This design comes from an exercise in tuning for small area, a short achievable clock period and few clock cycles on the open sky130 flow, not from production work.
Function was checked by simulation only, so behaviour that the tests miss may differ from the original.
Not every run is shown, and edits may drop behaviour that the tests do not exercise.
Power figures rest on the tool's default switching activity, not on a simulated workload. No driver is modelled on the clock port, so clocking that relies on it looks cheaper here than on a real chip.

$ cat design/flow/config.mk
export PLATFORM = sky130hd
export DESIGN_NAME = memsys
export DESIGN_NICKNAME = memsys
export VERILOG_FILES = /design/flow/design.v
export SDC_FILE = /design/flow/constraint.sdc
export NUM_CORES = 4
export LEC_CHECK = 0
export CAP_MARGIN = 30
export CORE_MARGIN = 2
export CORE_UTILIZATION = 30
export SETUP_SLACK_MARGIN = 2.5
export SLEW_MARGIN = 40
export SYNTH_HIERARCHICAL = 1
export SYNTH_MINIMUM_KEEP_SIZE = 0
$ cat design/flow/run.sh
#!/bin/bash
# synth_recipe.tcl (not shown) runs the flow's synth.tcl, then flattens the netlist and writes it again
# the make line also repeats each setting of config.mk as NAME=value (left out here)
make -C /OpenROAD-flow-scripts/flow DESIGN_CONFIG=/design/flow/config.mk WORK_HOME=/design/flow/orfs CLKGATE_MAP_FILE= SYNTH_SCRIPT=/design/flow/synth_recipe.tcl finish
$ cat design/flow/constraint.sdc
create_clock -name core_clock -period 9.0 [get_ports {clk}]
set_input_delay 1.8000 -clock core_clock [delete_from_list [all_inputs] [get_ports {clk}]]
set_output_delay 1.8000 -clock core_clock [all_outputs]
set_load 0.01 [all_outputs]
$ cat design/flow/design.v
`timescale 1 ns / 1 ps
module dec4
(
input [3:0] a,
output [15:0] y
);
assign y = 16'b1 << a;
endmodule
module rctl
(
input [3:0] c,
input rw,
output [15:0] lo,
output [15:0] hi
);
genvar b;
generate
for (b = 0; b < 16; b = b + 1) begin : g
  assign lo[b] = ~rw & (c <= b);
  assign hi[b] = ~rw & (c > b);
end
endgenerate
endmodule
module wctl
(
input [3:0] c,
input [3:0] ctrl,
input we,
output [15:0] lo,
output [15:0] hi
);
genvar b;
generate
for (b = 0; b < 16; b = b + 1) begin : g
  wire [3:0] off = b - c;
  wire in = we & (off < ctrl);
  assign lo[b] = in & (c <= b);
  assign hi[b] = in & (c > b);
end
endgenerate
endmodule
module selgen
(
input [15:0] oh,
input lo,
input hi,
output [15:0] y
);
assign y = ({16{lo}} & oh) | ({16{hi}} & {oh[14:0], 1'b0});
endmodule
module mxi
(
input a,
input b,
input s,
input sn,
output y
);
assign y = ~((a & s) | (b & sn));
endmodule
module mxo
(
input an,
input bn,
input n1,
input n2,
output y
);
assign y = ~((an | n1) & (bn | n2));
endmodule
module rot16
(
input [127:0] x,
input [3:0] s,
input [15:0] keep,
output [127:0] y
);
wire [127:0] t1n, t2, t4n;
wire [3:0] sn = ~s;
wire [15:0] n1 = ~(keep & {16{sn[3]}});
wire [15:0] n2 = ~(keep & {16{s[3]}});
genvar k, i;
generate
for (k = 0; k < 16; k = k + 1) begin : by
  for (i = 0; i < 8; i = i + 1) begin : bi
    mxi m1(.a(x [8*((k + 1) % 16) + i]), .b(x [8*k + i]), .s(s[0]), .sn(sn[0]), .y(t1n[8*k + i]));
    mxi m2(.a(t1n[8*((k + 2) % 16) + i]), .b(t1n[8*k + i]), .s(s[1]), .sn(sn[1]), .y(t2[8*k + i]));
    mxi m4(.a(t2 [8*((k + 4) % 16) + i]), .b(t2 [8*k + i]), .s(s[2]), .sn(sn[2]), .y(t4n[8*k + i]));
    mxo m8(.an(t4n[8*k + i]), .bn(t4n[8*((k + 8) % 16) + i]), .n1(n1[k]), .n2(n2[k]), .y(y[8*k + i]));
  end
end
endgenerate
endmodule
`timescale 1 ns / 1 ps
module slave_bank
(
input clk,
input a_rst,
input [15:0] wen,
input [7:0] wd,
input [15:0] rsel,
input [7:0] din,
output [7:0] x
);
wire [127:0] rows;
reg [7:0] acc;
integer r;
genvar g;
generate
for (g = 0; g < 16; g = g + 1) begin : row
  reg [7:0] q;
  always @(posedge clk, posedge a_rst)
    if (a_rst)
      q <= 8'd0;
    else if (wen[g])
      q <= wd;
  assign rows[8*g +: 8] = q;
end
endgenerate
always @* begin
  acc = din;
  for (r = 0; r < 16; r = r + 1)
    acc = acc | (rows[8*r +: 8] & {8{rsel[r]}});
end
assign x = acc;
endmodule
`timescale 1 ns / 1 ps
module memsys
(
input clk,
input a_rst,
input CMD_RCVD,
input rw,
input [7:0] addr,
input [3:0] ctrl,
input [119:0] data15,
output done,
output [119:0] answer
);
wire go = CMD_RCVD & ~a_rst;
wire we = go & rw;
assign done = go;
wire [3:0] c = addr[3:0];    
wire [15:0] oh;              
dec4 drow(.a(addr[7:4]), .y(oh));
wire [15:0] rlo, rhi, wlo, whi;
rctl rc(.c(c), .rw(rw), .lo(rlo), .hi(rhi));
wctl wc(.c(c), .ctrl(ctrl), .we(we), .lo(wlo), .hi(whi));
wire [15:0] keep;
genvar k;
generate
for (k = 0; k < 16; k = k + 1) begin : kp
  assign keep[k] = rw | (k < ctrl);
end
endgenerate
wire [127:0] x;     
wire [127:0] y;     
wire [127:0] din = rw ? {8'b0, data15} : 128'd0;
rot16 rot(.x(x), .s(rw ? 4'd0 - c : c), .keep(keep), .y(y));
assign answer = y[119:0];
genvar b;
generate
for (b = 0; b < 16; b = b + 1) begin : bank
  wire [15:0] wen, rsel;
  selgen ws(.oh(oh), .lo(wlo[b]), .hi(whi[b]), .y(wen));
  selgen rs(.oh(oh), .lo(rlo[b]), .hi(rhi[b]), .y(rsel));
  slave_bank sb(.clk(clk), .a_rst(a_rst), .wen(wen), .wd(y[8*b +: 8]),
                .rsel(rsel), .din(din[8*b +: 8]), .x(x[8*b +: 8]));
end
endgenerate
endmodule
Figure 1. Full-chip view from the flow's report step (run 1).
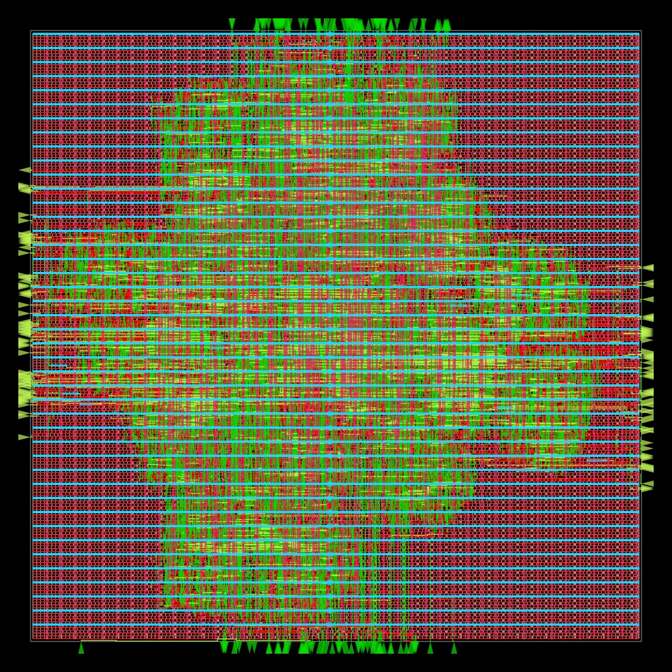
Finished Cell Area: 130000 µm²
die area: 349000 µm²

Figure 2. A small window of the routed layout (run 1).
Window x 128 to 168, y 128 to 168 µm. Cells in grey, sequential cells in the stronger grey; small squares are vias.
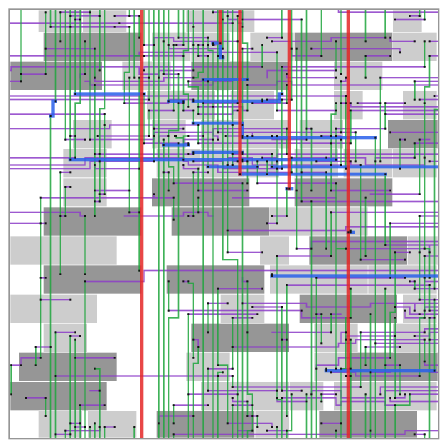
- purple: M1
- red: M4
- green: M2
- blue: M3
- sequential cells in the window: 19
- most frequent: mux2_2 (19), dfrtp_1 (19), a22o_1 (8)
- cells with their middle in the window: 67
- netlist names of flops here include: `bank.sb.row.q` (19)

==> results_dict.tcl, run 1 <==
set metrics [dict create \
    nonClkBufAreaFrac 0.111 \
    dp_worst_setup_slack_ns 0.0244 \
    grt_pass1_vias 79300 \
    grt_pass1_wl_um 608000 \
    layout_min_cycle_time_ns 7.46 \
    area.growth.synth_to_final_pct 26.3 \
    root_buffer "clkbuf_16" \
    layout.nets 8671 \
    ant_nets 0 \
    regMostFlops "bank.sb.row.q" \
    cts_tree "done" \
    powerDensity_nw_per_um2 204 \
    drt-initial-drc-count 9213 \
    antenna_found_initial 26 \
    seq_area_um2 51200 \
    insertion_delay_ns 0.96 \
    placed_area_um2 112000 \
    route.vias.total 78500 \
    status "timing/DRC/antenna clean" \
    synth_flop_cell "dfrtp_1" \
    cts_hold_buf 0 \
    clk_pin_slew_ns 0.05 \
    syn_area_per_cell_um2 13.5 \
    clockBufferDepth 4 \
    fp.dieH_um 591 \
    antenna_cells 16 \
    drt-vias-per-instance 5.92 \
    grt-ovfl-total 0 \
    hold_class "reg2reg" \
    crit_path_max_fanout 7 \
    crit_chain "buf_12 -> buf_6 -> and4bb_4 -> buf_6 -> buf_8 -> a22o_4 -> a222oi_1 -> nand4_1 -> buf_4 -> a22oi_2 -> buf_4 -> a22oi_2 -> buf_4 -> a22oi_2 -> o22ai_4 -> buf_6" \
    die_w_um 591 \
    cts_setup_buffers 499 \
    timing_hold_violations_final 0 \
    clkbuf_count 317 \
    fmax_mhz 134 \
    ys_seq_elements 2048 \
    drive_above_1_share 0.557 \
    relSlewSlack 0.317 \
    route.detailed.drc 0 \
    cpMaxStageDelayCell "nand4_1" \
    setup_viol_count_final 0 \
    async_flop_share 1.00 \
    leakagePower_nw 58.0 \
    inverters 54 \
    multi_input_gates 4784 \
]
Testbench counts for the RTL of run 1, summed over its fixed seeds: cycles 4,800.
Figure 3. Placement by cell class (run 1).
(1 px per µm) Fill, decap, tap and diode cells in grey.
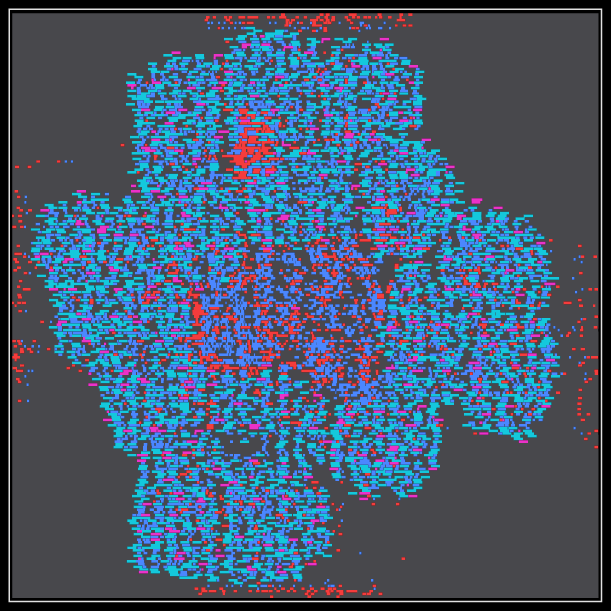
- magenta: clock drivers and dummy loads (cells 415)
- blue: remaining logic cells (cells 4838)
- red: remaining buffers and delay cells (cells 1383)
- cyan: sequential cells (cells 2048)
Seq/total area: 0.393
row cnt: 215
final core occ: 0.381
Core ar.: 343000 µm²

==> run 1: cell usage after synthesis, drive strengths merged (27+ instances only) <==
cell type and number:
a22o 608, dfrtp 2048, nand4 128, clkbuf 268, and4 129, ha 42, o22ai 128, a21oi 154
inv 54, a221oi 131, buf 508, mux2 2048, and2 156, a22oi 896, nand2 40, nor2 27
a222oi 128
==> run 1: kinds of logic after synthesis <==
group / synth area share
adder cells (fa/ha/maj): 0.00509
XOR/XNOR: 0.00119
flip-flops: 0.496
other: 0.000109
AO/OA/AOI/OAI: 0.187
buffers and inverters: 0.0490
multiplexers: 0.223
AND/OR/NAND/NOR: 0.0378
==> run 1: metrics by stage <==
step	TNS (ns)	std cells	power, W
after detailed placement	0	12200	0.0160
after CTS	0	13100	0.0264
after floorplan	-4010.05	7660	0.0137
after global routing	0	13200	0.0274
after global placement	0	12200	0.0158
final	0	13300	0.0266
==> run 1: per-module statistics from Yosys (local to each module, per instance) <==
module	cells inside	flip-flops and latches	copies in the design
slave_bank	377	128	16
wctl	214	0	1
rot16	38	0	1
rctl	54	0	1
dec4	20	0	1
mxo	1	0	128
memsys	175	0	1
mxi	1	0	384
selgen	19	0	32
==> run 1: worst paths after layout <==
path | start | to | slack [ns] | depth (start not counted)
setup / recovery | addr[4] | answer[58] | 1.54 | 16
hold / removal | bank[6].sb.row[15].q[5] | bank[6].sb.row[15].q[5] | 0.50 | 1
setup reg to reg | bank[4].sb.row[6].q[2] | bank[7].sb.row[10].q[2] | 5.27 | 11
hold reg to reg | bank[6].sb.row[15].q[5] | bank[6].sb.row[15].q[5] | 0.50 | 1
max in group asynchronous | a_rst | bank[15].sb.row[0].q[1] | 5.79 | 5
min in group asynchronous | a_rst | bank[7].sb.row[9].q[1] | 1.56 | 3
==> run 1: critical path: cells and delay by family <==
family	cells	cell delay (ns)
AOI/OAI and AO/OA	6	1.48
and+or+nand+nor	2	0.86
buffers and inverters	8	1.48
==> run 1: per-layer routing <==
metal	global-route usage	vias to the layer above	wire (µm)
li1	-	31600	-
met1	0.308	41700	171000
met2	0.359	4100	187000
met3	0.0569	1034	38400
met4	0.153	16	32700
met5	0	-	110
==> run 1: power by group <==
part | leakage, nW | total (W) | internal, W | switching (W)
combinational | 26.1 | 0.00572 | 0.00246 | 0.00326
clock | 3.85 | 0.00970 | 0.00565 | 0.00405
sequential | 28.1 | 0.0112 | 0.0104 | 0.000724
==> run 2: changes to the inputs <==
==> design/flow/flow/run.sh (new file) <==
#!/bin/bash
# Layout flow: the standard synthesis, then the standard ORFS layout
# with two changes: the port buffers are buf_4 cells (the default choice is
# a slow delay cell), and the resizer may swap cells across footprints.
set -euo pipefail
bash standard.sh synth > synth.log 2>&1
bash standard.sh 'BUFFER_PORTS_ARGS=-buffer_cell sky130_fd_sc_hd__buf_4' \
  MATCH_CELL_FOOTPRINT=0 finish > layout.log 2>&1
test -s out/final.def
==> design/flow/standard.sh (new file) <==
#!/bin/bash
# synth_recipe.tcl (not shown) runs the flow's synth.tcl, then flattens the netlist and writes it again
# the make line also repeats each setting of config.mk as NAME=value (left out here)
make -C /OpenROAD-flow-scripts/flow DESIGN_CONFIG=/design/flow/config.mk WORK_HOME=/design/flow/orfs CLKGATE_MAP_FILE= SYNTH_SCRIPT=/design/flow/synth_recipe.tcl "${@:-finish}"
--- a/design/flow/config.mk
+++ b/design/flow/config.mk
@@ -9,3 +9,3 @@
 export CORE_MARGIN = 2
-export CORE_UTILIZATION = 30
+export CORE_UTILIZATION = 65
 export SETUP_SLACK_MARGIN = 2.5
removed: design/flow/run.sh
Figure 4. Signal wires by layer (run 2).
(1 px per µm)
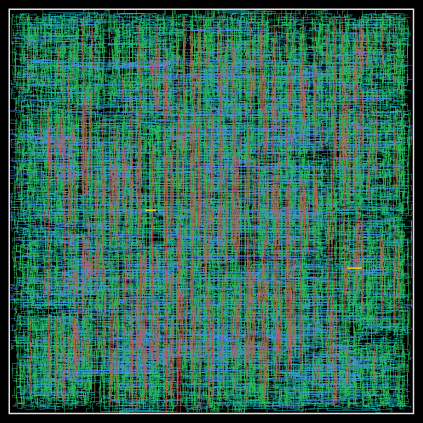
- blue: M3 (wire length 47.6 mm)
- cyan: M1 (wire length 142 mm)
- green: M2 (wire length 166 mm)
- red: M4 (wire length 37.0 mm)
- yellow: M5 (wire length 22.1 µm)
DR vias: 78900
total track usage: 0.478
WL/cell: 37.5 µm

==> run 2 against run 1 <==
Still clean on timing, DRC and antenna. Die area fell by 54%. Fmax rose by 4.8%. Via count rose by 0.58%. Utilization rose by 40 points. Sequential power barely moved. Sequential share of layout area rose by 2.2 points. Clock power fell by about 10%. Area after synthesis did not move. Total power fell by 4.7%. Highest routed layer unchanged.
==> results_dict.tcl, run 2 <==
set metrics [dict create \
    seq-power_w 0.0112 \
    die_area_um2 162000 \
    powerDensity_nw_per_um2 205 \
    fmax_mhz 141 \
    relSlewSlack 0.380 \
    synth.area.top_cells "dfrtp_1 (50%), mux2_2 (22%), a22oi_2 (4.7%)" \
    hold_class "reg2reg" \
    die_w_um 403 \
    leakagePower_nw 56.2 \
    crit_path_end_kind "output pin" \
    p_switching_w 0.00764 \
    ant_nets 0 \
    clk_pin_slew_ns 0.05 \
    cts_tree "done" \
    route.detailed.drc 0 \
    swShare 0.302 \
    regMostFlops "bank.sb.row.q" \
    dp_worst_setup_slack_ns 0.657 \
    antenna_found_initial 9 \
    synthTopCellsByCount "dfrtp_1 (2048), mux2_2 (2048), a22oi_1 (512)" \
    ys_seq_elements 2048 \
    port_buffers 256 \
    seqPwrFrac 0.442 \
    rows 146 \
    cpLargestDelayFamily "buffers and inverters" \
    internal_power_w 0.0177 \
    synth_flop_cell "dfrtp_1" \
    rrSetupSlack_ns 5.44 \
    syn_area_per_cell_um2 13.5 \
    crit_chain "buf_16 -> buf_12 -> nand2b_4 -> o21ai_4 -> buf_2 -> a22o_1 -> buf_4 -> a221oi_2 -> nand4_1 -> buf_4 -> a22oi_2 -> a22oi_2 -> a22oi_2 -> buf_6 -> o22ai_4 -> buf_12 -> buf_6" \
    crit_path_max_fanout 7 \
    hp-start "bank[5].sb.row[2].q[4]" \
    drt-initial-drc-count 10800 \
    drv_cap 0 \
    insertion_delay_ns 0.90 \
    drt-vias-per-instance 7.53 \
    top_power_group "sequential cells" \
    largest_reg_flops 2048 \
    synth_seq_area_share 0.496 \
    status "timing/DRC/antenna clean" \
    grt_pass1_vias 77500 \
    layout_min_cycle_time_ns 7.12 \
    area.growth.synth_to_final_pct 19.6 \
    cpMaxStageDelayCell "nand4_1" \
    clkPwrFrac 0.344 \
    root_buffer "clkbuf_16" \
    grt-ovfl-total 0 \
    timing.rr.start "bank[6].sb.row[0].q[6]" \
    synth_top_cell_by_area "dfrtp_1" \
    crit_start "addr[2]" \
    cp_num_buf_inv 8 \
    timing_hold_violations_final 0 \
    setup_viol_count_final 0 \
    grt_pass1_wl_um 562000 \
    clockBufferDepth 3 \
    async_flop_share 1.00 \
    comb_power_w 0.00541 \
    power_frac_comb 0.214 \
    fp.dieH_um 403 \
    layout.nets 8415 \
    rsz0062_at_grt "true" \
    clk-power_w 0.00872 \
    drive_above_1_share 0.553 \
]
Figure 5. Placement by cell class (run 2).
(1 px per µm) Fill, decap, tap and diode cells in grey.
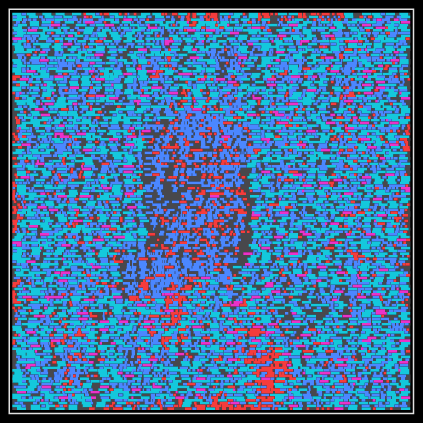
- blue: remaining logic cells (cells 4842)
- red: remaining buffers and delay cells (cells 1139)
- magenta: clock drivers and dummy loads (cells 369)
- cyan: sequential cells (cells 2048)
Core ar.: 158000 µm²
final core occ: 0.782

## run 2: cell counts after synthesis
No cell type changed its count.
## run 2: final cells by class
type	instances	area, µm²
antenna	9	22.5
clock buffer	313	6110
clock inverter	56	656
fill	9511	34400
inverter	54	282
multi-input combinational	4788	51000
sequential	2048	51200
tap	2072	2590
timing repair buffer	1139	11600
## run 2: final timing paths
path                                      endpoint  depth (start not counted)
hold / removal              bank[5].sb.row[2].q[4]                          1
hold reg to reg             bank[5].sb.row[2].q[4]                          1
setup reg to reg            bank[7].sb.row[1].q[6]                         13
min in group asynchronous   bank[1].sb.row[7].q[6]                          2
setup / recovery                         answer[6]                         17
max in group asynchronous  bank[11].sb.row[1].q[2]                          4
## run 2: cell families (layout without fill, tap and decap cells)
group	count (synthesis)	in the layout	synth area share
compound gates	2099	2101	0.187
mux	2048	2048	0.223
flops	2048	2048	0.496
buf+inv	830	1562	0.0490
simple gates	569	573	0.0378
fa+ha+maj	42	42	0.00509
xor+xnor	14	14	0.00119
other cells	3	19	0.000109
## run 2: worst register-to-register path, stage by stage (launching register included)
cell,delay (ns)
dfrtp_1,0.38
a22o_1,0.25
a221oi_2,0.18
nand4_1,0.57
buf_4,0.39
a22oi_2,0.26
a22oi_2,0.15
a22oi_2,0.21
buf_6,0.16
o22ai_4,0.08
buf_12,0.19
buf_4,0.15
buf_4,0.20
mux2_2,0.30
## run 2: metrics by stage
stage	std cells	TNS (ns)	instance area [µm²]	hold slack (ns)	total power, W
floorplan	7660	-4010.05	103000	0.480	0.0137
global placement	9511	0	106000	0.488	0.0155
detailed placement	9514	0	107000	0.494	0.0156
CTS	10400	0	122000	0.508	0.0250
global route	10500	0	124000	0.514	0.0260
finish	10500	0	124000	0.506	0.0253
## run 2: per-layer routing
| layer | GRT usage | part of all wire |
|---|---|---|
| met1 | 0.612 | 0.36 |
| met2 | 0.683 | 0.42 |
| met3 | 0.148 | 0.12 |
| met4 | 0.357 | 0.094 |
| met5 | 0 | 0.000056 |
## run 2: repair_timing
| action | in CTS | in global routing |
|---|---|---|
| resized for setup | 815 | 165 |
| setup endpoints to repair | 120 | 120 |
| gates cloned | 44 | 1 |
| pin swaps | 382 | 213 |
| buffers inserted | 449 | 91 |
| hold buffers | 0 | 0 |
| endpoints found under the hold margin | 0 | 0 |
==> run 3: changes to the inputs <==
--- a/design/flow/design.v
+++ b/design/flow/design.v
@@ -60,11 +60,11 @@
 endmodule
-module mxo
+module ao22
 (
-input an,
-input bn,
-input n1,
-input n2,
+input a,
+input b,
+input m1,
+input m2,
 output y
 );
-assign y = ~((an | n1) & (bn | n2));
+assign y = (a & m1) | (b & m2);
 endmodule
@@ -72,3 +72,3 @@
 (
-input [127:0] x,
+input [127:0] xn,
 input [3:0] s,
@@ -77,6 +77,6 @@
 );
-wire [127:0] t1n, t2, t4n;
+wire [127:0] t1, t2n, t4;
 wire [3:0] sn = ~s;
-wire [15:0] n1 = ~(keep & {16{sn[3]}});
-wire [15:0] n2 = ~(keep & {16{s[3]}});
+wire [15:0] mk1 = keep & {16{s[3]}};
+wire [15:0] mk2 = keep & {16{sn[3]}};
 genvar k, i;
@@ -85,6 +85,6 @@
   for (i = 0; i < 8; i = i + 1) begin : bi
-    mxi m1(.a(x [8*((k + 1) % 16) + i]), .b(x [8*k + i]), .s(s[0]), .sn(sn[0]), .y(t1n[8*k + i]));
-    mxi m2(.a(t1n[8*((k + 2) % 16) + i]), .b(t1n[8*k + i]), .s(s[1]), .sn(sn[1]), .y(t2[8*k + i]));
-    mxi m4(.a(t2 [8*((k + 4) % 16) + i]), .b(t2 [8*k + i]), .s(s[2]), .sn(sn[2]), .y(t4n[8*k + i]));
-    mxo m8(.an(t4n[8*k + i]), .bn(t4n[8*((k + 8) % 16) + i]), .n1(n1[k]), .n2(n2[k]), .y(y[8*k + i]));
+    mxi m1(.a(xn [8*((k + 1) % 16) + i]), .b(xn [8*k + i]), .s(s[0]), .sn(sn[0]), .y(t1[8*k + i]));
+    mxi m2(.a(t1 [8*((k + 2) % 16) + i]), .b(t1 [8*k + i]), .s(s[1]), .sn(sn[1]), .y(t2n[8*k + i]));
+    mxi m4(.a(t2n[8*((k + 4) % 16) + i]), .b(t2n[8*k + i]), .s(s[2]), .sn(sn[2]), .y(t4[8*k + i]));
+    ao22 m8(.a(t4 [8*((k + 8) % 16) + i]), .b(t4 [8*k + i]), .m1(mk1[k]), .m2(mk2[k]), .y(y[8*k + i]));
   end
@@ -102,8 +102,6 @@
 input [7:0] din,
-output [7:0] x
+output [7:0] xn
 );
 wire [127:0] rows;
-reg [7:0] acc;
-integer r;
-genvar g;
+genvar g, i, j;
 generate
@@ -118,9 +116,28 @@
 end
+for (i = 0; i < 8; i = i + 1) begin : rd
+  wire [7:0] l1;    
+  wire [1:0] p;     
+  for (j = 0; j < 7; j = j + 1) begin : pr
+    aoi22 u(.a1(rows[8*(2*j) + i]), .a2(rsel[2*j]),
+            .b1(rows[8*(2*j+1) + i]), .b2(rsel[2*j+1]), .y(l1[j]));
+  end
+  aoi221 u7(.a1(rows[8*14 + i]), .a2(rsel[14]), .b1(rows[8*15 + i]), .b2(rsel[15]),
+            .c1(din[i]), .y(l1[7]));
+  nand4g n0(.a(l1[0]), .b(l1[1]), .c(l1[2]), .d(l1[3]), .y(p[0]));
+  nand4g n1(.a(l1[4]), .b(l1[5]), .c(l1[6]), .d(l1[7]), .y(p[1]));
+  nor2g  o (.a(p[0]), .b(p[1]), .y(xn[i]));
+end
 endgenerate
-always @* begin
-  acc = din;
-  for (r = 0; r < 16; r = r + 1)
-    acc = acc | (rows[8*r +: 8] & {8{rsel[r]}});
-end
-assign x = acc;
+endmodule
+module aoi22 (input a1, input a2, input b1, input b2, output y);
+assign y = ~((a1 & a2) | (b1 & b2));
+endmodule
+module aoi221 (input a1, input a2, input b1, input b2, input c1, output y);
+assign y = ~((a1 & a2) | (b1 & b2) | c1);
+endmodule
+module nand4g (input a, input b, input c, input d, output y);
+assign y = ~(a & b & c & d);
+endmodule
+module nor2g (input a, input b, output y);
+assign y = ~(a | b);
 endmodule
@@ -155,6 +172,6 @@
 endgenerate
-wire [127:0] x;     
+wire [127:0] xn;    
 wire [127:0] y;     
 wire [127:0] din = rw ? {8'b0, data15} : 128'd0;
-rot16 rot(.x(x), .s(rw ? 4'd0 - c : c), .keep(keep), .y(y));
+rot16 rot(.xn(xn), .s(rw ? 4'd0 - c : c), .keep(keep), .y(y));
 assign answer = y[119:0];
@@ -167,3 +184,3 @@
   slave_bank sb(.clk(clk), .a_rst(a_rst), .wen(wen), .wd(y[8*b +: 8]),
-                .rsel(rsel), .din(din[8*b +: 8]), .x(x[8*b +: 8]));
+                .rsel(rsel), .din(din[8*b +: 8]), .xn(xn[8*b +: 8]));
 end
==> design/flow/flow/run.sh (replaced) <==
#!/bin/bash
set -euo pipefail
bash standard.sh ABC_LOAD_IN_FF=0.5 synth > synth.log 2>&1
bash standard.sh 'BUFFER_PORTS_ARGS=-buffer_cell sky130_fd_sc_hd__buf_4' \
  MATCH_CELL_FOOTPRINT=0 finish > layout.log 2>&1
test -s out/final.def
Figure 6. A small window of the routed layout (run 3).
Window x 80 to 120, y 80 to 120 µm. Cells in grey, sequential cells in the stronger grey; small squares are vias.
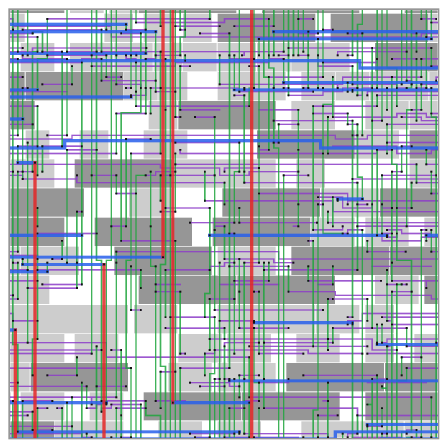

==> run 3 against run 2 <==
Routed wire length decreased by 6.7%. Largest power group unchanged. Register-to-register slack improved by 0.31 ns. Sequential share of layout area increased by 0.92 points. Global-route usage decreased by 3.0 points. Clock power increased by 3.7%. First-iteration DRC count decreased by 15%. Critical path type unchanged. Still clean on timing, DRC and antenna.
==> results_dict.tcl, run 3 <==
set metrics [dict create \
    cts_tree "done" \
    rsz0062_at_grt "true" \
    regMostFlops "bank.sb.row.q" \
    port_buffers 256 \
    most-common-layout-cells "dfrtp_1 (2048), mux2_2 (992), a22oi_1 (868)" \
    cts_hold_buf 0 \
    skew_ns 0.0516 \
    leakagePower_nw 55.7 \
    arrival_ns 5.16 \
    swShare 0.301 \
    boundaryPins 257 \
    die_w_um 400 \
    clockBufferDepth 3 \
    synth_area_um2 102000 \
    synth_top_cell_area_share 0.503 \
    grt-ovfl-total 0 \
    synth_seq_area_share 0.503 \
    timing_hold_violations_final 0 \
    hold_class "reg2reg" \
    antenna_found_initial 13 \
    final_common_cell "dfrtp_1" \
    core_area_um2 156000 \
    clk_pin_slew_ns 0.06 \
    status "timing/DRC/antenna clean" \
    slew_viol_final 0 \
    fp.dieH_um 400 \
    grt_pass1_wl_um 522000 \
    grt_usage 0.448 \
    route.vias.total 76000 \
    yosysWarningCount 7 \
    seqPwrFrac 0.445 \
    timing.rr.start "bank[14].sb.row[2].q[5]" \
    cts_buffers 205 \
    synth_top_cell_by_area "dfrtp_1" \
    syn_area_per_cell_um2 13.5 \
    synth_edf_count 0 \
    layout.nets 8155 \
    firstDrtPassIters 9 \
    crit_chain "buf_16 -> nand2b_4 -> buf_12 -> buf_6 -> o21ai_4 -> buf_8 -> a22o_4 -> a221oi_2 -> nand4_1 -> nor2_4 -> a22oi_1 -> a22oi_1 -> a22oi_2 -> buf_4 -> a22o_4 -> buf_4" \
    die_area_um2 160000 \
    path_class "in2out" \
    ys_seq_elements 2048 \
    synth_most_common_cell "dfrtp_1" \
    rrSetupSlack_ns 5.75 \
    drv_cap 0 \
    power_frac_comb 0.207 \
    largest_reg_flops 2048 \
    crit_required_ns 7.20 \
    final_cells 10200 \
    peakVddDrop_v 0.000220 \
    route.detailed.drc 0 \
    hold_path_end "bank[13].sb.row[9].q[1]" \
    wl_um 367000 \
    start_util 0.653 \
    r2r_end "bank[15].sb.row[8].q[5]" \
    whs_ns 0.486 \
    tightest_slew_ns 0.928 \
    placed_cells 9572 \
    drt-vias-per-instance 7.44 \
    synthTopCellsByCount "dfrtp_1 (2048), mux2_2 (1312), a22oi_1 (1280)" \
    clkPwrFrac 0.348 \
    async_flop_share 1.00 \
    crit_path_max_fanout 8 \
    setup_viol_count_final 0 \
    cts_sinks 2048 \
    htree_levels 4 \
    start_kind "primary input" \
    powerDensity_nw_per_um2 215 \
    layout_min_cycle_time_ns 6.96 \
    drive_above_1_share 0.441 \
    grt_pass1_vias 74400 \
    hp-start "bank[13].sb.row[9].q[1]" \
    min_path_cells 1 \
    synth.area.top_cells "dfrtp_1 (50%), mux2_2 (14%), a22oi_1 (9.4%)" \
    ant_nets 0 \
    synth_flop_cell "dfrtp_1" \
    insertion_delay_ns 0.89 \
    dp_hpwl_um 233000 \
    fin_setup_tns_ns 0 \
    slowest_delay_ns 0.33 \
    p_switching_w 0.00782 \
    grt_max_degree 93 \
    min_period_over_period 0.773 \
    root_buffer "clkbuf_16" \
    ff2ff_path_depth 9 \
    area.growth.synth_to_final_pct 18.6 \
    place.gp.congestion 1.05 \
    reg_top3 "bank.sb.row.q x2048" \
    internal_power_w 0.0182 \
    yosysUniqueCellTypes 62 \
    fmax_mhz 144 \
    crit_path_end_kind "output pin" \
    wl_per_cell_um 35.9 \
    relSlewSlack 0.380 \
    post_synth_inst_count 7525 \
    drt-initial-drc-count 9220 \
    cpMaxStageDelayCell "a22o_4" \
]
Testbench counts for the RTL of run 3, summed over its fixed seeds: cycles 4,800.
Figure 7. Placement by cell class (run 3).
(1 px per µm) Fill, decap, tap and diode cells in grey.
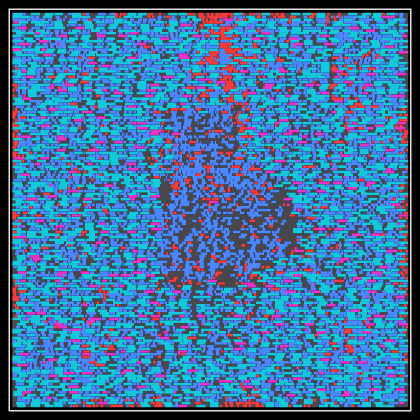
- magenta: clock drivers and dummy loads (cells 377)
- cyan: sequential cells (cells 2048)
- red: remaining buffers and delay cells (cells 752)
- blue: remaining logic cells (cells 4970)
row cnt: 145
Seq/total area: 0.424

-- run 3: cells by family after synthesis --
logic type	share of synthesized area
buffers and inverters	0.0595
AND/OR/NAND/NOR	0.0398
multiplexers	0.226
XOR/XNOR	0.00120
flip-flops	0.503
adder cells (fa/ha/maj)	0.00516
other	0.000110
AO/OA/AOI/OAI	0.165
-- run 3: how the worst max path moves through the flow --
stage          start          end  slack [ns]  cells past startpoint
6_report          rw  answer[118]        2.04                     16
5_1_grt           rw  answer[118]        2.08                     16
4_1_cts           rw   answer[65]        2.25                     14
3_5_place_dp      rw   answer[87]        0.68                     13
3_3_place_gp      rw   answer[52]        0.67                     13
2_1_floorplan     rw    answer[4]        0.58                      7
-- run 3: critical path, delay by kind of cell --
family	cells	cell delay [ns]
buf+inv	6	0.94
compound gates	7	1.62
simple gates	3	0.78
-- run 3: power groups by stage --
stage | clock network [W] | logic (W) | registers, W
3_3_place_gp | 0 | 0.00426 | 0.0115
3_5_place_dp | 0 | 0.00439 | 0.0116
6_report | 0.00904 | 0.00538 | 0.0116
4_1_cts | 0.00904 | 0.00503 | 0.0115
2_1_floorplan | 0 | 0.00293 | 0.0113
5_1_grt | 0.00946 | 0.00554 | 0.0117
-- run 3: metrics by stage --
stage               area (µm²)  worst slack [ns]  total power (W)  utilization
finish                  121000              2.04           0.0260        0.775
global route            121000              2.08           0.0267        0.775
CTS                     119000              2.25           0.0256        0.762
detailed placement      105000             0.682           0.0160        0.670
global placement        104000             0.665           0.0158        0.669
floorplan               103000             0.580           0.0143            -
-- run 3: metal layers --
| metal | wire length, µm | track usage | share of wire |
|---|---|---|---|
| met1 | 137000 | 0.596 | 0.37 |
| met2 | 157000 | 0.639 | 0.43 |
| met3 | 44200 | 0.136 | 0.12 |
| met4 | 28600 | 0.287 | 0.078 |
| met5 | 94 | 0 | 0.00026 |
-- run 3: what timing repair did --
item / 4_1_cts / 5_1_grt
pin swaps: 360 / 288
cloned: 29 / 7
gates resized for setup: 1045 / 275
endpoints found under the setup margin: 120 / 120
setup buffers: 170 / 49
-- run 3: area by class of cell --
class | count | area, µm²
diodes | 10 | 25.0
fillers | 9425 | 35100
repair buffers | 752 | 7760
inverters | 54 | 284
clock buffers | 301 | 6030
multi-input cells | 4916 | 51900
well taps | 2058 | 2570
flip-flops and latches | 2048 | 51200
clock inverters | 76 | 1090
==> run 4: changes to the inputs <==
--- a/design/flow/design.v
+++ b/design/flow/design.v
@@ -160,4 +160,11 @@
 wire [3:0] c = addr[3:0];    
-wire [15:0] oh;              
-dec4 drow(.a(addr[7:4]), .y(oh));
+wire [15:0] woh;
+dec4 dw(.a(addr[7:4]), .y(woh));
+wire [63:0] roh;
+genvar q;
+generate
+for (q = 0; q < 4; q = q + 1) begin : rdec
+  dec4 dr(.a(addr[7:4]), .y(roh[16*q +: 16]));
+end
+endgenerate
 wire [15:0] rlo, rhi, wlo, whi;
@@ -181,4 +188,4 @@
   wire [15:0] wen, rsel;
-  selgen ws(.oh(oh), .lo(wlo[b]), .hi(whi[b]), .y(wen));
-  selgen rs(.oh(oh), .lo(rlo[b]), .hi(rhi[b]), .y(rsel));
+  selgen ws(.oh(woh), .lo(wlo[b]), .hi(whi[b]), .y(wen));
+  selgen rs(.oh(roh[16*(b/4) +: 16]), .lo(rlo[b]), .hi(rhi[b]), .y(rsel));
   slave_bank sb(.clk(clk), .a_rst(a_rst), .wen(wen), .wd(y[8*b +: 8]),
==> design/flow/flow/run.sh (replaced) <==
#!/bin/bash
set -euo pipefail
bash standard.sh ABC_LOAD_IN_FF=0.5 synth > synth.log 2>&1
bash standard.sh 'BUFFER_PORTS_ARGS=-buffer_cell sky130_fd_sc_hd__buf_4' \
  MATCH_CELL_FOOTPRINT=0 \
  'CTS_ARGS=-sink_clustering_enable -repair_clock_nets -dont_use_dummy_load' \
  finish > layout.log 2>&1
test -s out/final.def
--- a/design/flow/config.mk
+++ b/design/flow/config.mk
@@ -14 +14,2 @@
 export SYNTH_MINIMUM_KEEP_SIZE = 0
+export TNS_END_PERCENT = 0
Figure 8. A small window of the routed layout (run 4).
Window x 80 to 120, y 80 to 120 µm. Cells in grey, sequential cells in the stronger grey; small squares are vias.
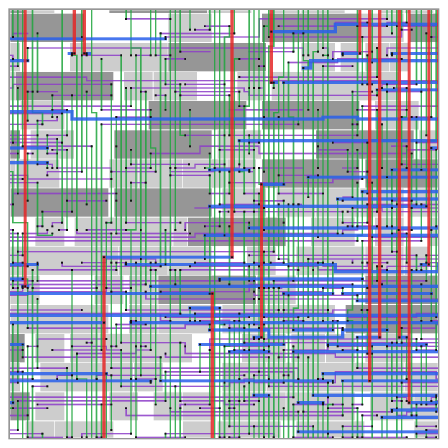
- purple: M1
- red: M4
- blue: M3
- green: M2
- netlist names of flops here include: `bank.sb.row.q` (16)
- sequential cells in the window: 16
- cells with their middle in the window: 88
- most frequent: dfrtp_1 (16), buf_4 (16), mux2_2 (13)

==> run 4 against run 3 <==
Sequential share of layout area up 1.6 points. Count of clock-buffer cells in the layout down 95. Fmax down 0.95%. Final area down 3.6%. Clock power down 19%. Routed wire length down 2.6%. Clock skew up 0.041 ns. Combinational power down 7.1%. Final cell count down 1.2%. Critical path depth down 2. Via count down 1.1%.
==> results_dict.tcl, run 4 <==
set metrics [dict create \
    status "timing/DRC/antenna clean" \
    crit_required_ns 7.20 \
    final_common_cell "dfrtp_1" \
    synth_area_um2 103000 \
    layout.nets 8200 \
    timing_hold_violations_final 0 \
    slew_viol_final 0 \
    cts_sinks 2048 \
    hold_path_end "bank[8].sb.row[13].q[7]" \
    regMostFlops "bank.sb.row.q" \
    drive_above_1_share 0.419 \
    crit_path_max_fanout 8 \
    synth_most_common_cell "dfrtp_1" \
    ff2ff_path_depth 9 \
    syn_area_per_cell_um2 13.5 \
    port_buffers 256 \
    synth.area.top_cells "dfrtp_1 (50%), mux2_2 (14%), a22oi_1 (9.4%)" \
    root_buffer "clkbuf_16" \
    power_frac_comb 0.209 \
    ant_nets 0 \
    total_power_w 0.0239 \
    setup_ws_ns 1.97 \
    post_synth_inst_count 7605 \
    reg_top3 "bank.sb.row.q x2048" \
    wl_per_cell_um 35.4 \
    r2r_end "bank[15].sb.row[10].q[1]" \
    hp-start "bank[8].sb.row[13].q[7]" \
    cts_hold_buf 0 \
    synthTopCellsByCount "dfrtp_1 (2048), mux2_2 (1312), a22oi_1 (1280)" \
    synth_top_cell_by_area "dfrtp_1" \
    antenna_found_initial 15 \
    dp_hpwl_um 243000 \
    synth_edf_count 0 \
    layout_min_cycle_time_ns 7.03 \
    drt-vias-per-instance 7.45 \
    seqPwrFrac 0.483 \
    dp_worst_setup_slack_ns 0.776 \
    yosysWarningCount 7 \
    boundaryPins 257 \
    area.growth.synth_to_final_pct 13.5 \
    grt_max_degree 129 \
    relSlewSlack 0.357 \
    path_class "in2out" \
    swShare 0.301 \
    most-common-layout-cells "dfrtp_1 (2048), mux2_2 (1312), a22oi_1 (975)" \
    place.gp.congestion 1.05 \
    yosysUniqueCellTypes 62 \
    ys_seq_elements 2048 \
    p_switching_w 0.00718 \
]
Testbench counts for the RTL of run 4, summed over its fixed seeds: cycles 4,800.
Figure 9. Placement by cell class (run 4).
(1 px per µm) Fill, decap, tap and diode cells in grey.
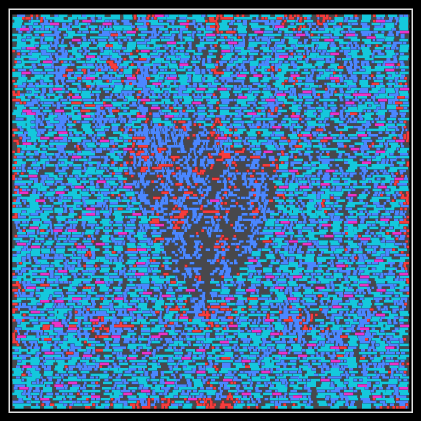
final core occ: 0.744
Seq/total area: 0.440
Core ar.: 157000 µm²

==> run 4: worst max-delay path: cells and delay by family <==
| family | cells | cell delay [ns] |
|---|---|---|
| AO/OA/AOI/OAI | 7 | 2.13 |
| buffers and inverters | 4 | 0.68 |
| AND/OR/NAND/NOR | 3 | 0.56 |
==> run 4: what timing repair did <==
item	in CTS	in global routing
pin swaps	266	139
resized for setup	1000	175
cloned	19	5
setup buffers	101	25
hold endpoints to repair	0	0
setup endpoints to repair	120	120
==> run 4: layer usage <==
metal,vias up,GRT usage,wire length (µm),part of all wire
met4,20,0.269,26800,0.075
met1,39400,0.579,138000,0.39
met5,-,0,126,0.00035
met2,4152,0.635,154000,0.43
met3,1057,0.122,38300,0.11
li1,30600,-,-,-
==> run 4: worst max path at each step <==
stage | from | slack [ns] | end
final | rw | 1.97 | answer[69]
after global routing | addr[3] | 2.04 | answer[64]
after CTS | addr[1] | 2.17 | answer[43]
after detailed placement | rw | 0.78 | answer[96]
after global placement | rw | 0.42 | answer[96]
after floorplan | addr[1] | 0.49 | answer[0]
==> run 4: kinds of logic (layout without fill, tap and decap cells) <==
kind of cell,Yosys count,in the layout,synth area share
compound gates,2099,2099,0.164
mux,2048,2048,0.225
flops,2048,2048,0.499
simple gates,761,761,0.0456
buf+inv,590,998,0.0605
fa+ha+maj,42,42,0.00512
xor+xnor,14,14,0.00119
other cells,3,20,0.000110
==> run 4: area by class of cell <==
type,instances,area [µm²]
fillers,10200,40000
repair buffers,736,6880
clock buffers,206,5150
well taps,2058,2570
diodes,10,25.0
repair inverters,2,10.0
multi-input cells,4974,50400
inverters,54,278
flip-flops and latches,2048,51200
==> run 4: power groups by stage <==
stage	Clock [W]	Combinational, W	Sequential (W)
final	0.00734	0.00500	0.0115
after global routing	0.00773	0.00517	0.0117
after detailed placement	0	0.00431	0.0116
after CTS	0.00736	0.00474	0.0115
after floorplan	0	0.00279	0.0113
after global placement	0	0.00417	0.0115
==> run 4: modules after synthesis, one instance, submodules excluded <==
| module | copies in the design | flops+latches |
|---|---|---|
| aoi22 | 896 | 0 |
| ao22 | 128 | 0 |
| wctl | 1 | 0 |
| slave_bank | 16 | 128 |
| memsys | 1 | 0 |
| nor2g | 128 | 0 |
| dec4 | 5 | 0 |
| rctl | 1 | 0 |
| aoi221 | 128 | 0 |
| mxi | 384 | 0 |
| nand4g | 256 | 0 |
| selgen | 32 | 0 |
| rot16 | 1 | 0 |
==> run 5: changes to the inputs <==
--- a/design/flow/flow/run.sh
+++ b/design/flow/flow/run.sh
@@ -5,3 +5,3 @@
   MATCH_CELL_FOOTPRINT=0 \
-  'CTS_ARGS=-sink_clustering_enable -repair_clock_nets -dont_use_dummy_load' \
+  'CTS_ARGS=-sink_clustering_enable -repair_clock_nets -dont_use_dummy_load -sink_clustering_size 30 -sink_clustering_max_diameter 150' \
   finish > layout.log 2>&1
--- a/design/flow/config.mk
+++ b/design/flow/config.mk
@@ -7,7 +7,7 @@
 export LEC_CHECK = 0
-export CAP_MARGIN = 30
+export CAP_MARGIN = 20
 export CORE_MARGIN = 2
-export CORE_UTILIZATION = 65
+export CORE_UTILIZATION = 70
 export SETUP_SLACK_MARGIN = 2.5
-export SLEW_MARGIN = 40
+export SLEW_MARGIN = 20
 export SYNTH_HIERARCHICAL = 1
Figure 10. A small window of the routed layout (run 5).
Window x 77 to 117, y 77 to 117 µm. Cells in grey, sequential cells in the stronger grey; small squares are vias.
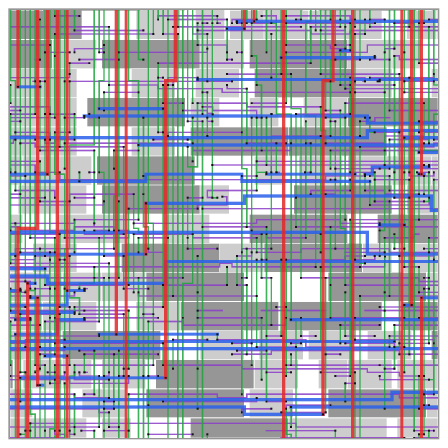
- purple: M1
- blue: M3
- green: M2
- red: M4
- cells with their middle in the window: 85
- netlist names of flops here include: `bank.sb.row.q` (24)
- most frequent: dfrtp_1 (24), mux2_2 (17), a22oi_1 (9)
- sequential cells in the window: 24

==> run 5 against run 4 <==
Fmax barely moved. Critical path type unchanged. Synthesized cell count did not move. Still clean. Setup slack improved by 0.0059 ns. Critical endpoint is now answer[3]. Via count fell by 0.65%. Routed wire length fell by 2.2%.
==> results_dict.tcl, run 5 <==
set metrics [dict create \
    met2_usage 0.668 \
    port_buffers 256 \
    crit_path_max_fanout 60 \
    die_area_um2 150000 \
    crit_path_end_kind "output pin" \
    cp_num_buf_inv 4 \
    final_cells 9732 \
    cpLargestDelayFamily "compound AO/OA/AOI/OAI gates" \
    relSlewSlack 0.163 \
    synth_flop_cell "dfrtp_1" \
    synth_most_common_cell "dfrtp_1" \
    power_frac_comb 0.237 \
    layout.nets 7990 \
    ant_nets 0 \
    final_common_cell "dfrtp_1" \
    start_kind "primary input" \
    gr-usage-met3 0.132 \
    fp.dieH_um 387 \
    grt_pass1_vias 73900 \
    syn_area_per_cell_um2 13.5 \
    wl_per_cell_um 35.9 \
    synth_edf_count 0 \
    total_power_w 0.0208 \
    layout_min_cycle_time_ns 7.02 \
    wl_met2_um 150000 \
    peakVddDrop_v 0.000159 \
    skew_ns 0.0625 \
    regMostFlops "bank.sb.row.q" \
    powerDensity_nw_per_um2 186 \
    hold_class "reg2reg" \
    fmax_mhz 142 \
    status "timing/DRC/antenna clean" \
    seq_area_um2 51200 \
    grt_max_degree 111 \
    whs_ns 0.497 \
    synth_area_um2 103000 \
    route.vias.total 74700 \
    place.gp.congestion 1.06 \
    ys_seq_elements 2048 \
    arrival_ns 5.22 \
    synth_seq_area_share 0.499 \
    top_usage_layer "met2" \
    p_switching_w 0.00663 \
    synthTopCellsByCount "dfrtp_1 (2048), mux2_2 (1312), a22oi_1 (1280)" \
    grt_pass1_wl_um 508000 \
    crit_required_ns 7.20 \
    synth.area.top_cells "dfrtp_1 (50%), mux2_2 (14%), a22oi_1 (9.4%)" \
    leakagePower_nw 51.8 \
    slowest_delay_ns 0.43 \
    wl_um 350000 \
    rsz0062_at_grt "true" \
    grt_usage 0.459 \
    wirelength_met1_um 130000 \
    highest_layer "met5" \
    placed_area_um2 104000 \
    drive_above_1_share 0.399 \
    insertion_delay_ns 0.77 \
    seqPwrFrac 0.552 \
    reg_top3 "bank.sb.row.q x2048" \
    async_flop_share 1.00 \
    placed_cells 9540 \
    setup_ws_ns 1.98 \
    clkPwrFrac 0.211 \
    path_common_cell "buf_4" \
    start_util 0.705 \
    slew_viol_final 0 \
    timing_hold_violations_final 0 \
    largest_reg_flops 2048 \
    drt-vias-per-instance 7.67 \
    crit_chain "buf_16 -> nor4bb_2 -> buf_4 -> a22o_1 -> a22oi_1 -> nand4_1 -> nor2_4 -> a22oi_2 -> buf_4 -> a22oi_2 -> a22oi_1 -> a22o_2 -> buf_4" \
    setup_viol_count_final 0 \
    clk_pin_slew_ns 0.11 \
    dp_hpwl_um 241000 \
    cts_sinks 2048 \
    synth_top_cell_by_area "dfrtp_1" \
    firstDrtPassIters 7 \
    area.growth.synth_to_final_pct 8.87 \
    clockBufferDepth 3 \
    stdcell_area_um2 112000 \
    antenna_found_initial 16 \
    grt-ovfl-total 0 \
    multiInputGateArea_um2 50100 \
    dp_worst_setup_slack_ns 0.647 \
    nFillCells 9026 \
    yosysWarningCount 7 \
    cpMaxStageDelayCell "nor4bb_2" \
    wl_met3_um 41100 \
    boundaryPins 257 \
    min_period_over_period 0.780 \
    path_class "in2out" \
    internal_power_w 0.0142 \
    most-common-layout-cells "dfrtp_1 (2048), mux2_2 (1312), a22oi_1 (978)" \
    synth_top_cell_area_share 0.499 \
    cts_buffers 78 \
    route.detailed.drc 0 \
    tightest_slew_ns 1.25 \
    die_w_um 387 \
    post_synth_inst_count 7605 \
    swShare 0.318 \
    grt_use_met1 0.610 \
    cts_tree "done" \
    drv_cap 0 \
    fin_setup_tns_ns 0 \
    root_buffer "clkbuf_16" \
    drt-initial-drc-count 8573 \
    yosysUniqueCellTypes 62 \
    htree_levels 3 \
]
Figure 11. Placement by cell class (run 5).
(1 px per µm) Fill, decap, tap and diode cells in grey.
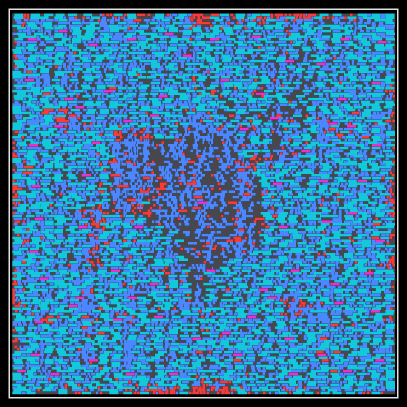
final core occ: 0.767
row cnt: 140
Core ar.: 146000 µm²

==> run 5: what timing repair did <==
| action | CTS | global route |
|---|---|---|
| endpoints found under the setup margin | 120 | 120 |
| setup buffers | 77 | 16 |
| cloned | 13 | 3 |
| hold buffers | 0 | 0 |
| pin swaps | 310 | 112 |
| gates resized for setup | 1001 | 143 |
==> run 5: power groups by stage <==
stage	Sequential [W]	Clock, W	Combinational [W]
after detailed placement	0.0116	0	0.00426
final	0.0115	0.00440	0.00494
after CTS	0.0115	0.00438	0.00469
after floorplan	0.0113	0	0.00279
after global placement	0.0115	0	0.00411
after global routing	0.0117	0.00469	0.00511
==> run 5: modules after synthesis, one instance, submodules excluded <==
module | cells | flops+latches
mxi | 1 | 0
aoi221 | 1 | 0
selgen | 19 | 0
rot16 | 38 | 0
wctl | 214 | 0
nand4g | 1 | 0
nor2g | 1 | 0
aoi22 | 1 | 0
ao22 | 1 | 0
dec4 | 20 | 0
rctl | 54 | 0
memsys | 175 | 0
slave_bank | 281 | 128
==> run 5: cell families (layout without fill, tap and decap cells) <==
| logic type | count (synthesis) | in the layout | synth area share |
|---|---|---|---|
| adders and majority gates | 42 | 42 | 0.00512 |
| xor gates and xnor gates | 14 | 14 | 0.00119 |
| DFF | 2048 | 2048 | 0.499 |
| and+or+nand+nor | 761 | 761 | 0.0456 |
| other | 3 | 15 | 0.000110 |
| muxes | 2048 | 2048 | 0.225 |
| AOI/OAI and AO/OA | 2099 | 2101 | 0.164 |
| buffers and inverters | 590 | 786 | 0.0605 |
==> run 5: area by class of cell <==
class                   count  share of cell area
diodes                      5            0.000112
clock buffers              78              0.0175
multi-input cells        4976               0.448
well taps                1917              0.0215
repair buffers            654              0.0521
flip-flops and latches   2048               0.458
inverters                  54             0.00239
==> run 5: final timing paths <==
check                                        startpoint                 endpoint  slack, ns  cells past startpoint
max in group asynchronous                         a_rst  bank[6].sb.row[13].q[1]       5.77                      4
worst min-delay path            bank[14].sb.row[5].q[4]  bank[14].sb.row[5].q[4]       0.50                      1
worst min register to register  bank[14].sb.row[5].q[4]  bank[14].sb.row[5].q[4]       0.50                      1
min in group asynchronous                         a_rst   bank[4].sb.row[3].q[2]       1.35                      2
worst max register to register   bank[9].sb.row[6].q[7]  bank[10].sb.row[7].q[7]       5.73                     10
worst max-delay path                            addr[7]                answer[3]       1.98                     13
==> run 6: changes to the inputs <==
--- a/design/flow/design.v
+++ b/design/flow/design.v
@@ -8,2 +8,10 @@
 endmodule
+module dec4n
+(
+input [3:0] a,
+input en_n,
+output [15:0] y
+);
+assign y = en_n ? 16'd0 : (16'b1 << a);
+endmodule
 module rctl
@@ -11,3 +19,2 @@
 input [3:0] c,
-input rw,
 output [15:0] lo,
@@ -18,4 +25,4 @@
 for (b = 0; b < 16; b = b + 1) begin : g
-  assign lo[b] = ~rw & (c <= b);
-  assign hi[b] = ~rw & (c > b);
+  assign lo[b] = c <= b;
+  assign hi[b] = c > b;
 end
@@ -166,7 +173,8 @@
 for (q = 0; q < 4; q = q + 1) begin : rdec
-  dec4 dr(.a(addr[7:4]), .y(roh[16*q +: 16]));
-end
-endgenerate
-wire [15:0] rlo, rhi, wlo, whi;
-rctl rc(.c(c), .rw(rw), .lo(rlo), .hi(rhi));
+  dec4n dr(.a(addr[7:4]), .en_n(rw), .y(roh[16*q +: 16]));
+end
+endgenerate
+wire [15:0] rlo0, rhi0, rlo1, rhi1, wlo, whi;
+rctl rc0(.c(c), .lo(rlo0), .hi(rhi0));
+rctl rc1(.c(c), .lo(rlo1), .hi(rhi1));
 wctl wc(.c(c), .ctrl(ctrl), .we(we), .lo(wlo), .hi(whi));
@@ -187,5 +195,7 @@
 for (b = 0; b < 16; b = b + 1) begin : bank
-  wire [15:0] wen, rsel;
+  wire [15:0] wen, rsel0, rsel1;
   selgen ws(.oh(woh), .lo(wlo[b]), .hi(whi[b]), .y(wen));
-  selgen rs(.oh(roh[16*(b/4) +: 16]), .lo(rlo[b]), .hi(rhi[b]), .y(rsel));
+  selgen rs0(.oh(roh[16*(b/4) +: 16]), .lo(rlo0[b]), .hi(rhi0[b]), .y(rsel0));
+  selgen rs1(.oh(roh[16*(b/4) +: 16]), .lo(rlo1[b]), .hi(rhi1[b]), .y(rsel1));
+  wire [15:0] rsel = {rsel1[15:8], rsel0[7:0]};
   slave_bank sb(.clk(clk), .a_rst(a_rst), .wen(wen), .wd(y[8*b +: 8]),
==> design/flow/flow/run.sh (replaced) <==
#!/bin/bash
set -euo pipefail
bash standard.sh ABC_LOAD_IN_FF=0.5 synth > synth.log 2>&1
bash standard.sh 'BUFFER_PORTS_ARGS=-buffer_cell sky130_fd_sc_hd__buf_4' \
  MATCH_CELL_FOOTPRINT=0 \
  'CTS_ARGS=-sink_clustering_enable -repair_clock_nets -dont_use_dummy_load -sink_clustering_size 20 -sink_clustering_max_diameter 100' \
  finish > layout.log 2>&1
test -s out/final.def
Figure 12. Placement by cell class (run 6).
(1 px per µm) Fill, decap, tap and diode cells in grey.
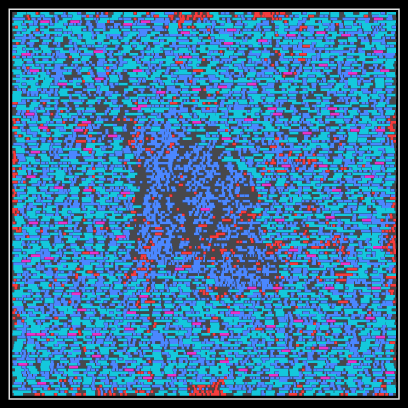
- magenta: clock-net drivers (cells 112)
- red: remaining buffers and delay cells (cells 627)
- cyan: sequential cells (cells 2048)
- blue: remaining logic cells (cells 5084)
final core occ: 0.759
Core ar.: 147000 µm²
Finished Cell Area: 112000 µm²

==> run 6 against run 5 <==
Still clean on timing, DRC and antenna. Register-to-register slack lost 0.14 ns. Count of clock-buffer cells in the layout up 34. Global-route usage down 0.41 points. Via count shrank 0.39%. First-iteration DRC count up 1.8%. Combinational power shrank 3%.
==> results_dict.tcl, run 6 <==
set metrics [dict create \
    timing.rr.start "bank[11].sb.row[14].q[5]" \
    seq_area_um2 51200 \
    grt_max_degree 129 \
    port_buffers 256 \
    firstDrtPassIters 7 \
    root_buffer "clkbuf_16" \
    dp_hpwl_um 241000 \
    ant_nets 0 \
    status "timing/DRC/antenna clean" \
    cts_buffers 112 \
    drv_cap 0 \
    drt-initial-drc-count 8725 \
    cts_hold_buf 0 \
    leakagePower_nw 51.8 \
    cp_num_buf_inv 4 \
    path_class "in2out" \
    r2r_end "bank[13].sb.row[4].q[5]" \
    rrSetupSlack_ns 5.59 \
    synth_area_um2 103000 \
    cts_sinks 2048 \
    start_kind "primary input" \
    wl_per_cell_um 35.4 \
    drive_above_1_share 0.387 \
    tightest_slew_ns 1.34 \
    grt_usage 0.455 \
    setup_viol_count_final 0 \
    regMostFlops "bank.sb.row.q" \
    total_power_w 0.0214 \
    hold_class "reg2reg" \
    antenna_found_initial 11 \
    place.gp.congestion 1.05 \
    syn_area_per_cell_um2 13.4 \
    arrival_ns 5.23 \
    drt-vias-per-instance 7.58 \
    grt-ovfl-total 0 \
    crit_required_ns 7.20 \
    route.detailed.drc 0 \
    insertion_delay_ns 0.79 \
    min_path_cells 1 \
    crit_path_end_kind "output pin" \
    slowest_delay_ns 0.36 \
    relSlewSlack 0.102 \
    layout_min_cycle_time_ns 7.03 \
]
Testbench counts for the RTL of run 6, summed over its fixed seeds: cycles 4,800.
Figure 13. Full-chip view from the flow's report step (run 6).
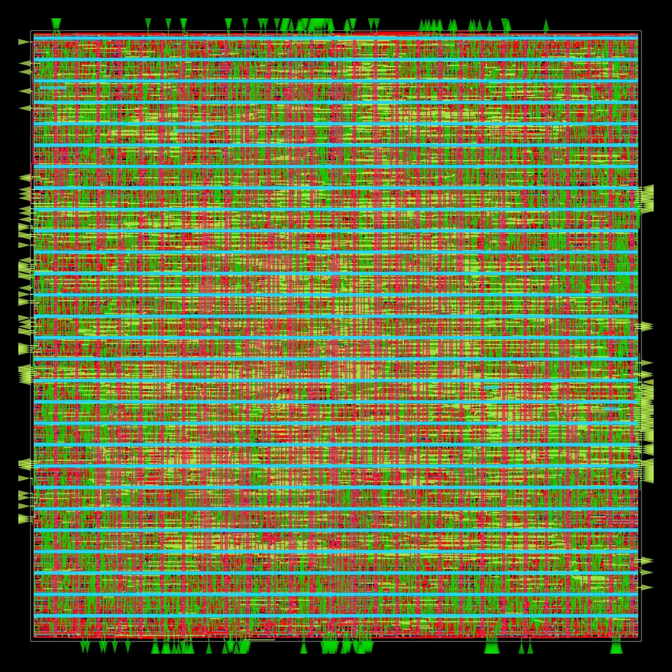
Die W: 388 µm
Ports: 257

run 6: how the worst max path moves through the flow:
stage | startpoint | endpoint | slack [ns]
after floorplan | addr[1] | answer[0] | 0.49
after detailed placement | addr[1] | answer[117] | 0.59
after CTS | addr[1] | answer[81] | 2.23
final | addr[4] | answer[5] | 1.97
after global routing | addr[1] | answer[5] | 2.03
after global placement | addr[1] | answer[117] | 0.76
run 6: per-layer routing:
| metal | vias to the layer above | part of all wire | GRT usage |
|---|---|---|---|
| met3 | 1062 | 0.12 | 0.138 |
| met4 | 8 | 0.077 | 0.284 |
| met5 | - | 0.00015 | 0 |
| li1 | 30200 | - | - |
| met1 | 38800 | 0.37 | 0.602 |
| met2 | 4321 | 0.43 | 0.661 |
run 6: timing repair:
item | in CTS | in global routing
pin swaps | 302 | 25
resized for setup | 960 | 37
buffers inserted | 64 | 4
setup endpoints to repair | 120 | 120
hold endpoints to repair | 0 | 0
cloned | 6 | 0
run 6: final cells by class:
class | instances | share of cell area
inverter | 65 | 0.00268
clock buffer | 112 | 0.0251
tap | 1930 | 0.0216
sequential | 2048 | 0.459
multi-input combinational | 5019 | 0.444
timing repair buffer | 627 | 0.0475
antenna | 8 | 0.000179
run 6: stage by stage:
step                worst slack [ns]   util  std cells
detailed placement             0.591  0.705       9613
floorplan                      0.495      -       7726
CTS                             2.23  0.757       9795
global route                    2.03  0.758       9802
global placement               0.758  0.705       9613
finish                          1.97  0.759       9809
run 6: power breakdown:
part / internal [W] / leakage, nW / total (W) / switching [W]
registers: 0.0107 / 27.9 / 0.0115 / 0.000811
clock network: 0.00220 / 1.38 / 0.00515 / 0.00295
logic: 0.00192 / 22.6 / 0.00480 / 0.00288
==> run 7: changes to the inputs <==
--- a/design/flow/config.mk
+++ b/design/flow/config.mk
@@ -9,3 +9,3 @@
 export CORE_MARGIN = 2
-export CORE_UTILIZATION = 70
+export CORE_UTILIZATION = 75
 export SETUP_SLACK_MARGIN = 2.5
Figure 14. A small window of the routed layout (run 7).
Window x 74 to 114, y 74 to 114 µm. Cells in grey, sequential cells in the stronger grey; small squares are vias.
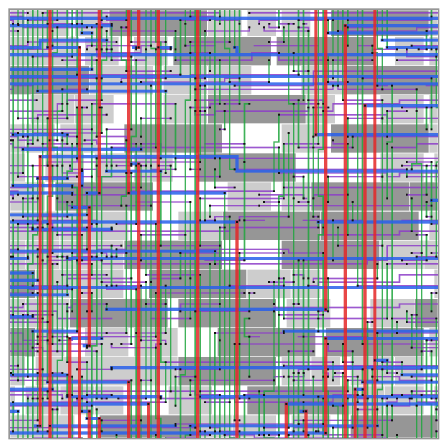
- purple: M1
- red: M4
- blue: M3
- green: M2
- most frequent: dfrtp_1 (25), a22oi_1 (12)
- cells with their middle in the window: 87
- netlist names of flops here include: `bank.sb.row.q` (25)
- sequential cells in the window: 25

==> run 7 against run 6 <==
Still clean on timing, DRC and antenna. Count of clock-buffer cells in the layout unchanged. Final cell count is 1.3% lower. Setup slack improved by 0.015 ns. Die area decreased by 6.6%. Global-route usage is 5.0 points higher. Via count up 4.1%. Sequential power is essentially flat. Clock skew grew 0.046 ns. Critical path type unchanged. Largest cell class unchanged.
==> results_dict.tcl, run 7 <==
set metrics [dict create \
    seq_area_um2 51200 \
    relSlewSlack 0.194 \
    antenna_found_initial 27 \
    grt_usage 0.505 \
    placed_cells 9462 \
    rows 136 \
    clk_pin_slew_ns 0.08 \
    timing_hold_violations_final 0 \
    cts_buffers 112 \
    setup_ws_ns 1.99 \
    path_common_cell "buf_4" \
    nFillCells 7259 \
    grt_pass1_wl_um 523000 \
    most-common-layout-cells "dfrtp_1 (2048), mux2_2 (1312), a22oi_1 (1023)" \
    slowest_delay_ns 0.41 \
    ant_nets 0 \
    crit_required_ns 7.20 \
    grt_pass1_vias 76600 \
    placed_area_um2 104000 \
    place.gp.congestion 1.10 \
    rsz0062_at_grt "true" \
    peakVddDrop_v 0.000207 \
    layout.nets 8052 \
    fmax_mhz 143 \
    powerDensity_nw_per_um2 193 \
    synth_area_um2 103000 \
    min_period_over_period 0.779 \
    grt_max_degree 129 \
    utilization 0.818 \
    skew_ns 0.110 \
    cts_sinks 2048 \
    firstDrtPassIters 6 \
    regMostFlops "bank.sb.row.q" \
    wl_per_cell_um 37.6 \
    leakagePower_nw 52.1 \
    reg_top3 "bank.sb.row.q x2048" \
    syn_area_per_cell_um2 13.4 \
    stdcell_area_um2 112000 \
    cts_hold_buf 0 \
    htree_levels 3 \
    core_area_um2 137000 \
    largest_reg_flops 2048 \
    start_util 0.754 \
    yosysWarningCount 7 \
    hold_class "reg2reg" \
    route.vias.total 77500 \
    boundaryPins 257 \
    cp_num_buf_inv 5 \
    status "timing/DRC/antenna clean" \
    arrival_ns 5.21 \
    cpLargestDelayFamily "compound AO/OA/AOI/OAI gates" \
    area.growth.synth_to_final_pct 8.44 \
    drv_cap 0 \
    route.detailed.drc 0 \
]
Figure 15. Full-chip view from the flow's report step (run 7).
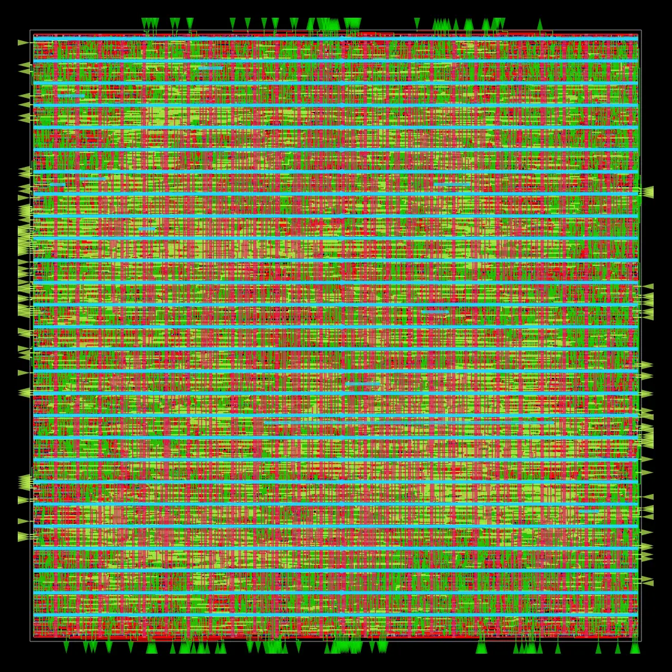
Die W: 375 µm
die area: 141000 µm²

-- run 7: power by group --
part / switching (W) / internal (W)
clock: 0.00299 / 0.00220
sequential: 0.000884 / 0.0107
combinational: 0.00300 / 0.00195
total: 0.00687 / 0.0148
-- run 7: what timing repair did --
item	in CTS	in global routing
setup endpoints to repair	120	120
resized for setup	962	116
gates cloned	10	5
pin swaps	217	114
setup buffers	57	19
-- run 7: final timing paths --
kind / endpoint / from / depth (start not counted) / slack, ns
max: answer[111] / addr[1] / 15 / 1.99
min: bank[13].sb.row[13].q[7] / bank[13].sb.row[13].q[7] / 1 / 0.49
max reg2reg: bank[0].sb.row[9].q[2] / bank[11].sb.row[15].q[2] / 10 / 5.61
min reg2reg: bank[13].sb.row[13].q[7] / bank[13].sb.row[13].q[7] / 1 / 0.49
max in group asynchronous: bank[15].sb.row[1].q[4] / a_rst / 4 / 5.72
min in group asynchronous: bank[6].sb.row[1].q[3] / a_rst / 2 / 1.42
-- run 7: cell type report --
cell class	instances	share of cell area
timing repair buffer	627	0.0502
multi-input combinational	5020	0.445
clock buffer	112	0.0250
tap	1794	0.0200
sequential	2048	0.457
inverter	65	0.00269
antenna	20	0.000446
-- run 7: layer usage --
layer  vias to the layer above  part of all wire  global-route usage
li1                      30300                 -                   -
met2                      5598              0.43               0.726
met5                         -           0.00082                   0
met4                        20             0.092               0.370
met3                      1573              0.14               0.169
met1                     40000              0.35               0.641
-- run 7: per-stage QoR --
step | hold WS, ns | total power (W)
final | 0.491 | 0.0217
after global routing | 0.503 | 0.0222
after CTS | 0.493 | 0.0212
after detailed placement | 0.475 | 0.0158
after global placement | 0.467 | 0.0155
after floorplan | 0.458 | 0.0141
==> run 8: changes to the inputs <==
--- a/design/flow/config.mk
+++ b/design/flow/config.mk
@@ -7,7 +7,7 @@
 export LEC_CHECK = 0
-export CAP_MARGIN = 20
+export CAP_MARGIN = 10
 export CORE_MARGIN = 2
-export CORE_UTILIZATION = 75
+export CORE_UTILIZATION = 70
 export SETUP_SLACK_MARGIN = 2.5
-export SLEW_MARGIN = 20
+export SLEW_MARGIN = 10
 export SYNTH_HIERARCHICAL = 1
Figure 16. Signal wires by layer (run 8).
(1 px per µm)
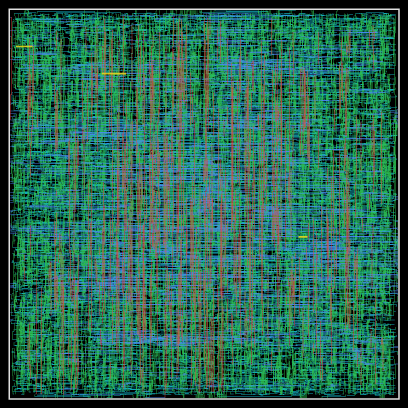
- blue: M3 (wire length 40.8 mm)
- red: M4 (wire length 27.2 mm)
- green: M2 (wire length 150 mm)
- cyan: M1 (wire length 129 mm)
- yellow: M5 (wire length 45.1 µm)
WL/cell: 35.4 µm
total track usage: 0.455
DR vias: 74100
total routed wirelength: 347000 µm

==> run 8 against run 7 <==
Clock power is 1% lower. Final cell count increased by 1.3%. First-iteration DRC count down 9.0%. Critical endpoint is now answer[5].
==> results_dict.tcl, run 8 <==
set metrics [dict create \
    status "timing/DRC/antenna clean" \
    synth_area_um2 103000 \
    powerDensity_nw_per_um2 192 \
    layout.nets 8050 \
    layout_min_cycle_time_ns 7.01 \
    relSlewSlack 0.104 \
    drt-vias-per-instance 7.56 \
    cts_hold_buf 0 \
    min_period_over_period 0.779 \
    die_area_um2 151000 \
    clockBufferDepth 3 \
    yosysWarningCount 7 \
    total_power_w 0.0214 \
    rsz0062_at_grt "true" \
    core_area_um2 147000 \
    insertion_delay_ns 0.80 \
    setup_viol_count_final 0 \
    cts_buffers 112 \
    cts_sinks 2048 \
    timing_hold_violations_final 0 \
    ant_nets 0 \
    die_w_um 388 \
    hold_class "reg2reg" \
    cpLargestDelayFamily "compound AO/OA/AOI/OAI gates" \
    port_buffers 256 \
    boundaryPins 257 \
    cpMaxStageDelayCell "nor2_4" \
    path_class "in2out" \
    fin_setup_tns_ns 0 \
    skew_ns 0.0744 \
    grt_pass1_vias 73200 \
    drive_above_1_share 0.386 \
    clk_pin_slew_ns 0.08 \
    grt-ovfl-total 0 \
    cts_tree "done" \
    htree_levels 3 \
    fp.dieH_um 388 \
    regMostFlops "bank.sb.row.q" \
    firstDrtPassIters 8 \
    fmax_mhz 143 \
    largest_reg_flops 2048 \
    tightest_slew_ns 1.34 \
    cp_num_buf_inv 5 \
    crit_path_end_kind "output pin" \
    start_util 0.703 \
    rrSetupSlack_ns 5.59 \
    crit_chain "buf_16 -> buf_12 -> nand2_8 -> clkinvlp_4 -> a22o_4 -> a221oi_2 -> nand4_1 -> nor2_4 -> a22oi_1 -> a22oi_2 -> a22oi_2 -> buf_6 -> a22o_4 -> buf_4" \
    seq_area_um2 51200 \
    slowest_delay_ns 0.38 \
    antenna_found_initial 11 \
    drv_cap 0 \
    reg_top3 "bank.sb.row.q x2048" \
    crit_required_ns 7.20 \
    peakVddDrop_v 0.000210 \
    root_buffer "clkbuf_16" \
    most-common-layout-cells "dfrtp_1 (2048), mux2_2 (1312), a22oi_1 (1054)" \
    start_kind "primary input" \
    grt_max_degree 129 \
    place.gp.congestion 1.05 \
    post_synth_inst_count 7719 \
    nFillCells 9423 \
    area.growth.synth_to_final_pct 7.87 \
]
Figure 17. Placement by cell class (run 8).
(1 px per µm) Fill, decap, tap and diode cells in grey.
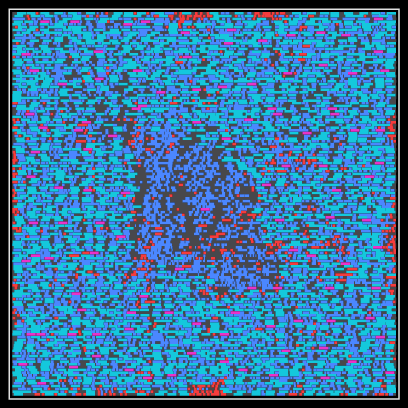
row cnt: 141
final core occ: 0.758
Finished Cell Area: 112000 µm²

run 8: path summary, 6_finish.rpt:
check / start / endpoint / cells after the start
min in group asynchronous: a_rst / bank[14].sb.row[3].q[4] / 2
min: bank[6].sb.row[11].q[3] / bank[6].sb.row[11].q[3] / 1
max in group asynchronous: a_rst / bank[2].sb.row[4].q[3] / 4
max: addr[2] / answer[5] / 14
min reg2reg: bank[6].sb.row[11].q[3] / bank[6].sb.row[11].q[3] / 1
max reg2reg: bank[11].sb.row[14].q[5] / bank[13].sb.row[4].q[5] / 11
run 8: final cells by class:
type | instances | area share
sequential | 2048 | 0.459
antenna | 8 | 0.000179
tap | 1930 | 0.0216
clock buffer | 112 | 0.0251
multi-input combinational | 5019 | 0.444
timing repair buffer | 626 | 0.0472
inverter | 65 | 0.00268
run 8: repair_timing:
action,CTS,global route
gates cloned,6,0
hold endpoints to repair,0,0
pin swaps,302,25
endpoints found under the setup margin,120,120
setup buffers,64,4
resized for setup,960,37
run 8: power by group:
part	internal (W)	total, W	switching [W]	leakage [nW]
Sequential	0.0107	0.0115	0.000812	27.9
Combinational	0.00192	0.00480	0.00288	22.5
Clock	0.00220	0.00514	0.00294	1.38
run 8: layer usage:
metal	routed length (µm)	up-vias	GRT usage
met1	129000	38600	0.602
met4	27200	6	0.284
li1	-	30200	-
met5	45	-	0
met3	40800	1049	0.138
met2	150000	4176	0.661
run 8: metrics by stage:
stage	cell area (µm²)	util	hold slack (ns)	cells	setup WS, ns
after floorplan	103000	-	0.458	7726	0.495
after global placement	104000	0.705	0.467	9613	0.758
after detailed placement	104000	0.705	0.475	9613	0.591
after CTS	111000	0.757	0.493	9795	2.23
after global routing	112000	0.758	0.499	9801	2.03
final	112000	0.758	0.490	9808	1.99
==> run 9: changes to the inputs <==
--- a/design/flow/design.v
+++ b/design/flow/design.v
@@ -8,3 +8,3 @@
 endmodule
-module dec4n
+module dec4e
 (
@@ -35,4 +35,4 @@
 input we,
-output [15:0] lo,
-output [15:0] hi
+output [15:0] lo_n,
+output [15:0] hi_n
 );
@@ -43,6 +43,22 @@
   wire in = we & (off < ctrl);
-  assign lo[b] = in & (c <= b);
-  assign hi[b] = in & (c > b);
-end
-endgenerate
+  assign lo_n[b] = ~(in & (c <= b));
+  assign hi_n[b] = ~(in & (c > b));
+end
+endgenerate
+endmodule
+module dec4n
+(
+input [3:0] a,
+output [15:0] yn
+);
+assign yn = ~(16'b1 << a);
+endmodule
+module wselgen
+(
+input [15:0] oh_n,
+input lo_n,
+input hi_n,
+output [15:0] y
+);
+assign y = ~(({16{lo_n}} | oh_n) & ({16{hi_n}} | {oh_n[14:0], 1'b1}));
 endmodule
@@ -167,4 +183,4 @@
 wire [3:0] c = addr[3:0];    
-wire [15:0] woh;
-dec4 dw(.a(addr[7:4]), .y(woh));
+wire [15:0] woh_n;
+dec4n dw(.a(addr[7:4]), .yn(woh_n));
 wire [63:0] roh;
@@ -173,9 +189,9 @@
 for (q = 0; q < 4; q = q + 1) begin : rdec
-  dec4n dr(.a(addr[7:4]), .en_n(rw), .y(roh[16*q +: 16]));
-end
-endgenerate
-wire [15:0] rlo0, rhi0, rlo1, rhi1, wlo, whi;
+  dec4e dr(.a(addr[7:4]), .en_n(rw), .y(roh[16*q +: 16]));
+end
+endgenerate
+wire [15:0] rlo0, rhi0, rlo1, rhi1, wlo_n, whi_n;
 rctl rc0(.c(c), .lo(rlo0), .hi(rhi0));
 rctl rc1(.c(c), .lo(rlo1), .hi(rhi1));
-wctl wc(.c(c), .ctrl(ctrl), .we(we), .lo(wlo), .hi(whi));
+wctl wc(.c(c), .ctrl(ctrl), .we(we), .lo_n(wlo_n), .hi_n(whi_n));
 wire [15:0] keep;
@@ -196,3 +212,3 @@
   wire [15:0] wen, rsel0, rsel1;
-  selgen ws(.oh(woh), .lo(wlo[b]), .hi(whi[b]), .y(wen));
+  wselgen ws(.oh_n(woh_n), .lo_n(wlo_n[b]), .hi_n(whi_n[b]), .y(wen));
   selgen rs0(.oh(roh[16*(b/4) +: 16]), .lo(rlo0[b]), .hi(rhi0[b]), .y(rsel0));
--- a/design/flow/config.mk
+++ b/design/flow/config.mk
@@ -7,3 +7,3 @@
 export LEC_CHECK = 0
-export CAP_MARGIN = 10
+export CAP_MARGIN = 20
 export CORE_MARGIN = 2
@@ -11,3 +11,3 @@
 export SETUP_SLACK_MARGIN = 2.5
-export SLEW_MARGIN = 10
+export SLEW_MARGIN = 20
 export SYNTH_HIERARCHICAL = 1
Figure 18. Placement by cell class (run 9).
(1 px per µm) Fill, decap, tap and diode cells in grey.
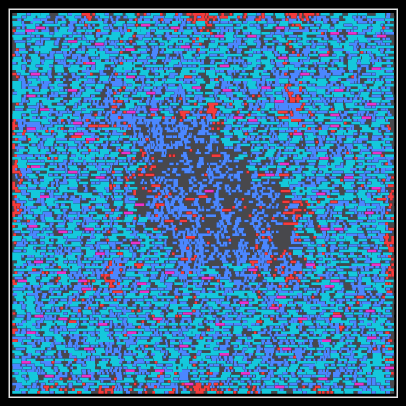
- red: remaining buffers and delay cells (cells 649)
- cyan: sequential cells (cells 2048)
- magenta: clock-net drivers (cells 113)
- blue: remaining logic cells (cells 5071)
Core ar.: 145000 µm²
Finished Cell Area: 111000 µm²
final core occ: 0.765
Seq/total area: 0.461
row cnt: 140

==> run 9 against run 8 <==
Total power grew 1.6%. Non-clock buffer count grew 23. Die area shrank 0.98%. Final area shrank 0.36%. Critical path type unchanged. Fmax fell by 0.59%. Setup slack lost 0.042 ns. Routed wire length down 0.40%. Register-to-register slack lost 0.06 ns. Synthesized cell count down 0.21%.
==> results_dict.tcl, run 9 <==
set metrics [dict create \
    wl_met2_um 149000 \
    slowest_delay_ns 0.40 \
    arrival_ns 5.25 \
    htree_levels 3 \
    clk_pin_slew_ns 0.08 \
    root_buffer "clkbuf_16" \
    route.detailed.drc 0 \
    timing_hold_violations_final 0 \
    status "timing/DRC/antenna clean" \
    start_kind "primary input" \
    timing.rr.start "bank[5].sb.row[14].q[3]" \
    grt_pass1_wl_um 502000 \
    whs_ns 0.490 \
    hold_class "reg2reg" \
    path_class "in2out" \
    wl_um 346000 \
    reg_top3 "bank.sb.row.q x2048" \
    boundaryPins 257 \
    port_buffers 256 \
    powerDensity_nw_per_um2 196 \
    skew_ns 0.121 \
    syn_area_per_cell_um2 13.3 \
    internal_power_w 0.0150 \
    clockBufferDepth 3 \
    seq_area_um2 51200 \
    most-common-layout-cells "dfrtp_1 (2048), mux2_2 (1312), a22oi_1 (1029)" \
    area.growth.synth_to_final_pct 8.56 \
    placed_cells 9589 \
    layout_min_cycle_time_ns 7.05 \
    swShare 0.313 \
    antenna_found_initial 16 \
    clkPwrFrac 0.239 \
    cts_hold_buf 0 \
    grt_usage 0.452 \
    path_common_cell "a22oi_2" \
    relSlewSlack 0.0808 \
    die_w_um 386 \
    wl_per_cell_um 35.2 \
    min_period_over_period 0.783 \
    seqPwrFrac 0.534 \
    rsz0062_at_grt "true" \
    wirelength_met1_um 131000 \
    insertion_delay_ns 0.81 \
    grt_pass1_vias 73500 \
    crit_start "addr[4]" \
    dp_hpwl_um 242000 \
    crit_chain "buf_16 -> nand2b_4 -> nor4b_2 -> buf_4 -> a22o_2 -> a22oi_2 -> nand4_1 -> nor2_4 -> a22oi_2 -> a22oi_2 -> a22oi_2 -> a22o_1 -> buf_4" \
    drv_cap 0 \
    drive_above_1_share 0.375 \
    drt-vias-per-instance 7.68 \
    final_cells 9811 \
    drt-initial-drc-count 9176 \
    p_switching_w 0.00680 \
    cts_tree "done" \
    fp.dieH_um 386 \
    yosysWarningCount 7 \
    synth_area_um2 102000 \
    post_synth_inst_count 7703 \
    cpMaxStageDelayCell "nor4b_2" \
    peakVddDrop_v 0.000209 \
    ant_nets 0 \
    leakagePower_nw 51.1 \
    slew_viol_final 0 \
    crit_path_end_kind "output pin" \
    cts_buffers 113 \
    place.gp.congestion 1.04 \
    crit_required_ns 7.20 \
    nFillCells 9123 \
    tightest_slew_ns 1.38 \
    largest_reg_flops 2048 \
    multiInputGateArea_um2 48700 \
    grt-ovfl-total 0 \
    fin_setup_tns_ns 0 \
    wl_met3_um 41400 \
    die_area_um2 149000 \
    cts_sinks 2048 \
    final_common_cell "dfrtp_1" \
    layout.nets 8062 \
    start_util 0.704 \
    grt_max_degree 129 \
    power_frac_comb 0.227 \
    route.vias.total 75400 \
    highest_layer "met5" \
    firstDrtPassIters 6 \
    hp-start "bank[14].sb.row[5].q[6]" \
    fmax_mhz 142 \
    crit_path_max_fanout 16 \
    regMostFlops "bank.sb.row.q" \
    placed_area_um2 103000 \
    setup_viol_count_final 0 \
]
Testbench counts for the RTL of run 9, summed over its fixed seeds: cycles 4,800.
Figure 19. A small window of the routed layout (run 9).
Window x 77 to 117, y 77 to 117 µm. Cells in grey, sequential cells in the stronger grey; small squares are vias.
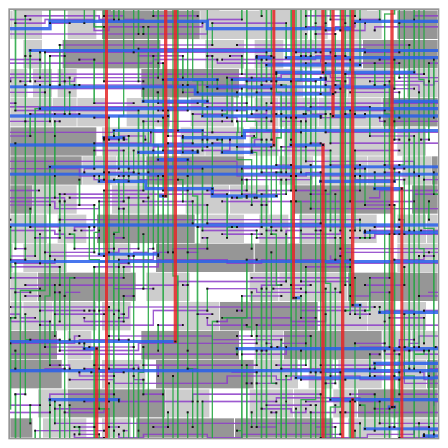

## run 9: changes by cell type in the layout (fill, tap and decap cells not counted), sizes merged, moves of 12 or more
| cell | before | now |
|---|---|---|
| or4b | 0 | 16 |
| nand2b | 20 | 36 |
| inv | 63 | 51 |
| buf | 620 | 634 |
| and2 | 171 | 156 |
| nor4b | 27 | 12 |
| o22ai | 0 | 241 |
| a22o | 608 | 368 |
## run 9: layout make-up
cell class              count  area share
multi-input cells        5017       0.438
flip-flops and latches   2048       0.461
clock buffers             113      0.0254
diodes                     13    0.000293
well taps                1917      0.0216
inverters                  54     0.00233
repair buffers            649      0.0508
## run 9: layer usage
layer  vias to the layer above  GRT usage
li1                      30300          -
met1                     39300      0.615
met2                      4646      0.652
met3                      1125      0.127
met4                        16      0.262
met5                         -          0
## run 9: worst paths after layout
kind,to,depth (start not counted),slack [ns]
worst max-delay path,answer[35],13,1.95
worst min-delay path,bank[14].sb.row[5].q[6],1,0.49
worst max register to register,bank[7].sb.row[2].q[3],10,5.53
worst min register to register,bank[14].sb.row[5].q[6],1,0.49
max in group asynchronous,bank[0].sb.row[11].q[7],4,5.78
min in group asynchronous,bank[5].sb.row[6].q[4],2,1.37
## run 9: stage by stage
stage               power (W)  utilization  setup WS (ns)
global placement       0.0158        0.708          0.632
finish                 0.0218        0.765           1.95
CTS                    0.0214        0.755           2.18
floorplan              0.0143            -          0.495
global route           0.0224        0.764           2.05
detailed placement     0.0160        0.708          0.691
## run 9: critical path, delay by kind of cell
kind	cells	cell delay, ns
AOI/OAI and AO/OA	6	1.70
buffers and inverters	3	0.61
and+or+nand+nor	4	1.12
## run 9: timing repair
action / CTS / global route
pin swaps: 210 / 131
cloned: 10 / 5
hold endpoints to repair: 0 / 0
buffers inserted: 45 / 36
resized for setup: 843 / 160
endpoints found under the setup margin: 120 / 120
## run 9: power groups by stage
stage	logic, W	clock network (W)	registers (W)
6_report	0.00493	0.00520	0.0116
5_1_grt	0.00510	0.00552	0.0118
4_1_cts	0.00466	0.00517	0.0116
3_5_place_dp	0.00430	0	0.0117
3_3_place_gp	0.00415	0	0.0116
2_1_floorplan	0.00286	0	0.0114
==> run 10: changes to the inputs <==
--- a/design/flow/config.mk
+++ b/design/flow/config.mk
@@ -7,3 +7,3 @@
 export LEC_CHECK = 0
-export CAP_MARGIN = 20
+export CAP_MARGIN = 10
 export CORE_MARGIN = 2
@@ -11,3 +11,3 @@
 export SETUP_SLACK_MARGIN = 2.5
-export SLEW_MARGIN = 20
+export SLEW_MARGIN = 10
 export SYNTH_HIERARCHICAL = 1
Figure 20. Signal wires by layer (run 10).
(1 px per µm)
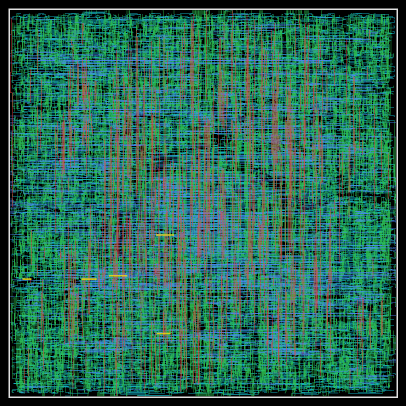
- cyan: M1 (wire length 129 mm)
- blue: M3 (wire length 41.3 mm)
- red: M4 (wire length 25.9 mm)
- yellow: M5 (wire length 66.2 µm)
- green: M2 (wire length 148 mm)
WL/cell: 35.2 µm
DR vias: 75100
total routed wirelength: 345000 µm
total track usage: 0.452

==> run 10 against run 9 <==
Area after synthesis unchanged. Register-to-register slack got worse by 0.02 ns. Setup slack improved by 0.028 ns. Non-clock buffer count decreased by 14. First-iteration DRC count decreased by 3.6%. Via count decreased by 0.37%. Global-route usage about the same. Sequential share of layout area about the same. Routed wire length decreased by 0.22%. Fmax increased by 0.39%. Largest power group unchanged.
==> results_dict.tcl, run 10 <==
set metrics [dict create \
    cp_num_buf_inv 3 \
    boundaryPins 257 \
    yosysWarningCount 7 \
    grt-ovfl-total 0 \
    area.growth.synth_to_final_pct 8.63 \
    root_buffer "clkbuf_16" \
    core_area_um2 145000 \
    cts_sinks 2048 \
    start_kind "primary input" \
    insertion_delay_ns 0.80 \
    layout_min_cycle_time_ns 7.02 \
    drive_above_1_share 0.377 \
    fp.dieH_um 386 \
    post_synth_inst_count 7703 \
    drv_cap 0 \
    firstDrtPassIters 6 \
    skew_ns 0.114 \
    start_util 0.704 \
    reg_top3 "bank.sb.row.q x2048" \
    hold_class "reg2reg" \
    arrival_ns 5.22 \
    path_class "in2out" \
    most-common-layout-cells "dfrtp_1 (2048), mux2_2 (1312), a22oi_1 (1015)" \
    placed_area_um2 103000 \
    regMostFlops "bank.sb.row.q" \
    powerDensity_nw_per_um2 196 \
    clockBufferDepth 3 \
    cpMaxStageDelayCell "a22oi_2" \
    port_buffers 256 \
    slowest_delay_ns 0.40 \
    layout.nets 8049 \
    crit_path_end_kind "output pin" \
    crit_path_max_fanout 12 \
    setup_viol_count_final 0 \
    crit_chain "buf_16 -> nand2b_4 -> nor3_1 -> buf_4 -> a22o_1 -> a22oi_1 -> nand4_1 -> nor2_4 -> a22oi_2 -> a22oi_2 -> a22oi_2 -> a22o_1 -> buf_4" \
    die_area_um2 149000 \
    final_common_cell "dfrtp_1" \
    fin_setup_tns_ns 0 \
    ant_nets 0 \
    status "timing/DRC/antenna clean" \
    route.detailed.drc 0 \
    grt_max_degree 129 \
    leakagePower_nw 51.1 \
    min_period_over_period 0.780 \
    rows 140 \
    place.gp.congestion 1.04 \
    syn_area_per_cell_um2 13.3 \
    grt_pass1_wl_um 503000 \
    timing_hold_violations_final 0 \
    drt-initial-drc-count 8848 \
    relSlewSlack 0.103 \
    peakVddDrop_v 0.000204 \
    rsz0062_at_grt "true" \
    htree_levels 3 \
    slew_viol_final 0 \
    dp_hpwl_um 241000 \
    largest_reg_flops 2048 \
    die_w_um 386 \
    drt-vias-per-instance 7.67 \
    antenna_found_initial 10 \
    whs_ns 0.489 \
    clk_pin_slew_ns 0.08 \
    cpLargestDelayFamily "compound AO/OA/AOI/OAI gates" \
    synth_area_um2 102000 \
    cts_buffers 113 \
    fmax_mhz 142 \
    crit_required_ns 7.20 \
    grt_pass1_vias 73800 \
    cts_hold_buf 0 \
]
Figure 21. Placement by cell class (run 10).
(1 px per µm) Fill, decap, tap and diode cells in grey.
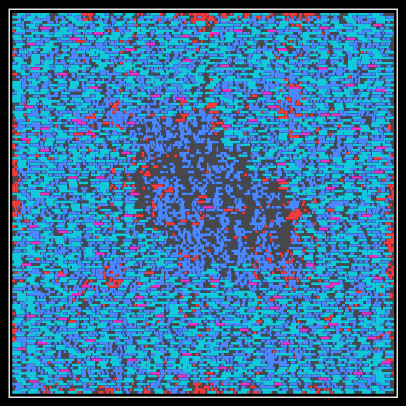
- red: remaining buffers and delay cells (cells 635)
- cyan: sequential cells (cells 2048)
- magenta: clock-net drivers (cells 113)
- blue: remaining logic cells (cells 5072)
Seq/total area: 0.461
final core occ: 0.765
Finished Cell Area: 111000 µm²

==> run 10: final cells by class <==
type | count | area, µm²
Antenna cell | 9 | 22.5
Clock buffer | 113 | 2830
Fill cell | 9055 | 34200
Inverter | 54 | 264
Multi-Input combinational cell | 5018 | 48900
Sequential cell | 2048 | 51200
Tap cell | 1917 | 2400
Timing Repair Buffer | 635 | 5550
==> run 10: worst reg2reg max path, cell delays in order (launching register included) <==
cell and delay (ns):
dfrtp_1 0.40, a221oi_2 0.41, nand4_1 0.29, nor2_2 0.39
a22oi_1 0.18, a22oi_2 0.33, a22oi_2 0.14, a22o_4 0.36
buf_4 0.20, buf_4 0.18, buf_4 0.16, mux2_1 0.29
==> run 10: through the flow <==
step | setup WS, ns | total power (W) | std cells | utilization
after CTS | 2.19 | 0.0214 | 9754 | 0.756
final | 1.98 | 0.0218 | 9794 | 0.765
after detailed placement | 0.666 | 0.0160 | 9588 | 0.708
after global placement | 0.632 | 0.0158 | 9588 | 0.708
after floorplan | 0.495 | 0.0143 | 7710 | -
after global routing | 2.05 | 0.0224 | 9789 | 0.765
==> run 10: timing repair <==
action | CTS | global route
pin swaps | 218 | 154
cloned | 10 | 3
gates resized for setup | 867 | 185
endpoints found under the setup margin | 120 | 120
endpoints found under the hold margin | 0 | 0
buffers inserted | 43 | 27
==> run 10: worst paths after layout <==
kind / start / to / slack (ns) / cells past startpoint
max: rw / answer[35] / 1.98 / 13
min: bank[8].sb.row[5].q[1] / bank[8].sb.row[5].q[1] / 0.49 / 1
max reg2reg: bank[11].sb.row[14].q[5] / bank[5].sb.row[2].q[5] / 5.51 / 11
min reg2reg: bank[8].sb.row[5].q[1] / bank[8].sb.row[5].q[1] / 0.49 / 1
max in group asynchronous: a_rst / bank[11].sb.row[4].q[3] / 5.75 / 4
min in group asynchronous: a_rst / bank[5].sb.row[5].q[4] / 1.39 / 2
==> run 10: power by group <==
group | switching, W | internal, W | total, W
Clock | 0.00296 | 0.00222 | 0.00518
Combinational | 0.00294 | 0.00200 | 0.00494
Sequential | 0.000893 | 0.0107 | 0.0116
Total | 0.00679 | 0.0150 | 0.0218
==> run 10: layer usage <==
layer	vias up	wire, µm	part of all wire	track usage
li1	30300	-	-	-
met5	-	66	0.00019	0
met3	1101	41300	0.12	0.130
met4	10	25900	0.075	0.272
met1	39100	129000	0.37	0.608
met2	4617	148000	0.43	0.652

==> notes/layouts.md <==
Pictures saved along the way, in no particular order.

Ports around the boundary.
(1 px per µm) Pins as bars across the die edge, other pins in grey.
panel A
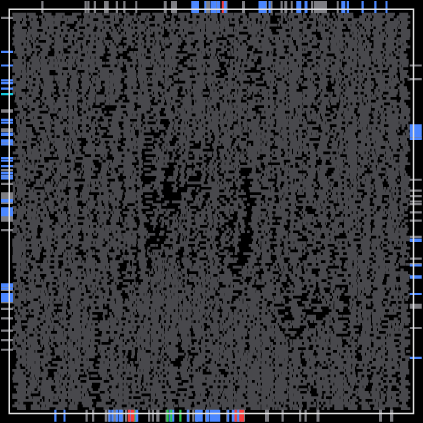
panel B
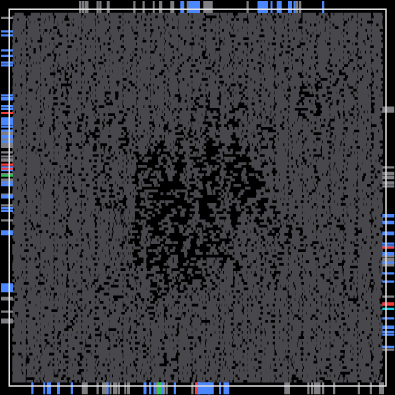
panel C
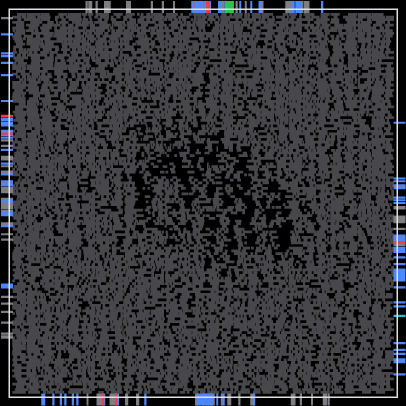
panel D
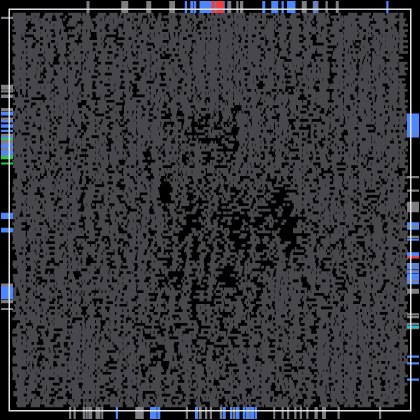
panel E
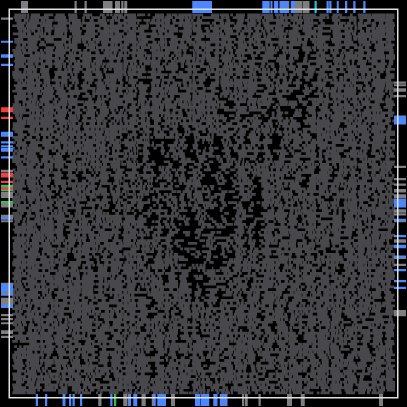
panel F
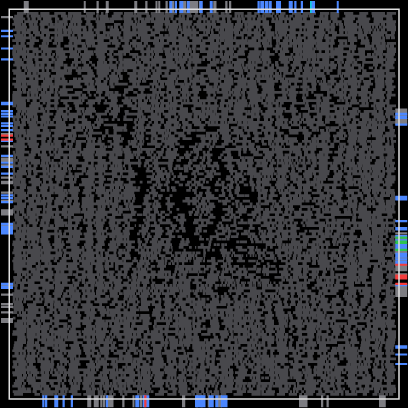
- run 2 = panel A
- run 3 = panel D
- run 10 = panel C
- run 7 = panel B
- run 8 = panel F
- run 5 = panel E

Key to panel A:
- cyan: `a_rst` (pins 1; direction input; edge left)
- red: `addr` (pins 8; direction input; edge 7 bottom, 1 top)
- green: `ctrl` (pins 4; direction input; edge bottom)
- blue: `answer` (pins 120; direction output; edge 35 bottom, 35 left, 33 top, 17 right)
- all pins by edge: 81 bottom, 78 top, 64 left, 34 right

-- port drivers added, routing unchanged --
The results above use ideal ports. As a check the final layouts listed here were re-extracted and re-timed, cells and wires unchanged.
Step 1, drivers: a clkbuf_16 drives clk and a buf_2 each remaining input, both assumed.
Step 2 also shifts input and output timing later by t, the mid clock arrival at the registers, as if the neighbouring blocks saw the same clock.
Slacks: no drivers / after step 1 / after step 2; pairs: no drivers / after step 1.
| run | t (ns) | slack for setup (ns) | slew at the worst register clock pin (ns) |
|---|---|---|---|
| run 1 | 0.997 | 1.544 / 1.250 / 1.250 | 0.07 / 0.07 |
| run 2 | 0.958 | 1.884 / 1.603 / 1.603 | 0.07 / 0.07 |
| run 3 | 0.957 | 2.040 / 1.557 / 1.557 | 0.07 / 0.07 |
| run 4 | 0.904 | 1.974 / 1.637 / 1.637 | 0.06 / 0.06 |
| run 5 | 0.828 | 1.980 / 1.703 / 1.703 | 0.12 / 0.12 |
| run 6 | 0.849 | 1.974 / 1.648 / 1.648 | 0.09 / 0.09 |
| run 7 | 0.857 | 1.989 / 1.613 / 1.613 | 0.09 / 0.09 |
| run 8 | 0.851 | 1.992 / 1.650 / 1.650 | 0.09 / 0.09 |
| run 9 | 0.836 | 1.950 / 1.647 / 1.647 | 0.09 / 0.09 |
| run 10 | 0.834 | 1.978 / 1.735 / 1.735 | 0.09 / 0.09 |
After both steps every run listed still meets setup and hold. The setup slack of run 3, which loses most, moves by -0.483 ns with the drivers and by -0.483 ns with both steps.
